Context: an optimization exercise on an open-source flow, tuned for a short achievable clock period and few clock cycles. The choices shown serve that exercise and are no tape-out recipe.
Function was checked by simulation only, so behaviour that the tests miss may differ from the original.
Not every run is shown, and edits may drop behaviour that the tests do not exercise.
Power is estimated from default activity; no workload was simulated.

File: flow/run.sh
#!/bin/bash
# synth_recipe.tcl (not shown) runs the flow's synth.tcl, then flattens the netlist and writes it again
# the make line also repeats each setting of config.mk as NAME=value (left out here)
make -C /OpenROAD-flow-scripts/flow DESIGN_CONFIG=/design/flow/config.mk WORK_HOME=/design/flow/orfs CLKGATE_MAP_FILE= SYNTH_SCRIPT=/design/flow/synth_recipe.tcl finish
File: flow/config.mk
export PLATFORM = sky130hd
export DESIGN_NAME = mips_cpu
export DESIGN_NICKNAME = mips_cpu
export VERILOG_FILES = /design/flow/design.v
export SDC_FILE = /design/flow/constraint.sdc
export NUM_CORES = 8
export LEC_CHECK = 0
export CAP_MARGIN = 20
export CORE_MARGIN = 2
export CORE_UTILIZATION = 40
export SETUP_SLACK_MARGIN = 0.5
export SLEW_MARGIN = 20
File: flow/constraint.sdc
create_clock -name core_clock -period 12.0 [get_ports {clk}]
set_input_delay 2.4000 -clock core_clock [delete_from_list [all_inputs] [get_ports {clk}]]
set_output_delay 2.4000 -clock core_clock [all_outputs]
set_load 0.01 [all_outputs]
File: flow/design.v
module pc(rst, clk, newpc, pc);
input rst, clk;
input [31:0] newpc;
output reg [31:0] pc;
always@(negedge rst or posedge clk)
begin
if (!rst)
	pc <= 0 ;
else
	pc <= newpc ;
end
endmodule
module sign_extend(unextend,extended);
    input  [15:0] unextend;
    output [31:0] extended;
    assign extended = {{16{unextend[15]}}, unextend};
endmodule
module mux_32(m1,m2,sel,out);
    input [31:0] m1,m2;
    input sel;
    output [31:0] out;
    assign out=sel? m2 : m1;
endmodule 
module mux_5(rt,rd,sel,wrt_reg);
    input [4:0] rt,rd;
    input sel;
    output [4:0]wrt_reg;
    assign wrt_reg=sel? rd : rt;
endmodule 
module jump_concat(inst,pc,out_adr);
    input [25:0] inst;
    input [3:0] pc;
    output [31:0] out_adr;
    assign out_adr = {pc,inst <<2};
endmodule
module alu_mips(reg_data1, reg_data2,shamt, control, aluout, zero);
input [31:0] reg_data1,reg_data2;
input [4:0] shamt;
input [3:0] control;
output reg [31:0] aluout;
output zero;
always@(control, reg_data1, reg_data2, shamt)
begin
	case(control)
		4'b0010: aluout=reg_data1+reg_data2;
		4'b0110: aluout=reg_data1-reg_data2;
		4'b0000: aluout=reg_data1&reg_data2;
		4'b0001: aluout=reg_data1|reg_data2;
		4'b1001: aluout=reg_data1^reg_data2;
		4'b1010: aluout=reg_data2<<shamt;
		4'b1100: aluout=reg_data2>>shamt;
		4'b0111: aluout={31'b0, reg_data1<reg_data2};
		default: aluout=reg_data1+reg_data2;
	endcase
end
assign zero=aluout==0?1:0;
endmodule
module control(inst,func,RegWrite,RegDst,AluSrc,Branch,MemWrite,MemRead,MemtoReg,AluOp,jump);
input [5:0] inst;
input [5:0] func;
output RegWrite,RegDst,AluSrc,Branch,MemWrite,MemRead,MemtoReg,jump;
output [3:0] AluOp;
reg [11:0] out;
always@(inst,func)begin
    if(inst==6'b000000)begin  
        if(func==6'b100000) out=12'b110001000100; 
        else if(func==6'b000000)out=12'b110000010100; 
        else if(func==6'b000010)out=12'b110000011000; 
        else if(func==6'b100010)out=12'b110000001100; 
        else if(func==6'b100100)out=12'b110000000000; 
        else if(func==6'b100101)out=12'b110000000010; 
        else if(func==6'b101011)out=12'b110000001110; 
        else out=12'b000000000000;
    end
    else if(inst== 6'b100011) out=12'b101001100100; 
    else if(inst==6'b101011) out=12'b001010000100; 
    else if(inst==6'b000100) out=12'b000100001100; 
    else if (inst==6'b001000) out=12'b101000000100; 
    else if(inst==6'b001101) out=12'b101000000010; 
    else if(inst==6'b000010) out=12'b000000000101; 
    else out=12'b000000000000;
end
assign RegWrite=out[11];
assign RegDst=out[10];
assign AluSrc=out[9];
assign Branch=out[8];
assign MemWrite=out[7];
assign MemRead=out[6];
assign MemtoReg=out[5];
assign AluOp=out[4:1];
assign jump=out[0];
endmodule
module register_mips(rst,clk,regwrite,read_adr1,read_adr2,dst_adr,write_data,readout1,readout2);
    input rst,clk;  
    input regwrite;  
    input [4:0] read_adr1,read_adr2,dst_adr;  
    input [31:0] write_data;  
    output [31:0] readout1, readout2;  
    reg[31:0] register_memory [31:1];  
    parameter size=32;
    integer i;
    always @ (negedge rst or posedge clk)
    begin
        if (!rst) begin
            for (i = 1; i < size; i = i + 1)
                register_memory[i] <= 32'b0;
        end
        else if (regwrite == 1'b1 && dst_adr != 5'd0) begin
            register_memory[dst_adr] <= write_data;
        end
    end
    assign readout1 = (read_adr1 == 5'd0) ? 32'b0 : register_memory[read_adr1];
    assign readout2 = (read_adr2 == 5'd0) ? 32'b0 : register_memory[read_adr2];
endmodule
module mips_cpu(rst,clk,imem_addr,imem_rdata,dmem_addr,dmem_wdata,dmem_we,dmem_rdata);
    input rst,clk;
    output [31:0] imem_addr;    
    input  [31:0] imem_rdata;   
    output [31:0] dmem_addr;    
    output [31:0] dmem_wdata;   
    output        dmem_we;      
    input  [31:0] dmem_rdata;   
    wire[4:0] reg_wrtadr;
    wire [31:0] instruction,read_data1,read_data2,sign_extended,alu_scr2,alu_result,reg_wrtdata,mem_readdata;
    wire [31:0] new_pc,now_pc,next_pc,branced_pc,jump_pc,branch_selected;
    wire alu_zero,is_branced;
    wire RegWrite,RegDst,AluSrc,Branch,MemWrite,MemRead,MemtoReg,jump;
    wire [3:0] AluOp;
    pc p1(rst,clk,new_pc,now_pc);
    jump_concat jcon(instruction[25:0],next_pc[31:28],jump_pc);
    control c1(instruction[31:26],instruction[5:0],RegWrite,RegDst,AluSrc,Branch,MemWrite,MemRead,MemtoReg,AluOp,jump);
    assign imem_addr=now_pc;
    assign instruction=imem_rdata;
    mux_5 regmux(instruction[20:16],instruction[15:11],RegDst,reg_wrtadr);
    register_mips r1(rst,clk,RegWrite,instruction[25:21],instruction[20:16],reg_wrtadr,reg_wrtdata,read_data1,read_data2);
    sign_extend se(instruction[15:0],sign_extended);
    mux_32 alscr(read_data2,sign_extended,AluSrc,alu_scr2);
    alu_mips ALU(read_data1,alu_scr2,instruction[10:6],AluOp,alu_result,alu_zero);
    assign dmem_addr=alu_result;
    assign dmem_wdata=read_data2;
    assign dmem_we=MemWrite;
    assign mem_readdata=dmem_rdata;
    mux_32 memmux(alu_result,mem_readdata,MemtoReg,reg_wrtdata);
    mux_32 bmux(next_pc,branced_pc,is_branced,branch_selected);
    mux_32 jmux(branch_selected,jump_pc,jump,new_pc);
    assign next_pc=now_pc+4;
    assign is_branced=alu_zero&Branch;
    assign branced_pc=(sign_extended<<2)+next_pc;
endmodule
==> run_1/layer_met2.png <==
Drawn at 1 px/um.
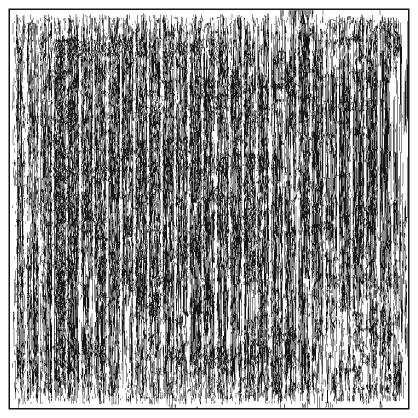
The layer carries 165 mm of wire. The layer holds 40% of the routed length. 6195 nets have wire on it.

==> run_1/detail.png <==
Window x 84 to 114, y 283 to 313 um. Cells in gray, sequential cells in the stronger gray; small squares are vias.
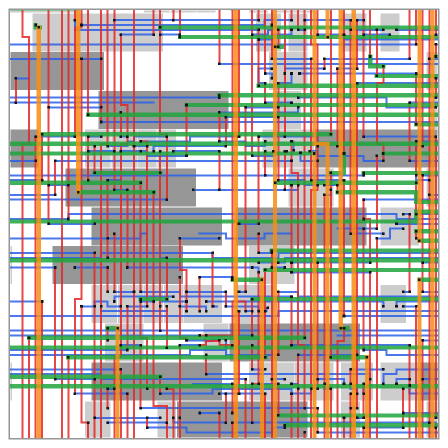
Key: metal 3 = green; metal 1 = blue; metal 4 = orange; metal 2 = red
Netlist names of flops here include r1.register_memory (10). Most frequent: dfrtp_1 (10), nand2_1 (9), o21ai_0 (8). 43 logic cells have their middle in the window. Sequential cells in the window: 10.

==> flow_summary.toml, run 1 <==
[status]
status = "no timing/DRC/antenna violations"

[timing]
worst_slew_pin_slew_ns = 1.291
slew_headroom_pct = 13.37
finalSetupViolCount = 0
worst_slack_ns = 0.3821
layout_min_cycle_time_ns = 11.62

[clock_network]
clkSinkCount = 1022
insertion_delay_ns = 0.83
post_cts_buffers = 5

[finish]
nMultiInputCombCells = 5648
ff_latch_area_mm2 = 0.02557
buffers = 799
clkCellAreaFrac_pct = 5.024
largestRegisters = "r1.register_memory x992, p1.pc x30"
inv_count = 128
final_layout_size_suffix_gt1_share_pct = 14.08
mostFrequentLayoutCells = "nand2_1 (1230), o21ai_0 (1116), dfrtp_1 (1022), buf_4 (586), and3_1 (463)"
multi_input_area_mm2 = 0.03428
seq_cells = 1022
top_register = "r1.register_memory"

[critical_path]
cp.buffers_inverters = 13
crit_arrival_ns = 9.22

[pwr]
power.density_mw_per_mm2 = 121.2
leakage_uw = 0.03314
p_seq_share_pct = 41.0
pwr-share-clk_pct = 39.7

[synth]
synth_top_family_by_area = "compound AO/OA/AOI/OAI gates"
synthSimpleGateAreaFrac_pct = 21.37
ys_seq_area_share_pct = 41.21
synthAdderAreaFrac_pct = 2.653
synth.distinct_cells = 105
synth_flop_cell = "dfrtp_1"

[global_route]
grt_start_max_net_pins = 168
grt_pass1_vias = 64949
antenna_found_initial = 42

[die]
coreArea_mm2 = 0.1540
die_width_um = 397.9

[route]
drt_wl_total_um = 410900
initialDrtViolationCount = 12878
wl_per_cell_um = 41.57

[placement]
dpl_worst_slack_ns = -0.4367
hpwl_um = 284700
Testbench counts for the RTL of run 1, summed over its fixed seeds: cycles 55,417.
==> run_1/placement_by_type.png <==
Drawn at 1.5 px/um. Fill, decap, tap and diode cells in gray.
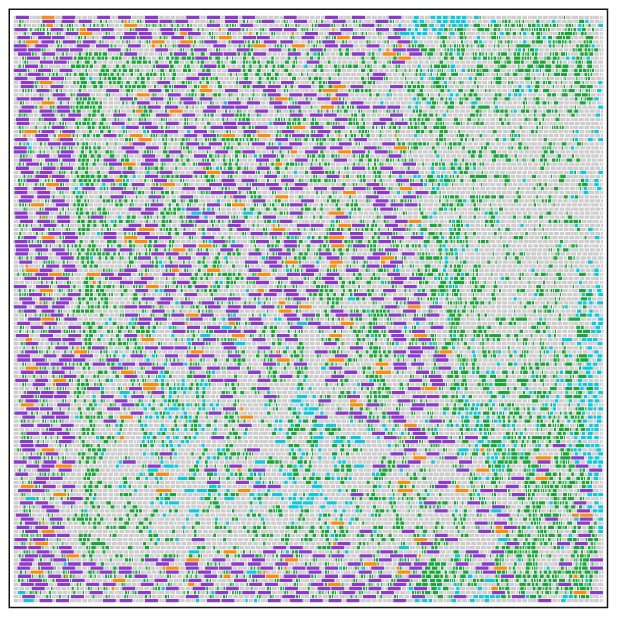
Key: other buffers and delay cells = cyan [cells 799, share of their area 9.9%]; flops = purple [cells 1022, share of their area 36%]; combinational and other logic = green [cells 5776, share of their area 49%]; clock drivers and dummy loads = orange [cells 204, share of their area 5.2%]
Core Rows: 144
Seq/total area: 34.69%
fin area: 0.07371 mm2
Core Util, Final: 47.85%

-- run 1: final timing paths --
path                                           start  slack [ns]  cells after the start                          to
max in group asynchronous                        rst        8.03                      3  r1.register_memory[12][25]
min                        r1.register_memory[8][12]        0.50                      2   r1.register_memory[8][12]
min reg2reg                r1.register_memory[8][12]        0.50                      2   r1.register_memory[8][12]
max                                   imem_rdata[18]        0.38                     31               dmem_addr[28]
max reg2reg                r1.register_memory[27][0]        3.96                     35                    p1.pc[6]
min in group asynchronous                        rst        1.59                      1    r1.register_memory[4][3]
-- run 1: per-stage QoR --
step / setup TNS [ns] / total power (uW) / hold WS, ns / instance area [um2] / util [%]
after floorplan: 0 / 4497 / 0.4622 / 62070 / -
after global placement: -3.707 / 5343 / 0.4812 / 69560 / 45.16
after detailed placement: -0.8546 / 5351 / 0.4878 / 69590 / 45.18
after CTS: 0 / 8843 / 0.5021 / 73420 / 47.66
after global routing: 0 / 9153 / 0.5215 / 73620 / 47.79
final: 0 / 8935 / 0.5021 / 73710 / 47.85
-- run 1: metal layers --
layer	wire length, um	GRT usage [%]
met3	58580	19.70
met1	151200	63.53
met4	36160	35.34
met5	183	0.1513
met2	164800	70.87
==> run 2: a larger rewrite; changed files in full <==
removed: flow/run.sh
==> flow/design.v <==
module pc(rst, clk, newpc, pc);
input rst, clk;
input [31:0] newpc;
output reg [31:0] pc;
always@(negedge rst or posedge clk)
begin
if (!rst)
	pc <= 0 ;
else
	pc <= newpc ;
end
endmodule
module sign_extend(unextend,extended);
    input  [15:0] unextend;
    output [31:0] extended;
    assign extended = {{16{unextend[15]}}, unextend};
endmodule
module mux_32(m1,m2,sel,out);
    input [31:0] m1,m2;
    input sel;
    output [31:0] out;
    assign out=sel? m2 : m1;
endmodule 
module mux_5(rt,rd,sel,wrt_reg);
    input [4:0] rt,rd;
    input sel;
    output [4:0]wrt_reg;
    assign wrt_reg=sel? rd : rt;
endmodule 
module jump_concat(inst,pc,out_adr);
    input [25:0] inst;
    input [3:0] pc;
    output [31:0] out_adr;
    assign out_adr = {pc,inst <<2};
endmodule
module ks_add #(parameter W = 32, parameter L = 5) (a, b, ci, s, co);
    input  [W-1:0] a, b;
    input          ci;
    output [W-1:0] s;
    output         co;
    wire [W-1:0] g [0:L];
    wire [W-1:0] p [0:L];
    assign g[0] = (a & b);
    assign p[0] = (a | b);
    genvar i, k;
    generate
        for (k = 0; k < L; k = k + 1) begin : lvl
            for (i = 0; i < W; i = i + 1) begin : bt
                if (i >= (1 << k)) begin : comb
                    assign g[k+1][i] = g[k][i] | (p[k][i] & g[k][i - (1 << k)]);
                    assign p[k+1][i] = p[k][i] & p[k][i - (1 << k)];
                end else begin : ps
                    assign g[k+1][i] = g[k][i];
                    assign p[k+1][i] = p[k][i];
                end
            end
        end
    endgenerate
    wire [W:0] c;
    assign c[0] = ci;
    generate
        for (i = 1; i <= W; i = i + 1) begin : cy
            assign c[i] = g[L][i-1] | (p[L][i-1] & ci);
        end
    endgenerate
    assign s  = (a ^ b) ^ c[W-1:0];
    assign co = c[W];
endmodule
module control(inst,func,RegWrite,RegDst,AluSrc,Branch,MemWrite,MemRead,MemtoReg,AluOp,jump);
input [5:0] inst;
input [5:0] func;
output RegWrite,RegDst,AluSrc,Branch,MemWrite,MemRead,MemtoReg,jump;
output [3:0] AluOp;
reg [11:0] out;
always@(inst,func)begin
    if(inst==6'b000000)begin  
        if(func==6'b100000) out=12'b110001000100; 
        else if(func==6'b000000)out=12'b110000010100; 
        else if(func==6'b000010)out=12'b110000011000; 
        else if(func==6'b100010)out=12'b110000001100; 
        else if(func==6'b100100)out=12'b110000000000; 
        else if(func==6'b100101)out=12'b110000000010; 
        else if(func==6'b101011)out=12'b110000001110; 
        else out=12'b000000000000;
    end
    else if(inst== 6'b100011) out=12'b101001100100; 
    else if(inst==6'b101011) out=12'b001010000100; 
    else if(inst==6'b000100) out=12'b000100001100; 
    else if (inst==6'b001000) out=12'b101000000100; 
    else if(inst==6'b001101) out=12'b101000000010; 
    else if(inst==6'b000010) out=12'b000000000101; 
    else out=12'b000000000000;
end
assign RegWrite=out[11];
assign RegDst=out[10];
assign AluSrc=out[9];
assign Branch=out[8];
assign MemWrite=out[7];
assign MemRead=out[6];
assign MemtoReg=out[5];
assign AluOp=out[4:1];
assign jump=out[0];
endmodule
module register_mips(rst,clk,regwrite,read_adr1,read_adr2,dst_adr,write_data,readout1,readout2);
    input rst,clk;  
    input regwrite;  
    input [4:0] read_adr1,read_adr2,dst_adr;  
    input [31:0] write_data;  
    output [31:0] readout1, readout2;  
    reg[31:0] register_memory [31:1];  
    parameter size=32;
    integer i;
    always @ (negedge rst or posedge clk)
    begin
        if (!rst) begin
            for (i = 1; i < size; i = i + 1)
                register_memory[i] <= 32'b0;
        end
        else if (regwrite == 1'b1 && dst_adr != 5'd0) begin
            register_memory[dst_adr] <= write_data;
        end
    end
    assign readout1 = (read_adr1 == 5'd0) ? 32'b0 : register_memory[read_adr1];
    assign readout2 = (read_adr2 == 5'd0) ? 32'b0 : register_memory[read_adr2];
endmodule
module mips_cpu(rst,clk,imem_addr,imem_rdata,dmem_addr,dmem_wdata,dmem_we,dmem_rdata);
    input rst,clk;
    output [31:0] imem_addr;    
    input  [31:0] imem_rdata;   
    output [31:0] dmem_addr;    
    output [31:0] dmem_wdata;   
    output        dmem_we;      
    input  [31:0] dmem_rdata;   
    reg [29:0] pc;              
    reg [29:0] pcn;             
    reg        e_kill;          
    reg        e_wen, e_lw, e_sw, e_beq, e_pred, e_fok, e_addi;
    reg [31:0] e_nimm;          
    reg [4:0]  e_rd;
    reg [31:0] e_rsl, e_rsh, e_rtl, e_rth, e_bl, e_bh;
    reg        e_rs4, e_rt4;
    reg [15:0] e_imm;
    reg [4:0]  e_sh;
    reg        e_fb_l;
    reg        s_add, s_sub, s_and, s_or, s_slt, s_sll, s_srl;
    reg [29:0] e_npc;
    reg        m_wen, m_lw;
    reg [4:0]  m_rd;
    reg [31:0] m_res;
    reg [31:0] m_addr, m_wdata;
    reg        m_we;
    reg        w_wen;
    reg [4:0]  w_rd;
    reg [31:0] w_val;
    reg [31:0] rf [1:31];
    wire [31:0] ins = imem_rdata;
    wire [5:0]  op = ins[31:26];
    wire [5:0]  fn = ins[5:0];
    wire [4:0]  rs = ins[25:21];
    wire [4:0]  rt = ins[20:16];
    wire [4:0]  rd = ins[15:11];
    wire rtype  = (op == 6'h00);
    wire f_add  = rtype & (fn == 6'h20);
    wire f_sub  = rtype & (fn == 6'h22);
    wire f_and  = rtype & (fn == 6'h24);
    wire f_or   = rtype & (fn == 6'h25);
    wire f_slt  = rtype & (fn == 6'h2B);
    wire f_sll  = rtype & (fn == 6'h00);
    wire f_srl  = rtype & (fn == 6'h02);
    wire f_lw   = (op == 6'h23);
    wire f_sw   = (op == 6'h2B);
    wire f_beq  = (op == 6'h04);
    wire f_addi = (op == 6'h08);
    wire f_ori  = (op == 6'h0D);
    wire f_j    = (op == 6'h02);
    wire f_r3   = f_add | f_sub | f_and | f_or | f_slt;    
    wire f_sh   = f_sll | f_srl;                            
    wire f_ri   = f_addi | f_ori | f_lw;                    
    wire [4:0] f_dst = f_ri ? rt : rd;
    wire f_wen  = ((f_r3 | f_sh) & (rd != 5'd0)) | (f_ri & (rt != 5'd0));
    wire use_rs = f_r3 | f_ri | f_sw | f_beq;
    wire use_rt = f_r3 | f_sh | f_sw | f_beq;
    wire [31:0] rsl = (rs[3:0] == 4'd0) ? 32'd0 : rf[{1'b0, rs[3:0]}];
    wire [31:0] rsh = rf[{1'b1, rs[3:0]}];
    wire [31:0] rtl = (rt[3:0] == 4'd0) ? 32'd0 : rf[{1'b0, rt[3:0]}];
    wire [31:0] rth = rf[{1'b1, rt[3:0]}];
    wire ev_wen = e_wen & ~e_kill;
    wire ev_lw  = e_lw  & ~e_kill;
    wire fa_m = ev_wen & (e_rd == rs);
    wire fb_m = ev_wen & (e_rd == rt);
    wire fa_w = m_wen & (m_rd == rs);
    wire fb_w = m_wen & (m_rd == rt);
    wire stall = ev_lw & (fa_m | (fb_m & ~op[5] & ~op[3]));
    wire [29:0] pci = ~pcn;
    wire [29:0] npc = pci + 30'd1;
    wire [29:0] jt  = {2'b00, npc[29:26], ins[23:0]};
    wire [10:0] bt_lo = {1'b0, npc[9:0]} + {1'b0, ins[9:0]};
    wire [29:0] bt  = {npc[29:10], bt_lo[9:0]};
    wire        fok = bt_lo[10] ? (ins[15:10] == 6'h3F) : (ins[15:10] == 6'h00);
    wire e_az   = e_addi & ~e_kill & (e_rs4 ? (e_rsh == e_nimm) : (e_rsl == e_nimm));
    wire zknown = e_addi & ~e_kill & (((rt == 5'd0) & fa_m) | ((rs == 5'd0) & fb_m));
    wire f_pred = f_beq & (zknown ? e_az : ((rs == rt) | ins[15]));
    wire        mispredict;
    wire [29:0] redirect;
    wire [31:0] res;
    wire [31:0] a, bf, b;    
    wire [31:0] wb;
    wire [31:0] fva = fa_m ? res : wb;
    wire [31:0] fvb = fb_m ? res : wb;
    wire        fa  = fa_m | fa_w;
    wire        fb  = fb_m | fb_w;
    wire [31:0] imm32 = {{16{ins[15]}}, ins[15:0]};
    wire        isrc  = f_ri | f_sw;
    wire [29:0] pc_next = mispredict ? redirect :
                          stall      ? pci :
                          f_j        ? jt :
                          f_pred     ? bt : npc;
    always @(negedge rst or posedge clk) begin
        if (!rst) begin
            pc  <= 30'd0;
            pcn <= {30{1'b1}};
            e_kill <= 1'b0;
            e_wen <= 1'b0; e_lw <= 1'b0; e_sw <= 1'b0; e_beq <= 1'b0;
        end else begin
            pc  <= pc_next;
            pcn <= ~pc_next;
            e_kill <= mispredict | stall;
            e_wen  <= f_wen;
            e_lw   <= f_lw;
            e_sw   <= f_sw;
            e_beq  <= f_beq & (ins[15:0] != 16'd0);
        end
    end
    always @(posedge clk) begin
        e_pred <= f_pred;
        e_addi <= f_addi & f_wen;
        e_nimm <= 32'd0 - {{16{ins[15]}}, ins[15:0]};
        e_fok  <= fok;
        e_rd   <= f_dst;
        e_rs4  <= rs[4];
        e_rt4  <= rt[4];
        e_rsl  <= fa ? fva : rsl;
        e_rsh  <= fa ? fva : rsh;
        e_rtl  <= fb ? fvb : rtl;
        e_rth  <= fb ? fvb : rth;
        e_bl   <= isrc ? imm32 : fb ? fvb : rtl;
        e_bh   <= isrc ? imm32 : fb ? fvb : rth;
        e_imm  <= ins[15:0];
        e_sh   <= ins[10:6];
        e_fb_l <= fb_m & ev_lw;
        s_add  <= f_add | f_addi | f_lw | f_sw;
        s_sub  <= f_sub;
        s_and  <= f_and;
        s_or   <= f_or | f_ori;
        s_slt  <= f_slt;
        s_sll  <= f_sll;
        s_srl  <= f_srl;
        e_npc  <= npc;
    end
    assign a  = e_rs4 ? e_rsh : e_rsl;
    assign bf = e_rt4 ? e_rth : e_rtl;
    assign b  = e_rt4 ? e_bh : e_bl;
    wire [31:0] sum, diff;
    wire        nborrow;
    ks_add #(32) add0 (.a(a), .b(b), .ci(1'b0), .s(sum), .co());
    ks_add #(32) sub0 (.a(a), .b(~bf), .ci(1'b1), .s(diff), .co(nborrow));
    assign res = ({32{s_add}} & sum)
                    | ({32{s_sub}} & diff)
                    | ({32{s_and}} & (a & bf))
                    | ({32{s_or}}  & (a | b))
                    | ({32{s_slt}} & {31'd0, ~nborrow})
                    | ({32{s_sll}} & (bf << e_sh))
                    | ({32{s_srl}} & (bf >> e_sh));
    wire eq_ll = (e_rsl == e_rtl), eq_lh = (e_rsl == e_rth);
    wire eq_hl = (e_rsh == e_rtl), eq_hh = (e_rsh == e_rth);
    wire taken = e_rs4 ? (e_rt4 ? eq_hh : eq_hl) : (e_rt4 ? eq_lh : eq_ll);
    wire ev_beq = e_beq & ~e_kill;
    assign mispredict = ev_beq & (taken ? ~(e_pred & e_fok) : e_pred);
    wire [29:0] e_bt = e_npc + {{14{e_imm[15]}}, e_imm};
    assign redirect = taken ? e_bt : e_npc;
    always @(negedge rst or posedge clk) begin
        if (!rst) begin
            m_wen <= 1'b0; m_lw <= 1'b0; m_we <= 1'b0;
        end else begin
            m_wen <= ev_wen;
            m_lw  <= ev_lw;
            m_we  <= e_sw & ~e_kill;
        end
    end
    always @(posedge clk) begin
        m_rd    <= e_rd;
        m_res   <= res;
        m_addr  <= sum;
        m_wdata <= e_fb_l ? dmem_rdata : bf;
    end
    assign wb = m_lw ? dmem_rdata : m_res;
    always @(negedge rst or posedge clk) begin
        if (!rst) begin
            w_wen <= 1'b0;
        end else begin
            w_wen <= m_wen;
        end
    end
    always @(posedge clk) begin
        w_rd  <= m_rd;
        w_val <= wb;
    end
    integer i;
    always @(negedge rst or posedge clk) begin
        if (!rst) begin
            for (i = 1; i < 32; i = i + 1)
                rf[i] <= 32'd0;
        end else if (m_wen) begin
            rf[m_rd] <= wb;
        end
    end
    assign imem_addr  = {pc, 2'b00};
    assign dmem_addr  = m_addr;
    assign dmem_wdata = m_wdata;
    assign dmem_we    = m_we;
endmodule
==> flow/flow/run.sh <==
#!/bin/bash
set -euo pipefail
bash standard.sh SETUP_SLACK_MARGIN=8.5 TNS_END_PERCENT=100 \
  "BUFFER_PORTS_ARGS=-buffer_cell sky130_fd_sc_hd__buf_8" finish > flow_make.log 2>&1
==> flow/standard.sh <==
#!/bin/bash
# synth_recipe.tcl (not shown) runs the flow's synth.tcl, then flattens the netlist and writes it again
# the make line also repeats each setting of config.mk as NAME=value (left out here)
make -C /OpenROAD-flow-scripts/flow DESIGN_CONFIG=/design/flow/config.mk WORK_HOME=/design/flow/orfs CLKGATE_MAP_FILE= SYNTH_SCRIPT=/design/flow/synth_recipe.tcl "${@:-finish}"
==> flow/config.mk <==
export PLATFORM = sky130hd
export DESIGN_NAME = mips_cpu
export DESIGN_NICKNAME = mips_cpu
export VERILOG_FILES = /design/flow/design.v
export SDC_FILE = /design/flow/constraint.sdc
export NUM_CORES = 8
export LEC_CHECK = 0
export ABC_CLOCK_PERIOD_IN_PS = 3000
export CAP_MARGIN = 20
export CORE_MARGIN = 2
export CORE_UTILIZATION = 40
export SLEW_MARGIN = 20
==> run 2 against run 1 <==
  * Largest power group unchanged
  * Non-clock buffer count is 290 higher
  * Synthesized cell count is 10% higher
  * Critical path depth is 14 lower
  * Final cell count is 16% higher
  * Clock skew is 0.064 ns lower
  * Die area is 23% higher
  * Combinational power grew to 2.9 times the previous value
  * Global-route usage is 8.7 points lower
  * Flip-flop and latch count is 411 higher
  * Largest cell class unchanged
  * Register-to-register slack better by 3.9 ns
==> flow_summary.toml, run 2 <==
[pwr]
leakage_uw = 0.04156
pwr-share-clk_pct = 31.8
p_sw_share_pct = 34.87
power.density_mw_per_mm2 = 156.7
p_seq_share_pct = 37.2
power_uw = 16390

[route]
drt_wl_total_um = 430400
wl_per_cell_um = 37.48

[timing]
worst_slack_ns = 7.848
slew_headroom_pct = 14.01
layout_min_cycle_time_ns = 4.152
period_share_pct = 34.60
finalSetupViolCount = 0
tns_ns = 0

[clock_network]
insertion_delay_ns = 0.86
post_cts_buffers = 385
clkSinkCount = 1433

[die]
ios = 163
die_width_um = 440.4
coreArea_mm2 = 0.1898
num_rows = 160
die-area_mm2 = 0.1940

[critical_path]
cp.buffers_inverters = 6
crit_arrival_ns = 4.89
cp.required_ns = 12.74
crit_family = "compound AO/OA/AOI/OAI gates"

[finish]
fin_util_pct = 55.12
finalInstanceArea_mm2 = 0.1046
top_register = "rf"
final_layout_size_suffix_gt1_share_pct = 28.75
fillers = 16078
ff_latch_area_mm2 = 0.03415
mostFrequentLayoutCells = "dfrtp_1 (1028), nor2_1 (868), a21oi_1 (788), nand2_1 (593), buf_4 (448)"
multi_input_area_mm2 = 0.04531

[synth]
synthSimpleGateAreaFrac_pct = 13.29
yosysTopAreaCell = "dfrtp_1"
ys_seq_area_share_pct = 44.66
synth.distinct_cells = 102
synth_top_family_by_area = "compound AO/OA/AOI/OAI gates"
async_reset_ff_share_pct = 73.97
synth_flop_cell = "dfrtp_1"
synth_mux_area_share_pct = 6.833
synthAdderAreaFrac_pct = 3.593

[placement]
placed_cells = 10423
hpwl_um = 224800
place_area_mm2 = 0.08232
dpl_worst_slack_ns = 6.060

[global_route]
grt_pass1_vias = 73485
antenna_found_initial = 30
grt_start_max_net_pins = 165

[status]
status = "no timing/DRC/antenna violations"
Testbench counts for the RTL of run 2, summed over its fixed seeds: cycles 56,620.
[run 2: final timing paths]
kind                              to  slack, ns  depth (start not counted)    start
max                         e_bl[26]       7.85                         17    e_rs4
min                          m_rd[0]       0.40                          0  e_rd[0]
max reg2reg                 e_bl[26]       7.85                         17    e_rs4
min reg2reg                  m_rd[0]       0.40                          0  e_rd[0]
max in group asynchronous  rf[21][6]       8.67                          3      rst
min in group asynchronous     pc[29]       1.53                          1      rst
[run 2: kinds of logic after synthesis]
logic type,count (synthesis)
flip-flops,1433
other,1
adder cells (fa/ha/maj),217
AND/OR/NAND/NOR,2287
multiplexers,393
XOR/XNOR,164
AO/OA/AOI/OAI,2871
buffers and inverters,896
[run 2: routing by layer]
layer  share of wire (%)  track usage [%]
met3                  14            16.02
met2                  42            60.50
met4                  11            35.08
met1                  34            48.84
met5               0.098           0.5459
[run 2: cell type report]
cell class	count	share of cell area, %
antenna	22	0.05263
clock buffer	217	4.260
clock inverter	71	0.9533
inverter	206	0.7679
multi-input combinational	5937	43.31
sequential	1433	32.64
tap	2511	3.003
timing repair buffer	1089	15.01
==> run_2/detail.png <==
Window x 95 to 125, y 315 to 345 um. Cells in gray, sequential cells in the stronger gray; small squares are vias.
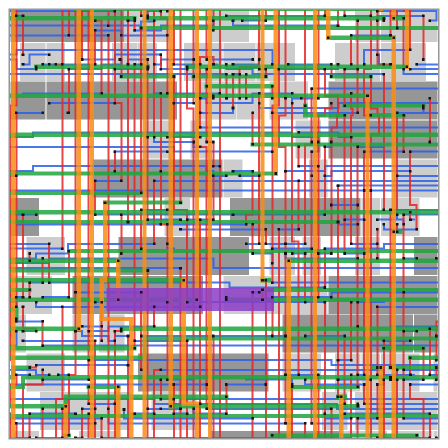
Key: metal 2 = red; metal 3 = green; metal 1 = blue; metal 5 = purple; metal 4 = orange
Most frequent: dfrtp_1 (11), a22oi_1 (9). Netlist names of flops here include rf (11). Sequential cells in the window: 11. 55 logic cells have their middle in the window.

==> run_2/routing.png <==
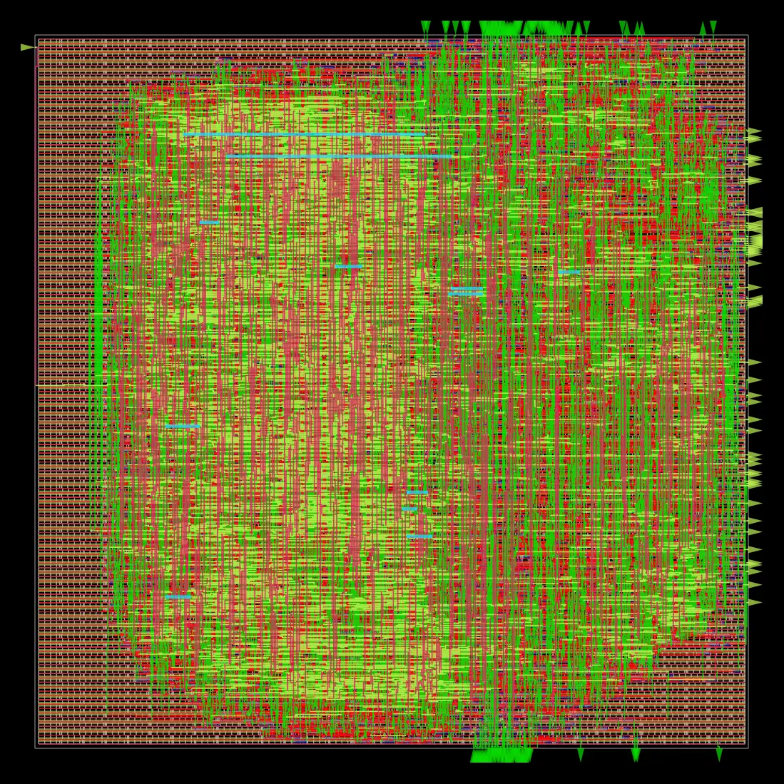
met3 wire length: 59080 um
detailed-route via count: 79.35k
routed length on met2: 179400 um
WL met1: 145900 um

--- run 3 (diff from run 2) ---
--- a/flow/design.v
+++ b/flow/design.v
@@ -141,2 +141,3 @@
     reg        e_rs4, e_rt4;
+    reg        e_rs4n, e_rt4n;   
     reg [15:0] e_imm;
@@ -207,6 +208,2 @@
     wire [31:0] wb;
-    wire [31:0] fva = fa_m ? res : wb;
-    wire [31:0] fvb = fb_m ? res : wb;
-    wire        fa  = fa_m | fa_w;
-    wire        fb  = fb_m | fb_w;
     wire [31:0] imm32 = {{16{ins[15]}}, ins[15:0]};
@@ -241,8 +238,10 @@
         e_rt4  <= rt[4];
-        e_rsl  <= fa ? fva : rsl;
-        e_rsh  <= fa ? fva : rsh;
-        e_rtl  <= fb ? fvb : rtl;
-        e_rth  <= fb ? fvb : rth;
-        e_bl   <= isrc ? imm32 : fb ? fvb : rtl;
-        e_bh   <= isrc ? imm32 : fb ? fvb : rth;
+        e_rs4n <= ~rs[4];
+        e_rt4n <= ~rt[4];
+        e_rsl  <= fa_m ? res : fa_w ? wb : rsl;
+        e_rsh  <= fa_m ? res : fa_w ? wb : rsh;
+        e_rtl  <= fb_m ? res : fb_w ? wb : rtl;
+        e_rth  <= fb_m ? res : fb_w ? wb : rth;
+        e_bl   <= (fb_m & ~isrc) ? res : isrc ? imm32 : fb_w ? wb : rtl;
+        e_bh   <= (fb_m & ~isrc) ? res : isrc ? imm32 : fb_w ? wb : rth;
         e_imm  <= ins[15:0];
@@ -259,5 +258,5 @@
     end
-    assign a  = e_rs4 ? e_rsh : e_rsl;
+    assign a  = {e_rs4n ? e_rsl[31:16] : e_rsh[31:16], e_rs4 ? e_rsh[15:0] : e_rsl[15:0]};
     assign bf = e_rt4 ? e_rth : e_rtl;
-    assign b  = e_rt4 ? e_bh : e_bl;
+    assign b  = e_rt4n ? e_bl : e_bh;
     wire [31:0] sum, diff;
==> flow/flow/run.sh (replaced) <==
#!/bin/bash
set -euo pipefail
here=$(cd "$(dirname "$0")" && pwd)
plat=$(sed -n '/^export DONT_USE_CELLS/,/^#/p' "$FLOW_HOME/platforms/sky130hd/config.mk" \
       | grep -o 'sky130_fd_sc_hd__[a-z0-9_]*' | tr '\n' ' ')
extra=$(tr '\n' ' ' < "$here/extra_dont_use.txt")
bash standard.sh SETUP_SLACK_MARGIN=8.5 TNS_END_PERCENT=100 \
  "BUFFER_PORTS_ARGS=-buffer_cell sky130_fd_sc_hd__buf_8" \
  "DONT_USE_CELLS=$plat $extra" finish > flow_make.log 2>&1
==> flow/flow/extra_dont_use.txt (new file) <==
sky130_fd_sc_hd__a2111o_1 sky130_fd_sc_hd__a2111o_2 sky130_fd_sc_hd__a2111o_4 sky130_fd_sc_hd__a2111oi_0 sky130_fd_sc_hd__a2111oi_1 sky130_fd_sc_hd__a2111oi_2 sky130_fd_sc_hd__a2111oi_4 sky130_fd_sc_hd__a41o_1 sky130_fd_sc_hd__a41o_2 sky130_fd_sc_hd__a41o_4 sky130_fd_sc_hd__a41oi_1 sky130_fd_sc_hd__a41oi_2 sky130_fd_sc_hd__a41oi_4 sky130_fd_sc_hd__nor4_1 sky130_fd_sc_hd__nor4_2 sky130_fd_sc_hd__nor4_4 sky130_fd_sc_hd__nor4b_1 sky130_fd_sc_hd__nor4b_2 sky130_fd_sc_hd__nor4b_4 sky130_fd_sc_hd__nor4bb_1 sky130_fd_sc_hd__nor4bb_2 sky130_fd_sc_hd__nor4bb_4 sky130_fd_sc_hd__o2111a_1 sky130_fd_sc_hd__o2111a_2 sky130_fd_sc_hd__o2111a_4 sky130_fd_sc_hd__o2111ai_1 sky130_fd_sc_hd__o2111ai_2 sky130_fd_sc_hd__o2111ai_4 sky130_fd_sc_hd__o41a_1 sky130_fd_sc_hd__o41a_2 sky130_fd_sc_hd__o41a_4 sky130_fd_sc_hd__o41ai_1 sky130_fd_sc_hd__o41ai_2 sky130_fd_sc_hd__o41ai_4 sky130_fd_sc_hd__or4_1 sky130_fd_sc_hd__or4_2 sky130_fd_sc_hd__or4_4 sky130_fd_sc_hd__or4b_1 sky130_fd_sc_hd__or4b_2 sky130_fd_sc_hd__or4b_4 sky130_fd_sc_hd__or4bb_1 sky130_fd_sc_hd__or4bb_2 sky130_fd_sc_hd__or4bb_4 
==> run 3 against run 2 <==
  * Now fails the layout checks on max-capacitance violations, max-slew violations
  * Utilization fell by 0.46 points
  * Count of clock-buffer cells in the layout up 30
  * Non-clock buffer count shrank 71
  * Clock skew about the same
  * Die area down 0.56%
  * Register-to-register slack improved by 0.13 ns
  * Global-route usage is 2.3 points lower
==> flow_summary.toml, run 3 <==
[status]
status = "failed layout checks"
so.violations = "max-capacitance violations, max-slew violations"

[worst_hold_path]
holdPathStages = 0
worstHoldEndpoint = "m_rd[2]"
min_from = "e_rd[2]"

[critical_path]
r2r_start = "e_rs4"
crit_arrival_ns = 4.81
r2r_slack_ns = 7.98
crit_family = "compound AO/OA/AOI/OAI gates"
cp.buffers_inverters = 3

[pwr]
p_sw_share_pct = 34.32
power.density_mw_per_mm2 = 157.7
p_seq_share_pct = 37.3

[flow_run]
maxCapViolCount = 1

[finish]
antenna_cells = 29
clkCellAreaFrac_pct = 5.188
inv_count = 249
nMultiInputCombCells = 5970
sh_seq_area_pct = 33.27
top_register = "rf"
finalInstanceArea_mm2 = 0.1028

[die]
taps = 2495
die_width_um = 439.2

[placement]
placed_cells = 10475

[route]
route.met2.wl_um = 167700
wl_per_cell_um = 36.28

[synth]
synth_flop_cell = "dfrtp_1"
async_reset_ff_share_pct = 73.87
synth.distinct_cells = 91

[global_route]
met1_usage_pct = 47.86
gr-max-usage-layer = "met2"

[timing]
tns_ns = 0
final_max_slew_viol_count = 14
Testbench counts for the RTL of run 3, summed over its fixed seeds: cycles 56,620.
run 3: changes by cell type after synthesis, moves of 29 or more:
cell,before,now
nand3_1,174,134
inv_1,200,244
o21ai_0,515,312
and3_1,50,21
a22o_1,229,25
nor4_1,36,0
nand2_1,635,380
nor2_1,952,1195
a22oi_1,465,867
nand4_1,102,229
a221oi_1,244,36
nor3_1,102,172
a21oi_1,854,1070
run 3: repair_timing:
item,in CTS,in global routing
hold buffers,0,0
setup endpoints to repair,1077,814
cloned,80,39
resized for setup,1100,588
pin swaps,242,385
setup buffers,324,247
run 3: logic make-up after synthesis:
family	share of synthesized area (%)
AO/OA/AOI/OAI	24.22
XOR/XNOR	2.035
adder cells (fa/ha/maj)	3.580
buffers and inverters	4.849
flip-flops	44.97
multiplexers	6.674
other	0.004950
AND/OR/NAND/NOR	13.66
run 3: per-stage QoR:
stage	utilization, %	hold slack [ns]	setup slack [ns]	power, uW
2_1_floorplan	-	0.3732	7.408	8163
3_3_place_gp	43.31	0.3942	6.228	9785
3_5_place_dp	43.32	0.3939	6.245	9820
4_1_cts	51.63	0.4065	8.018	15550
5_1_grt	54.63	0.4210	7.840	16660
6_report	54.67	0.4193	7.887	16210
==> run_3/layer_met2.png <==
Drawn at 1 px/um.
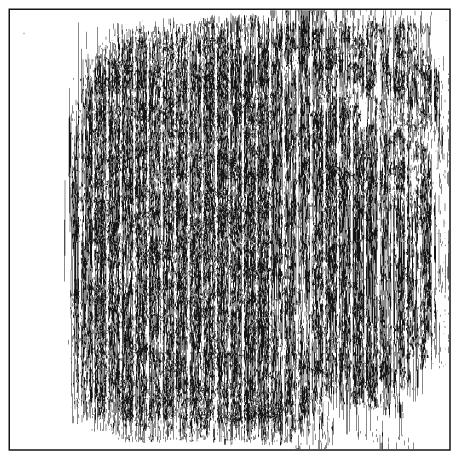
7534 nets have wire on it. The layer carries 168 mm of wire. The layer holds 40% of the routed length. The longest straight run is 186 um.
detailed-route via count: 79.55k
routing usage on met2: 56.63%
final wirelength: 416600 um

==> run_3/wires.png <==
Drawn at 1 px/um. Only two layers are drawn.
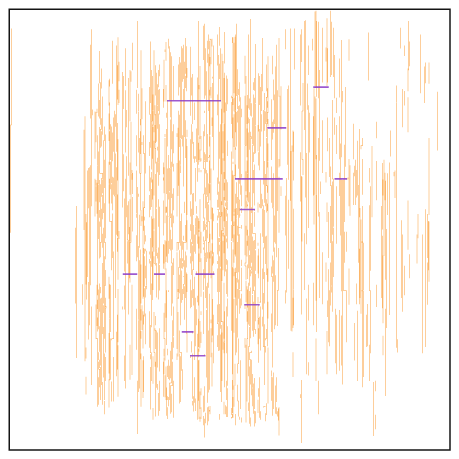
Key: metal 5 = purple [wire length 232 um]; metal 4 = orange [wire length 43.2 mm]

--- run 4 (diff from run 3) ---
==> flow/flow/extra_dont_use.txt (replaced) <==
sky130_fd_sc_hd__a2111o_1
sky130_fd_sc_hd__a2111o_2
sky130_fd_sc_hd__a2111o_4
sky130_fd_sc_hd__a2111oi_0
sky130_fd_sc_hd__a2111oi_1
sky130_fd_sc_hd__a2111oi_2
sky130_fd_sc_hd__a2111oi_4
sky130_fd_sc_hd__a41o_1
sky130_fd_sc_hd__a41o_2
sky130_fd_sc_hd__a41o_4
sky130_fd_sc_hd__a41oi_1
sky130_fd_sc_hd__a41oi_2
sky130_fd_sc_hd__a41oi_4
sky130_fd_sc_hd__nor4_1
sky130_fd_sc_hd__nor4_2
sky130_fd_sc_hd__nor4_4
sky130_fd_sc_hd__nor4b_1
sky130_fd_sc_hd__nor4b_2
sky130_fd_sc_hd__nor4b_4
sky130_fd_sc_hd__nor4bb_1
sky130_fd_sc_hd__nor4bb_2
sky130_fd_sc_hd__nor4bb_4
sky130_fd_sc_hd__o2111a_1
sky130_fd_sc_hd__o2111a_2
sky130_fd_sc_hd__o2111a_4
sky130_fd_sc_hd__o2111ai_1
sky130_fd_sc_hd__o2111ai_2
sky130_fd_sc_hd__o2111ai_4
sky130_fd_sc_hd__o41a_1
sky130_fd_sc_hd__o41a_2
sky130_fd_sc_hd__o41a_4
sky130_fd_sc_hd__o41ai_1
sky130_fd_sc_hd__o41ai_2
sky130_fd_sc_hd__o41ai_4
sky130_fd_sc_hd__or4_1
sky130_fd_sc_hd__or4_2
sky130_fd_sc_hd__or4_4
sky130_fd_sc_hd__or4b_1
sky130_fd_sc_hd__or4b_2
sky130_fd_sc_hd__or4b_4
sky130_fd_sc_hd__or4bb_1
sky130_fd_sc_hd__or4bb_2
sky130_fd_sc_hd__or4bb_4
sky130_fd_sc_hd__a311o_1
sky130_fd_sc_hd__a311o_2
sky130_fd_sc_hd__a311o_4
sky130_fd_sc_hd__a311oi_1
sky130_fd_sc_hd__a311oi_2
sky130_fd_sc_hd__a311oi_4
sky130_fd_sc_hd__nor3_1
sky130_fd_sc_hd__nor3_2
sky130_fd_sc_hd__nor3_4
sky130_fd_sc_hd__nor3b_1
sky130_fd_sc_hd__nor3b_2
sky130_fd_sc_hd__nor3b_4
sky130_fd_sc_hd__o311a_1
sky130_fd_sc_hd__o311a_2
sky130_fd_sc_hd__o311a_4
sky130_fd_sc_hd__o311ai_0
sky130_fd_sc_hd__o311ai_1
sky130_fd_sc_hd__o311ai_2
sky130_fd_sc_hd__o311ai_4
sky130_fd_sc_hd__o31a_1
sky130_fd_sc_hd__o31a_2
sky130_fd_sc_hd__o31a_4
sky130_fd_sc_hd__o31ai_1
sky130_fd_sc_hd__o31ai_2
sky130_fd_sc_hd__o31ai_4
sky130_fd_sc_hd__o32a_1
sky130_fd_sc_hd__o32a_2
sky130_fd_sc_hd__o32a_4
sky130_fd_sc_hd__o32ai_1
sky130_fd_sc_hd__o32ai_2
sky130_fd_sc_hd__o32ai_4
sky130_fd_sc_hd__or3_1
sky130_fd_sc_hd__or3_2
sky130_fd_sc_hd__or3_4
sky130_fd_sc_hd__or3b_1
sky130_fd_sc_hd__or3b_2
sky130_fd_sc_hd__or3b_4
==> run 4 against run 3 <==
  * Now clean on timing, DRC and antenna
  * Routed wire length is 1.1% higher
  * Critical endpoint is now e_bl[29]
  * Fmax is 3.1% higher
  * Die area is 0.30% higher
  * Via count is 0.11% higher
  * Sequential power hardly changed
  * Critical path depth stayed put
  * Global-route usage is 0.95 points lower
  * First-iteration DRC count is 1.9% higher
  * Largest power group unchanged
  * Power is 3.0% lower
  * Synthesized cell count is 0.22% higher
==> flow_summary.toml, run 4 <==
[timing]
tns_ns = 0
finalSetupViolCount = 0
worst_slew_pin_slew_ns = 1.317
worst_slack_ns = 8.009
layout_min_cycle_time_ns = 3.991
period_share_pct = 33.26
hold_ws_ns = 0.4044

[placement]
hpwl_um = 217100
place_area_mm2 = 0.08191
dpl_worst_slack_ns = 6.090
placed_cells = 10496

[finish]
clkCellAreaFrac_pct = 4.974
nonClkBufAreaFrac_pct = 13.90
nMultiInputCombCells = 5986
final_layout_size_suffix_gt1_share_pct = 27.37
largest_cell_class = "multi-input gates"
inv_count = 258
top_register = "rf"
buffers = 1024
seq_cells = 1435
multi_input_area_share_pct = 43.33
antenna_cells = 26
multi_input_area_mm2 = 0.04395
nClkBuffers = 237

[pwr]
power.density_mw_per_mm2 = 155.0
leakage_uw = 0.03932
p_sw_share_pct = 34.31
pwr-share-clk_pct = 31.2
power_uw = 15730

[route]
vias = 79636
drt_wl_total_um = 421100
wl_per_cell_um = 36.61

[critical_path]
cp.required_ns = 12.77
crit_arrival_ns = 4.76
crit_family = "simple AND/OR/NAND/NOR gates"
cp.buffers_inverters = 4

[synth]
synthSimpleGateAreaFrac_pct = 13.64
synth-compound-area-share_pct = 24.00
synth_mux_area_share_pct = 7.119
synth_flop_cell = "dfrtp_1"

[status]
status = "no timing/DRC/antenna violations"

[die]
die_width_um = 439.9
ios = 163
die-area_mm2 = 0.1935

[flow_run]
maxCapViolCount = 0

[clock_network]
clkSinkCount = 1435

[global_route]
grt_pass1_vias = 72197
grt_start_max_net_pins = 168
-- run 4: path summary, 6_finish.rpt --
path	start	slack, ns	cells after the start	to
min	e_rd[4]	0.40	0	m_rd[4]
max reg2reg	e_rt4n	8.15	16	m_res[30]
max in group asynchronous	rst	8.69	3	rf[11][26]
max	imem_rdata[17]	8.01	11	e_bl[29]
min reg2reg	e_rd[4]	0.40	0	m_rd[4]
min in group asynchronous	rst	1.57	1	pc[13]
-- run 4: routing by layer --
metal	part of all wire (%)	vias to the layer above	wire [um]	global-route usage, %
met5	0.15	-	623	0.2730
met4	11	38	47780	28.51
met3	15	2683	64360	15.38
met2	40	7286	168200	56.35
met1	33	38095	140100	45.70
li1	-	31534	-	-
-- run 4: what timing repair did --
| action | CTS | global route |
|---|---|---|
| gates resized for setup | 899 | 509 |
| setup endpoints to repair | 1072 | 775 |
| pin swaps | 207 | 371 |
| hold buffers | 0 | 0 |
| setup buffers | 284 | 284 |
| cloned | 69 | 62 |
==> run_4/detail.png <==
Window x 95 to 125, y 315 to 345 um. Cells in gray, sequential cells in the stronger gray; small squares are vias.
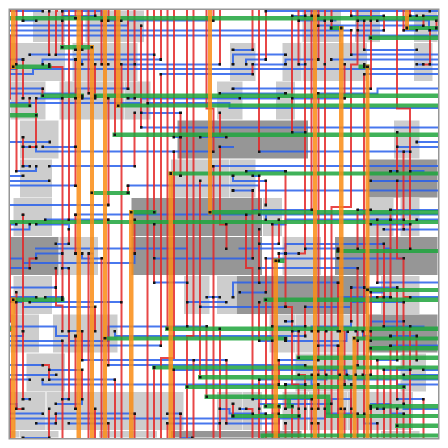
Key: metal 1 = blue; metal 3 = green; metal 4 = orange; metal 2 = red
54 logic cells have their middle in the window. Sequential cells in the window: 7. Netlist names of flops here include rf (7). Most frequent: a21oi_1 (11), nor2_1 (9).

==> run_4/placement_by_type.png <==
Drawn at 1 px/um. Fill, decap, tap and diode cells in gray.
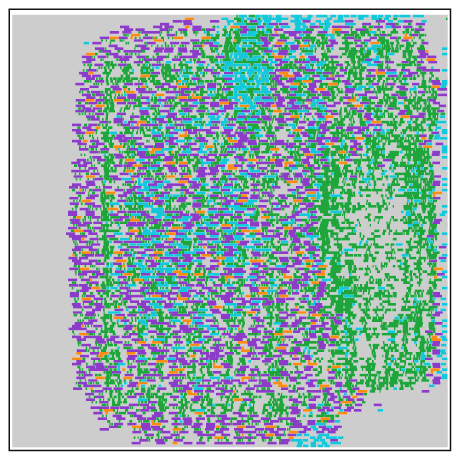
Key: combinational and other logic = green [cells 6244, share of their area 46%]; other buffers and delay cells = cyan [cells 1024, share of their area 14%]; flops = purple [cells 1435, share of their area 35%]; clock drivers and dummy loads = orange [cells 278, share of their area 5.1%]
fin area: 0.1014 mm2
CORE AREA: 0.1882 mm2
Core Rows: 159
Seq/total area: 33.70%
Core Util, Final: 53.90%

--- run 5 (diff from run 4) ---
--- a/flow/flow/run.sh
+++ b/flow/flow/run.sh
@@ -8,2 +8,2 @@
   "BUFFER_PORTS_ARGS=-buffer_cell sky130_fd_sc_hd__buf_8" \
-  "DONT_USE_CELLS=$plat $extra" finish > flow_make.log 2>&1
+  "DONT_USE_CELLS=$plat $extra" "POST_GLOBAL_ROUTE_TCL=$here/post_grt.tcl" finish > flow_make.log 2>&1
==> flow/flow/post_grt.tcl (new file) <==
# After the global-route timing repair: repair any max slew / max capacitance
# violations its moves (cloning, resizing) left, with global-route parasitics,
# then legalize and update the global routes of the changed nets.
log_cmd estimate_parasitics -global_routing
log_cmd global_route -start_incremental
repair_design_helper
log_cmd detailed_placement
log_cmd global_route -end_incremental
log_cmd estimate_parasitics -global_routing
==> run 5 against run 4 <==
  * Die area unchanged
  * Register-to-register slack about the same
  * Via count unchanged
  * Global-route usage is the same
  * Final cell count did not move
  * Still clean on timing, DRC and antenna
  * Routed wire length did not move
  * Combinational power about the same
  * Critical path type unchanged
==> flow_summary.toml, run 5 <==
[die]
num_rows = 159
die_width_um = 439.9
die-area_mm2 = 0.1935
coreArea_mm2 = 0.1882
ios = 163

[route]
drt_wl_total_um = 421100
vias = 79636

[timing]
worst_slew_pin_slew_ns = 1.317
worst_slack_ns = 8.009
slew_headroom_pct = 12.21
final_max_slew_viol_count = 0
hold_ws_ns = 0.4044
layout_min_cycle_time_ns = 3.991

[placement]
place_area_mm2 = 0.08191
dpl_worst_slack_ns = 6.090

[global_route]
antenna_found_initial = 26
grt_start_max_net_pins = 168

[synth]
synthAdderAreaFrac_pct = 3.570
synth-xor-area-share_pct = 2.075
async_reset_ff_share_pct = 73.87
synth_top_family_by_area = "compound AO/OA/AOI/OAI gates"
synthSimpleGateAreaFrac_pct = 13.64

[status]
status = "no timing/DRC/antenna violations"

[pwr]
leakage_uw = 0.03932
p_seq_share_pct = 38.4
p_sw_share_pct = 34.31
power_uw = 15730
power.density_mw_per_mm2 = 155.0
pwr-share-clk_pct = 31.2

[critical_path]
crit_arrival_ns = 4.76
cp.required_ns = 12.77
cp.buffers_inverters = 4
crit_family = "simple AND/OR/NAND/NOR gates"

[clock_network]
post_cts_buffers = 284
insertion_delay_ns = 0.84
post_cts_resized = 899

[finish]
finalInstanceArea_mm2 = 0.1014
final_layout_size_suffix_gt1_share_pct = 27.37
mostFrequentLayoutCells = "nor2_1 (1142), a21oi_1 (1029), dfrtp_1 (1025), a22oi_1 (649), buf_4 (464)"
fillers = 16216
[run 5: area by class of cell]
cell class	instances	area (um2)	area share [%]
antenna	26	65.06	0.06414
timing repair buffer	1024	14100	13.90
sequential	1435	34190	33.70
clock inverter	41	486.7	0.4798
inverter	258	972.2	0.9583
multi-input combinational	5986	43950	43.33
tap	2495	3122	3.077
clock buffer	237	4559	4.494
[run 5: metal layers]
metal  track usage (%)  routed length, um  vias up
li1                  -                  -    31534
met1             45.70             140100    38095
met2             56.35             168200     7286
met3             15.38              64360     2683
met4             28.51              47780       38
met5            0.2730                623        -
[run 5: power by group through the flow]
stage | combinational, uW | sequential [uW] | clock [uW]
4_1_cts | 4270 | 5980 | 4880
3_5_place_dp | 3700 | 6030 | 0
2_1_floorplan | 2280 | 5850 | 0
3_3_place_gp | 3650 | 6020 | 0
6_report | 4780 | 6030 | 4910
[run 5: final timing paths]
kind	depth (start not counted)	to	slack, ns
max	11	e_bl[29]	8.01
min	0	m_rd[4]	0.40
max reg2reg	16	m_res[30]	8.15
min reg2reg	0	m_rd[4]	0.40
max in group asynchronous	3	rf[11][26]	8.69
min in group asynchronous	1	pc[13]	1.57
==> run_5/layer_met2.png <==
Drawn at 1 px/um.
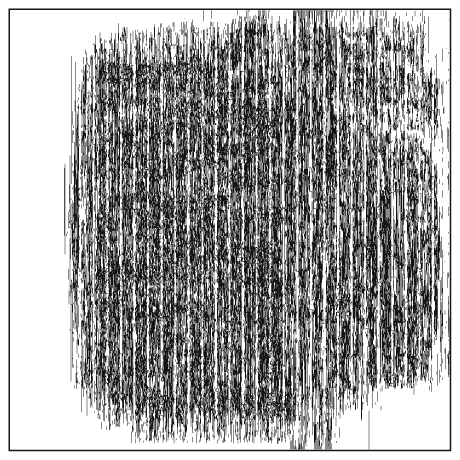
The longest straight run is 128 um. 7580 nets have wire on it. The layer holds 40% of the routed length.

==> run_5/routing.png <==
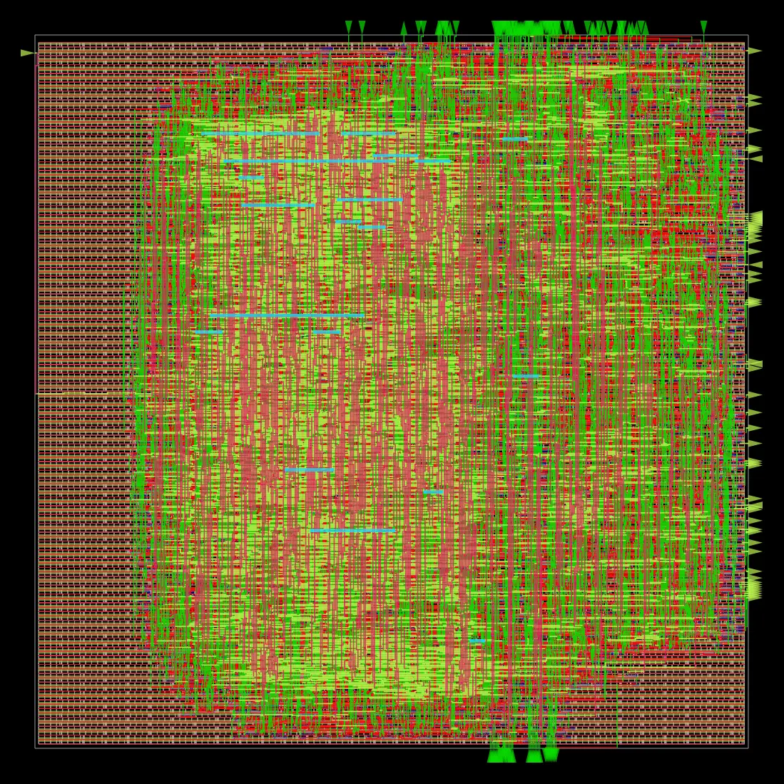
DR WL/cell: 36.61 um
met3 wire length: 64360 um
GRT Overall Usage: 38.59%
routed length on met2: 168200 um

--- run 6 (diff from run 5) ---
--- a/flow/config.mk
+++ b/flow/config.mk
@@ -11,2 +11,3 @@
 export CORE_UTILIZATION = 40
+export PLACE_DENSITY = 0.55
 export SLEW_MARGIN = 20
==> run 6 against run 5 <==
  * Via count decreased by 2.0%
  * Sequential share of layout area decreased by 0.54 points
  * Final cell count increased by 0.17%
  * Non-clock buffer count increased by 29
  * Routed wire length increased by 0.87%
  * Clock skew increased by 0.012 ns
  * Clock power increased by 5.1%
==> flow_summary.toml, run 6 <==
[route]
drt_wl_total_um = 424800
initialDrtViolationCount = 13288
wl_per_cell_um = 36.87
top_layer = "met5"

[pwr]
p_seq_share_pct = 37.5
seq_power_uw = 6040
top_power_group = "registers"
leakage_uw = 0.03992
power.density_mw_per_mm2 = 156.1
pg_clk_uw = 5160
pwr-share-clk_pct = 32.1
comb_power_uw = 4890
p_sw_share_pct = 34.05

[status]
status = "no timing/DRC/antenna violations"

[clock_network]
clkSinkCount = 1435
post_cts_resized = 1000
post_cts_buffers = 292
postCtsHoldBufs = 0
insertion_delay_ns = 0.84

[timing]
layout_min_cycle_time_ns = 3.922
slew_headroom_pct = 13.30
period_share_pct = 32.68
worst_slew_pin_slew_ns = 1.301
finalSetupViolCount = 0
final_max_slew_viol_count = 0
tns_ns = 0

[critical_path]
r2r_cells = 13
crit_family = "buffers and inverters"
reg2reg_to = "pcn[0]"
cp.required_ns = 12.74
cp.buffers_inverters = 8
crit_arrival_ns = 4.66
r2r_start = "e_rs4"

[finish]
fin_util_pct = 54.77
top_register = "rf"
final_layout_size_suffix_gt1_share_pct = 28.84
mostFrequentLayoutCells = "nor2_1 (1135), dfrtp_1 (1023), a21oi_1 (1011), a22oi_1 (628), buf_4 (458)"
fillers = 16376

[synth]
synth-compound-area-share_pct = 24.00
ys_seq_area_share_pct = 44.83
synth.distinct_cells = 73
synth-xor-area-share_pct = 2.075
yosysTopAreaCell = "dfrtp_1"

[placement]
hpwl_um = 229500
placed_cells = 10512

[worst_hold_path]
worstHoldEndpoint = "m_rd[1]"

[global_route]
grt_start_max_net_pins = 94
gr-usage-met3_pct = 13.74
met1_usage_pct = 49.05
gr-max-usage-layer = "met2"
grt_pass1_vias = 70871
met2_usage_pct = 59.42

[die]
coreArea_mm2 = 0.1882
ios = 163
num_rows = 159
die-area_mm2 = 0.1935

[flow_run]
maxCapViolCount = 0
-- run 6: stage by stage --
stage,area (um2),setup WS [ns],hold WS [ns]
floorplan,77960,7.457,0.3748
global placement,81950,6.046,0.3855
detailed placement,81980,5.976,0.3881
CTS,96860,8.136,0.3963
finish,103100,8.078,0.4050
-- run 6: cell type report --
class,count,area [um2],share of cell area [%]
Inverter,258,987.2,0.9577
Clock inverter,55,721.9,0.7003
Antenna cell,13,32.53,0.03156
Clock buffer,229,4656,4.516
Timing Repair Buffer,1053,14720,14.28
Tap cell,2495,3122,3.028
Multi-Input combinational cell,5984,44660,43.32
Sequential cell,1435,34190,33.16
-- run 6: worst max-delay path by stage --
| stage | startpoint | to | slack (ns) | cells after the start |
|---|---|---|---|---|
| detailed placement | imem_rdata[16] | e_bl[29] | 5.98 | 10 |
| global placement | imem_rdata[16] | e_bl[29] | 6.05 | 10 |
| finish | imem_rdata[16] | e_bl[0] | 8.08 | 14 |
| CTS | pc[27] | imem_addr[29] | 8.14 | 1 |
| floorplan | imem_rdata[16] | pc[1] | 7.46 | 12 |
==> run_6/layer_met2.png <==
Drawn at 1 px/um.
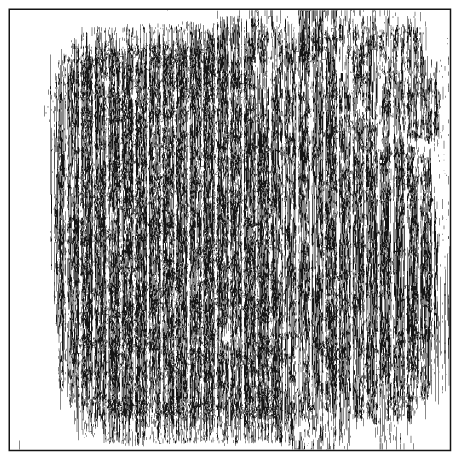
The longest straight run is 136 um. 7537 nets have wire on it. The layer carries 174 mm of wire.

==> run_6/routing.png <==
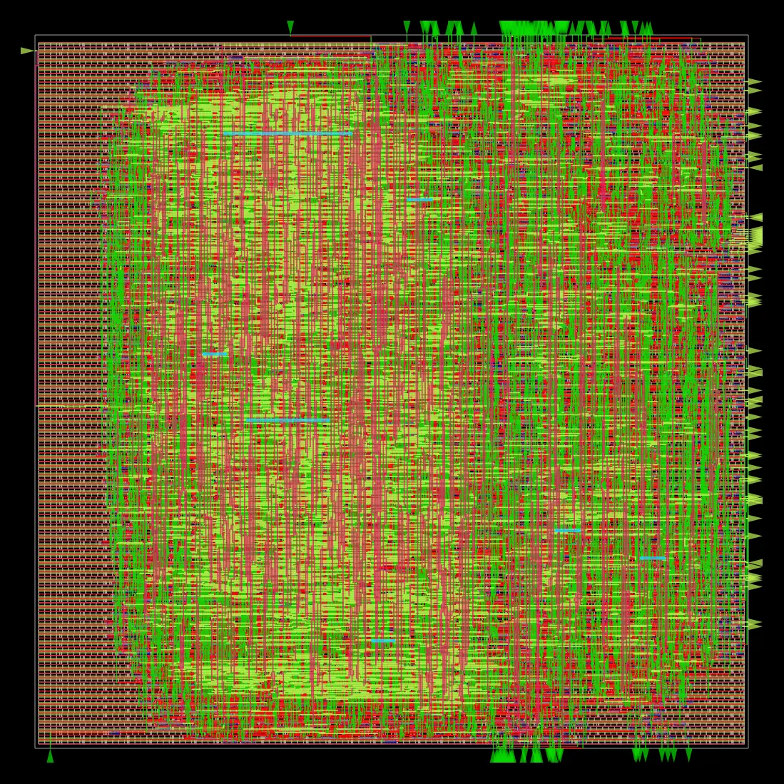
detailed-route via count: 78.06k
met3 wire length: 60760 um
GRT Overall Usage: 40.13%
WL met1: 146800 um
routed length on met2: 174400 um

--- run 7 (diff from run 6) ---
--- a/flow/config.mk
+++ b/flow/config.mk
@@ -11,2 +11,3 @@
 export CORE_UTILIZATION = 40
+export GPL_ROUTABILITY_DRIVEN = 0
 export PLACE_DENSITY = 0.55
==> run 7 against run 6 <==
  * Still clean
  * Global-route usage up 0.70 points
  * Non-clock buffer count grew 45
  * Clock skew increased by 0.0022 ns
  * Critical path depth grew 1
  * Final cell count is 0.48% higher
  * Routed wire length grew 1.9%
  * Final area is 0.90% higher
  * Power is 0.42% lower
  * Highest routed layer unchanged
==> flow_summary.toml, run 7 <==
[critical_path]
r2r_cells = 14
worst-path-stages = 15
cp.buffers_inverters = 9
r2r_start = "e_rs4"
cp-startpoint = "imem_rdata[17]"
crit_arrival_ns = 4.71
r2r_slack_ns = 8.15
crit_family = "buffers and inverters"

[finish]
fillers = 16126
finalInstanceArea_mm2 = 0.1040
final_layout_size_suffix_gt1_share_pct = 28.89
mostFrequentLayoutCells = "nor2_1 (1134), dfrtp_1 (1028), a21oi_1 (1020), a22oi_1 (631), buf_4 (443)"
ff_latch_area_mm2 = 0.03420

[timing]
tns_ns = 0
layout_min_cycle_time_ns = 3.938
worst_slew_pin_slew_ns = 1.256
finalSetupViolCount = 0
period_share_pct = 32.81

[placement]
hpwl_um = 222000
placed_cells = 10506

[die]
num_rows = 159
coreArea_mm2 = 0.1882

[route]
initialDrtViolationCount = 14604
wl_per_cell_um = 37.39

[global_route]
grt_pass1_vias = 71970
antenna_found_initial = 24
grt_util_all_layers_pct = 40.83
gr-max-usage-layer = "met2"

[synth]
yosysTopAreaCell = "dfrtp_1"

[pwr]
pwr-share-clk_pct = 31.9
p_seq_share_pct = 37.8

[status]
status = "no timing/DRC/antenna violations"

[clock_network]
clkSinkCount = 1435

[flow_run]
maxCapViolCount = 0
run 7: cell counts after synthesis:
Identical to the previous run, type by type.
run 7: final cells by class:
type                            instances  area share, %
Clock buffer                          233          4.463
Tap cell                             2495          3.001
Sequential cell                      1435          32.88
Timing Repair Buffer                 1098          15.21
Clock inverter                         55         0.6387
Inverter                              258         0.9455
Multi-Input combinational cell       5986          42.81
Antenna cell                           17        0.04090
run 7: logic make-up (layout without fill, tap and decap cells):
group           after synthesis  count (layout)  share of synthesized area, %
xor+xnor                    180             180                         2.075
other cells                   1              19                      0.004935
fa+ha+maj                   215             215                         3.570
flops                      1435            1435                         44.83
compound gates             2834            2836                         24.00
mux                         422             424                         7.119
simple gates               2324            2329                         13.64
buf+inv                     925            1644                         4.755
run 7: power groups by stage:
stage	combinational [uW]	clock, uW	sequential [uW]
finish	4870	5110	6050
detailed placement	3700	0	6050
CTS	4310	5090	6000
global placement	3660	0	6050
floorplan	2280	0	5850
==> run_7/placement_by_type.png <==
Drawn at 1 px/um. Fill, decap, tap and diode cells in gray.
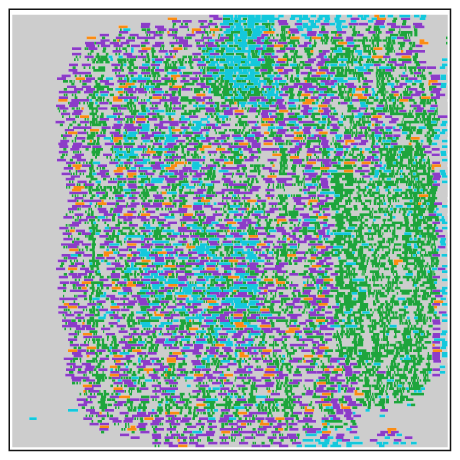
Key: combinational and other logic = green [cells 6244, share of their area 45%]; other buffers and delay cells = cyan [cells 1098, share of their area 16%]; clock drivers and dummy loads = orange [cells 288, share of their area 5.3%]; flops = purple [cells 1435, share of their area 34%]

==> run_7/detail.png <==
Window x 95 to 125, y 315 to 345 um. Cells in gray, sequential cells in the stronger gray; small squares are vias.
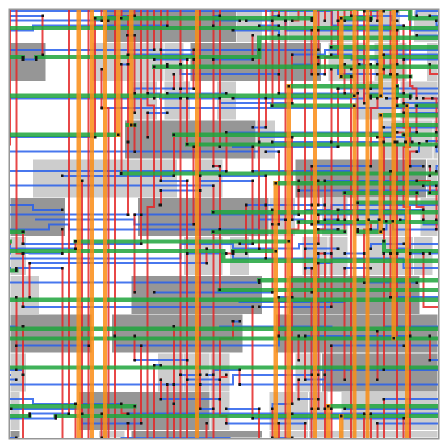
Key: metal 2 = red; metal 4 = orange; metal 3 = green; metal 1 = blue
Netlist names of flops here include rf (12). Most frequent: nor2_1 (13), dfrtp_1 (12), a21oi_1 (10). Sequential cells in the window: 12. 52 logic cells have their middle in the window.

--- run 8 (diff from run 7) ---
--- a/flow/config.mk
+++ b/flow/config.mk
@@ -10,5 +10,4 @@
 export CORE_MARGIN = 2
-export CORE_UTILIZATION = 40
-export GPL_ROUTABILITY_DRIVEN = 0
-export PLACE_DENSITY = 0.55
+export CORE_UTILIZATION = 50
+export PLACE_DENSITY = 0.6
 export SLEW_MARGIN = 20
==> run 8 against run 7 <==
  * Largest cell class unchanged
  * Worst setup slack got worse by 0.075 ns
  * Sequential power is essentially flat
  * Critical endpoint is now e_rtl[22]
  * Synthesized cell count unchanged
  * Worst hold slack improved by 0.045 ns
  * Final cell count fell by 5.6%
  * Still clean
  * Final area fell by 2.9%
  * Via count is 1.0% lower
  * Die area is 20% lower
==> flow_summary.toml, run 8 <==
[finish]
fillers = 11818
final_layout_size_suffix_gt1_share_pct = 26.96
fin_util_pct = 66.70
top_register = "rf"
ff_latch_area_mm2 = 0.03419
mostFrequentLayoutCells = "nor2_1 (1160), dfrtp_1 (1026), a21oi_1 (1017), a22oi_1 (652), nand2_1 (364)"

[critical_path]
r2r_cells = 16
cp-startpoint = "e_rt4n"
endpoint = "e_rtl[22]"
crit_arrival_ns = 4.69
r2r_slack_ns = 7.99
r2r_start = "e_rt4n"
cp.buffers_inverters = 6
cp.required_ns = 12.68
reg2reg_to = "e_rtl[22]"

[synth]
synth.distinct_cells = 73
ys_seq_area_share_pct = 44.83
synth_flop_cell = "dfrtp_1"
async_reset_ff_share_pct = 73.87
synthAdderAreaFrac_pct = 3.570
synth-xor-area-share_pct = 2.075
synthSimpleGateAreaFrac_pct = 13.64
synth_mux_area_share_pct = 7.119
yosysTopAreaCell = "dfrtp_1"
synth_top_family_by_area = "compound AO/OA/AOI/OAI gates"

[timing]
final_max_slew_viol_count = 0
slew_headroom_pct = 12.93
period_share_pct = 33.44
tns_ns = 0
finalSetupViolCount = 0
worst_slew_pin_slew_ns = 1.306
layout_min_cycle_time_ns = 4.013
worst_slack_ns = 7.987

[worst_hold_path]
worstHoldEndpoint = "m_rd[4]"
min_from = "e_rd[4]"
holdPathStages = 0

[placement]
hpwl_um = 223700
dpl_worst_slack_ns = 6.085

[pwr]
power.density_mw_per_mm2 = 160.7

[clock_network]
clkSinkCount = 1435
insertion_delay_ns = 0.84
post_cts_buffers = 341
postCtsHoldBufs = 0
post_cts_resized = 1038

[route]
wl_per_cell_um = 37.81
drt_wl_total_um = 413000

[global_route]
antenna_found_initial = 19
grt_start_max_net_pins = 150

[status]
status = "no timing/DRC/antenna violations"

[die]
die-area_mm2 = 0.1551
ios = 163
coreArea_mm2 = 0.1514
num_rows = 143

[flow_run]
maxCapViolCount = 0
[run 8: cell counts after synthesis]
Identical to the previous run, type by type.
[run 8: layout make-up]
| type | instances | area share, % |
|---|---|---|
| Antenna cell | 20 | 0.04957 |
| Sequential cell | 1435 | 33.86 |
| Multi-Input combinational cell | 5982 | 44.08 |
| Clock inverter | 52 | 0.7684 |
| Clock buffer | 244 | 4.713 |
| Tap cell | 2030 | 2.516 |
| Inverter | 258 | 0.9840 |
| Timing Repair Buffer | 904 | 13.03 |
[run 8: metal layers]
layer | global-route usage [%] | wire (um) | up-vias
met3 | 22.38 | 64850 | 2259
li1 | - | - | 31280
met4 | 39.16 | 40080 | 28
met5 | 1.847 | 835 | -
met1 | 61.37 | 141800 | 37899
met2 | 69.93 | 165500 | 7263
[run 8: metrics by stage]
stage          hold WS, ns  cell area (um2)  std cells  total power [uW]
2_1_floorplan       0.3748            77960       8337              8130
3_3_place_gp        0.3891            81370      10029              9717
3_5_place_dp        0.3922            81420      10031              9746
4_1_cts             0.4270            97330      10748             15640
6_report            0.4424           101000      10925             16230
[run 8: where the power goes]
part | total, uW | switching (uW) | internal (uW)
combinational | 4950 | 2720 | 2230
clock | 5220 | 2180 | 3030
sequential | 6060 | 622 | 5440
==> run_8/routing.png <==
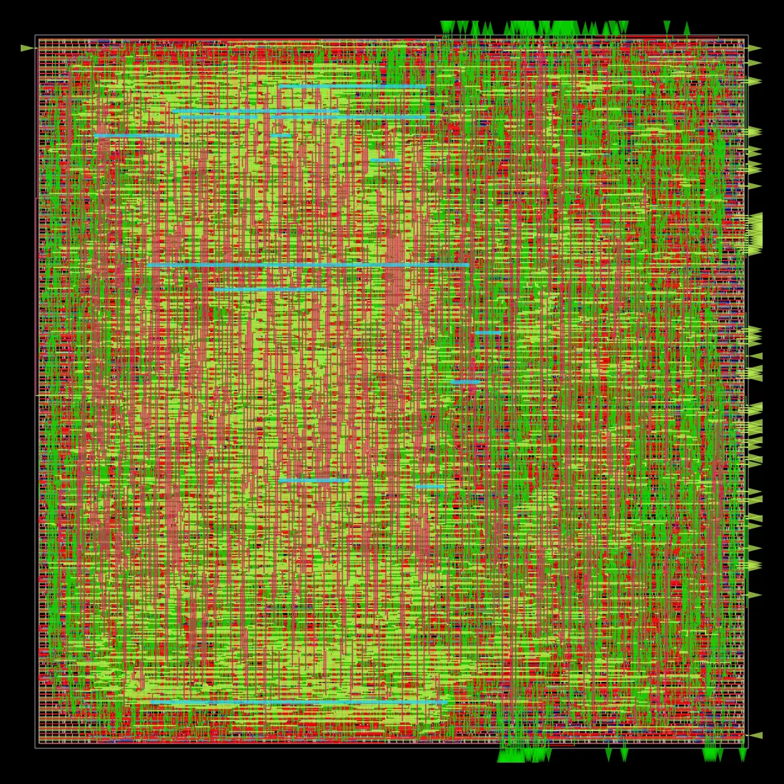
WL met1: 141800 um
detailed-route via count: 78.73k
routed length on met2: 165500 um
GRT Overall Usage: 50.63%
met3 wire length: 64850 um

==> run_8/placement_by_type.png <==
Drawn at 1.5 px/um. Fill, decap, tap and diode cells in gray.
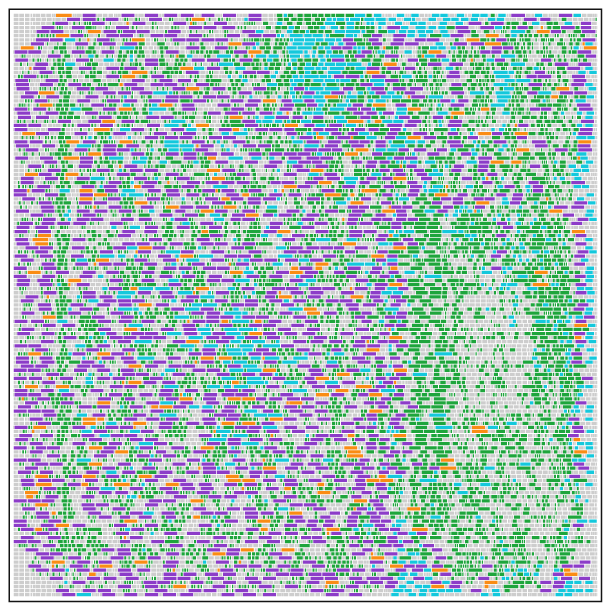
Key: clock drivers and dummy loads = orange [cells 296, share of their area 5.6%]; combinational and other logic = green [cells 6240, share of their area 46%]; other buffers and delay cells = cyan [cells 904, share of their area 13%]; flops = purple [cells 1435, share of their area 35%]

--- run 9 (diff from run 8) ---
--- a/flow/design.v
+++ b/flow/design.v
@@ -139,3 +139,5 @@
     reg [4:0]  e_rd;
-    reg [31:0] e_rsl, e_rsh, e_rtl, e_rth, e_bl, e_bh;
+    reg [31:0] e_rsl, e_rsh, e_rtl, e_rth;
+    reg        e_isrc;          
+    reg [31:0] e_imm32;
     reg        e_rs4, e_rt4;
@@ -244,4 +246,4 @@
         e_rth  <= fb_m ? res : fb_w ? wb : rth;
-        e_bl   <= (fb_m & ~isrc) ? res : isrc ? imm32 : fb_w ? wb : rtl;
-        e_bh   <= (fb_m & ~isrc) ? res : isrc ? imm32 : fb_w ? wb : rth;
+        e_isrc <= isrc;
+        e_imm32 <= imm32;
         e_imm  <= ins[15:0];
@@ -259,4 +261,4 @@
     assign a  = {e_rs4n ? e_rsl[31:16] : e_rsh[31:16], e_rs4 ? e_rsh[15:0] : e_rsl[15:0]};
-    assign bf = e_rt4 ? e_rth : e_rtl;
-    assign b  = e_rt4n ? e_bl : e_bh;
+    assign bf = {e_rt4n ? e_rtl[31:16] : e_rth[31:16], e_rt4 ? e_rth[15:0] : e_rtl[15:0]};
+    assign b  = e_isrc ? e_imm32 : bf;
     wire [31:0] sum, diff;
--- a/flow/config.mk
+++ b/flow/config.mk
@@ -10,4 +10,4 @@
 export CORE_MARGIN = 2
-export CORE_UTILIZATION = 50
-export PLACE_DENSITY = 0.6
+export CORE_UTILIZATION = 40
+export PLACE_DENSITY = 0.55
 export SLEW_MARGIN = 20
==> run 9 against run 8 <==
  * Still clean
  * Final area down 6.2%
  * Flip-flop and latch count down 63
  * Fmax down 1.6%
  * Sequential power down 4.1%
  * Clock skew down 0.021 ns
  * Routed wire length down 2.8%
  * Critical path depth down 4
  * Synthesized area down 3.5%
  * Worst setup slack worse by 0.066 ns
  * Worst hold slack worse by 0.031 ns
  * Largest power group unchanged
  * Highest routed layer unchanged
==> flow_summary.toml, run 9 <==
[status]
status = "no timing/DRC/antenna violations"

[synth]
synth_mux_area_share_pct = 6.493
synth-compound-area-share_pct = 24.35
synth.distinct_cells = 77
synth-xor-area-share_pct = 2.078

[pwr]
p_sw_uw = 5227
pwr-share-clk_pct = 31.9
seq_power_uw = 5810
p_int_uw = 10000
pg_clk_uw = 4850
p_sw_share_pct = 34.33
comb_power_uw = 4560
power_uw = 15230
comb_power_share_pct = 29.9

[global_route]
antenna_found_initial = 25

[placement]
hpwl_um = 216400
dpl_worst_slack_ns = 6.449
placed_cells = 10196

[finish]
multi_input_area_mm2 = 0.04148
fin_util_pct = 51.81

[timing]
worst_slack_ns = 7.921
slew_headroom_pct = 16.25
final_max_slew_viol_count = 0

[critical_path]
r2r_start = "e_rt4"
cp.required_ns = 12.69

[clock_network]
post_cts_buffers = 201

[route]
wl_per_cell_um = 36.67
Testbench counts for the RTL of run 9, summed over its fixed seeds: cycles 56,620.
[run 9: layout make-up]
| class | count | share of cell area, % |
|---|---|---|
| diodes | 16 | 0.04230 |
| repair buffers | 785 | 11.73 |
| clock buffers | 220 | 4.740 |
| multi-input cells | 5837 | 43.82 |
| clock inverters | 61 | 0.6331 |
| inverters | 268 | 1.081 |
| flip-flops and latches | 1372 | 34.80 |
| well taps | 2385 | 3.153 |
[run 9: layer usage]
metal	GRT usage [%]	up-vias	wire length [um]
li1	-	30320	-
met1	49.93	36270	143600
met2	58.14	6441	165400
met3	13.06	1825	56420
met4	26.04	18	35740
met5	0	-	164
[run 9: cell families after synthesis]
logic type	Yosys count
compound gates	2790
simple gates	2252
flops	1372
buf+inv	921
mux	396
fa+ha+maj	215
xor+xnor	174
other cells	1
[run 9: critical path, cell delays in order]
cell and delay (ns):
buf_12 0.11, buf_4 0.13, buf_8 0.12, buf_6 0.11
nand2b_4 0.12, nor2_4 0.09, buf_12 0.18, a22o_1 0.40
a221oi_1 0.25, nand4_1 0.13, nor2_1 0.36, o22ai_2 0.11
==> run_9/layer_met2.png <==
Drawn at 1 px/um.
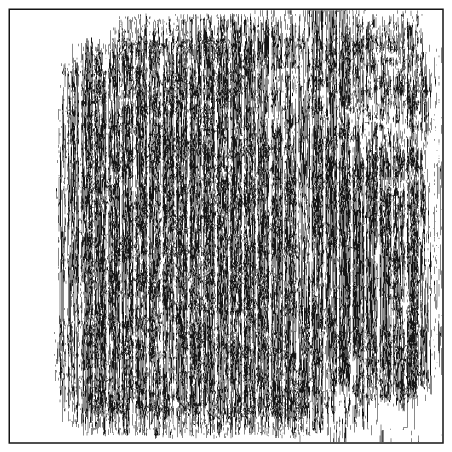
7019 nets have wire on it. The layer carries 165 mm of wire.
routing usage on met2: 58.14%
detailed-route via count: 74.87k
final wirelength: 401400 um

==> run_9/placement_by_type.png <==
Drawn at 1.5 px/um. Fill, decap, tap and diode cells in gray.
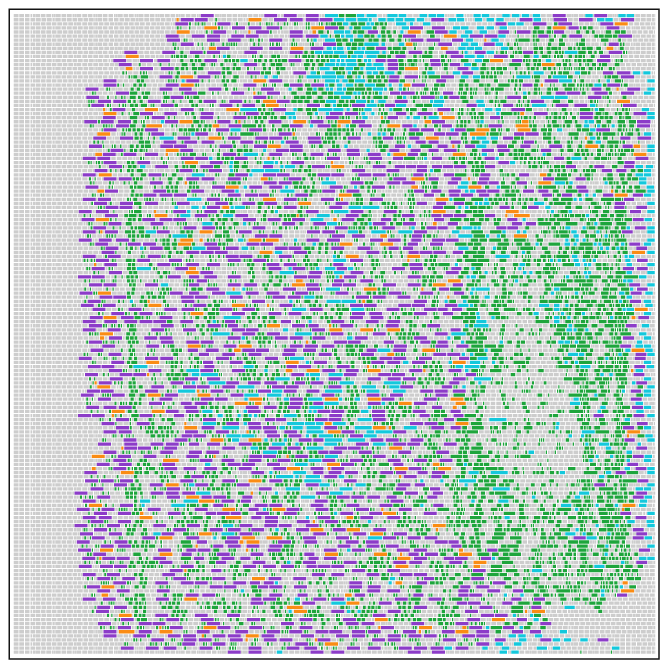
Key: other buffers and delay cells = cyan [cells 785, share of their area 12%]; clock drivers and dummy loads = orange [cells 281, share of their area 5.6%]; flops = purple [cells 1372, share of their area 36%]; combinational and other logic = green [cells 6105, share of their area 46%]

--- run 10 (diff from run 9) ---
--- a/flow/design.v
+++ b/flow/design.v
@@ -139,5 +139,3 @@
     reg [4:0]  e_rd;
-    reg [31:0] e_rsl, e_rsh, e_rtl, e_rth;
-    reg        e_isrc;          
-    reg [31:0] e_imm32;
+    reg [31:0] e_rsl, e_rsh, e_rtl, e_rth, e_bl, e_bh;
     reg        e_rs4, e_rt4;
@@ -212,2 +210,5 @@
     wire        isrc  = f_ri | f_sw;
+    wire ra_m = fa_m, ra_w = ~fa_m & fa_w, ra_r = ~fa_m & ~fa_w;
+    wire rb_m = fb_m, rb_w = ~fb_m & fb_w, rb_r = ~fb_m & ~fb_w;
+    wire bb_m = rb_m & ~isrc, bb_w = rb_w & ~isrc, bb_r = rb_r & ~isrc;
     wire [29:0] pc_next = mispredict ? redirect :
@@ -242,8 +243,8 @@
         e_rt4n <= ~rt[4];
-        e_rsl  <= fa_m ? res : fa_w ? wb : rsl;
-        e_rsh  <= fa_m ? res : fa_w ? wb : rsh;
-        e_rtl  <= fb_m ? res : fb_w ? wb : rtl;
-        e_rth  <= fb_m ? res : fb_w ? wb : rth;
-        e_isrc <= isrc;
-        e_imm32 <= imm32;
+        e_rsl  <= ({32{ra_m}} & res) | ({32{ra_w}} & wb) | ({32{ra_r}} & rsl);
+        e_rsh  <= ({32{ra_m}} & res) | ({32{ra_w}} & wb) | ({32{ra_r}} & rsh);
+        e_rtl  <= ({32{rb_m}} & res) | ({32{rb_w}} & wb) | ({32{rb_r}} & rtl);
+        e_rth  <= ({32{rb_m}} & res) | ({32{rb_w}} & wb) | ({32{rb_r}} & rth);
+        e_bl   <= ({32{bb_m}} & res) | ({32{bb_w}} & wb) | ({32{bb_r}} & rtl) | ({32{isrc}} & imm32);
+        e_bh   <= ({32{bb_m}} & res) | ({32{bb_w}} & wb) | ({32{bb_r}} & rth) | ({32{isrc}} & imm32);
         e_imm  <= ins[15:0];
@@ -261,4 +262,4 @@
     assign a  = {e_rs4n ? e_rsl[31:16] : e_rsh[31:16], e_rs4 ? e_rsh[15:0] : e_rsl[15:0]};
-    assign bf = {e_rt4n ? e_rtl[31:16] : e_rth[31:16], e_rt4 ? e_rth[15:0] : e_rtl[15:0]};
-    assign b  = e_isrc ? e_imm32 : bf;
+    assign bf = e_rt4 ? e_rth : e_rtl;
+    assign b  = e_rt4n ? e_bl : e_bh;
     wire [31:0] sum, diff;
==> run 10 against run 9 <==
  * Final area grew 8.2%
  * Fmax grew 0.61%
  * Synthesized cell count grew 1.8%
  * Still clean
  * Clock power grew 4.7%
  * Sequential power grew 3%
  * Count of clock-buffer cells in the layout grew 13
==> flow_summary.toml, run 10 <==
[pwr]
comb_power_share_pct = 30.9
pwr-share-clk_pct = 31.7
top_power_group = "registers"
seq_power_uw = 6010
pg_clk_uw = 5080
p_sw_share_pct = 34.13
leakage_uw = 0.03984
p_sw_uw = 5480
comb_power_uw = 4960

[finish]
fin_util_pct = 55.13
final_layout_size_suffix_gt1_share_pct = 28.74
top_register = "rf"

[route]
wl_per_cell_um = 36.10
wl_met3_um = 53140
vias = 76302
drt_wl_total_um = 412200

[die]
die_width_um = 436.9
coreArea_mm2 = 0.1858
num_rows = 158
ios = 163
die-area_mm2 = 0.1909

[placement]
placed_cells = 10427
hpwl_um = 218200
dpl_worst_slack_ns = 6.034

[timing]
final_max_slew_viol_count = 0
tns_ns = 0
hold_ws_ns = 0.4137
finalSetupViolCount = 0
layout_min_cycle_time_ns = 4.054

[synth]
async_reset_ff_share_pct = 73.87
synth_top_family_by_area = "compound AO/OA/AOI/OAI gates"
synthSimpleGateAreaFrac_pct = 13.41
synth_flop_cell = "dfrtp_1"
yosysTopAreaCell = "dfrtp_1"
synth.distinct_cells = 82

[global_route]
gr-usage-met3_pct = 14.12
grt_pass1_vias = 71354
gr-max-usage-layer = "met2"
met2_usage_pct = 59.34
grt_start_max_net_pins = 162

[clock_network]
clkSinkCount = 1435
post_cts_resized = 1110
postCtsHoldBufs = 0

[critical_path]
cp.required_ns = 12.71
crit_arrival_ns = 4.76

[status]
status = "no timing/DRC/antenna violations"
Testbench counts for the RTL of run 10, summed over its fixed seeds: cycles 56,620.
## run 10: kinds of logic after synthesis
group | count (synthesis)
mux | 353
simple gates | 2303
compound gates | 2865
xor+xnor | 187
fa+ha+maj | 215
buf+inv | 908
flops | 1435
other cells | 1
## run 10: area by class of cell
class                      count  area [um2]
antenna                       11       27.53
clock buffer                 233        4609
clock inverter                54       695.7
fill                       16036       83380
inverter                     248       959.7
multi-input combinational   5934       44010
sequential                  1435       34170
tap                         2480        3103
timing repair buffer        1022       14870
## run 10: worst max-delay path, cell delays in order
cell      delay (ns)
buf_12          0.09
or2_4           0.14
buf_6           0.11
buf_6           0.12
nor2_4          0.04
buf_12          0.14
buf_6           0.11
buf_12          0.15
a22o_1          0.23
a221oi_2        0.17
nand4_1         0.58
o21ai_2         0.38
nand2_1         0.09
## run 10: worst paths after layout
path | start | endpoint | slack (ns)
max in group asynchronous | rst | rf[4][20] | 8.75
hold / removal | e_rd[0] | m_rd[0] | 0.41
hold reg to reg | e_rd[0] | m_rd[0] | 0.41
min in group asynchronous | rst | rf[23][5] | 1.58
setup reg to reg | e_rs4 | pc[13] | 8.06
setup / recovery | imem_rdata[21] | e_rsh[20] | 7.95
==> run_10/routing.png <==
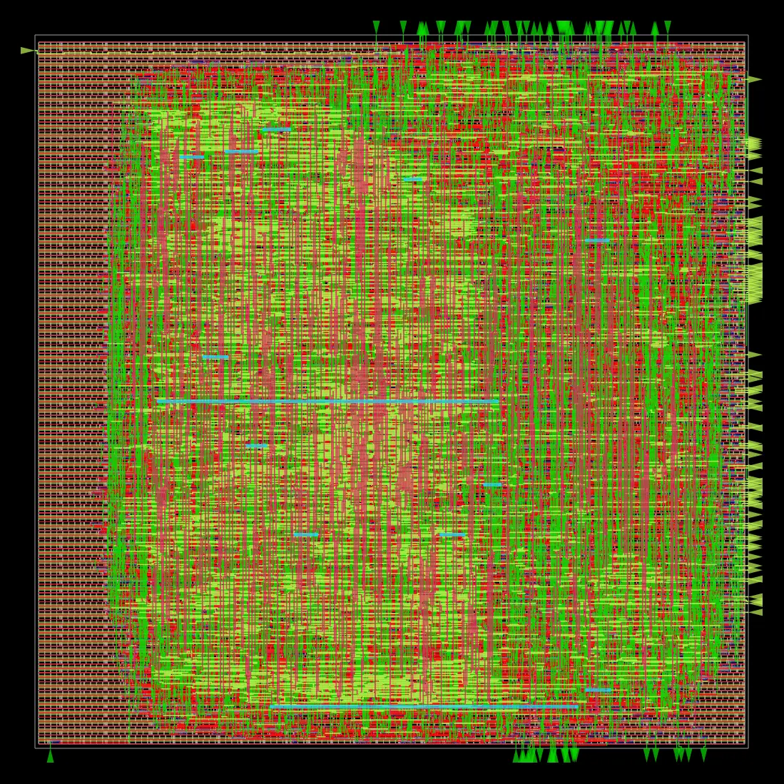
routed length on met2: 171100 um
GRT Overall Usage: 41.12%

==> run_10/detail.png <==
Window x 94 to 124, y 313 to 343 um. Cells in gray, sequential cells in the stronger gray; small squares are vias.
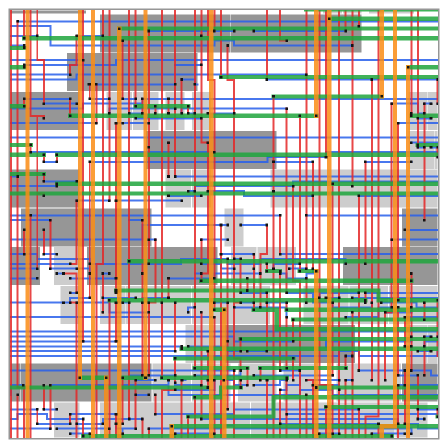
Key: metal 4 = orange; metal 2 = red; metal 3 = green; metal 1 = blue
Most frequent: dfrtp_1 (11), nor2_1 (9), a21oi_1 (8). Netlist names of flops here include rf (11). Sequential cells in the window: 11. 44 logic cells have their middle in the window.

[re-timing with driven ports]
No port has a modelled driver above. Below, the same layouts with a new extraction and two added sets of constraints. Step 1, drivers: a clkbuf_16 drives clk and a buf_2 each remaining input, both assumed. Step 2 moves the port delays by t, midway between the first and last clock arrival at a register: inputs arrive t later, outputs are due t later. That takes back most of the time a late clock gives input paths. Three values: no drivers, after step 1, after step 2; two values: the first two.
run	shift t [ns]	setup slack, ns	slew at the worst register clock pin (ns)	cell pins on the clock port's net
run 1	0.869	0.382 / 0.308 / 0.308	0.07 / 0.07	1
run 2	0.934	7.848 / 7.848 / 6.947	0.07 / 0.07	1
run 3	0.915	7.887 / 7.927 / 7.012	0.07 / 0.07	1
run 4	0.917	8.009 / 8.047 / 7.130	0.07 / 0.07	1
run 5	0.917	8.009 / 8.047 / 7.130	0.07 / 0.07	1
run 6	0.911	8.078 / 8.089 / 7.208	0.08 / 0.08	1
run 7	0.931	8.062 / 8.091 / 7.176	0.08 / 0.08	1
run 8	0.897	7.987 / 7.987 / 7.131	0.07 / 0.07	1
run 9	0.907	7.921 / 7.961 / 7.054	0.07 / 0.07	1
run 10	0.922	7.946 / 7.952 / 7.030	0.07 / 0.07	1
The setup slack of run 10, which loses most, moves by +0.006 ns with the drivers and by -0.916 ns with both steps.
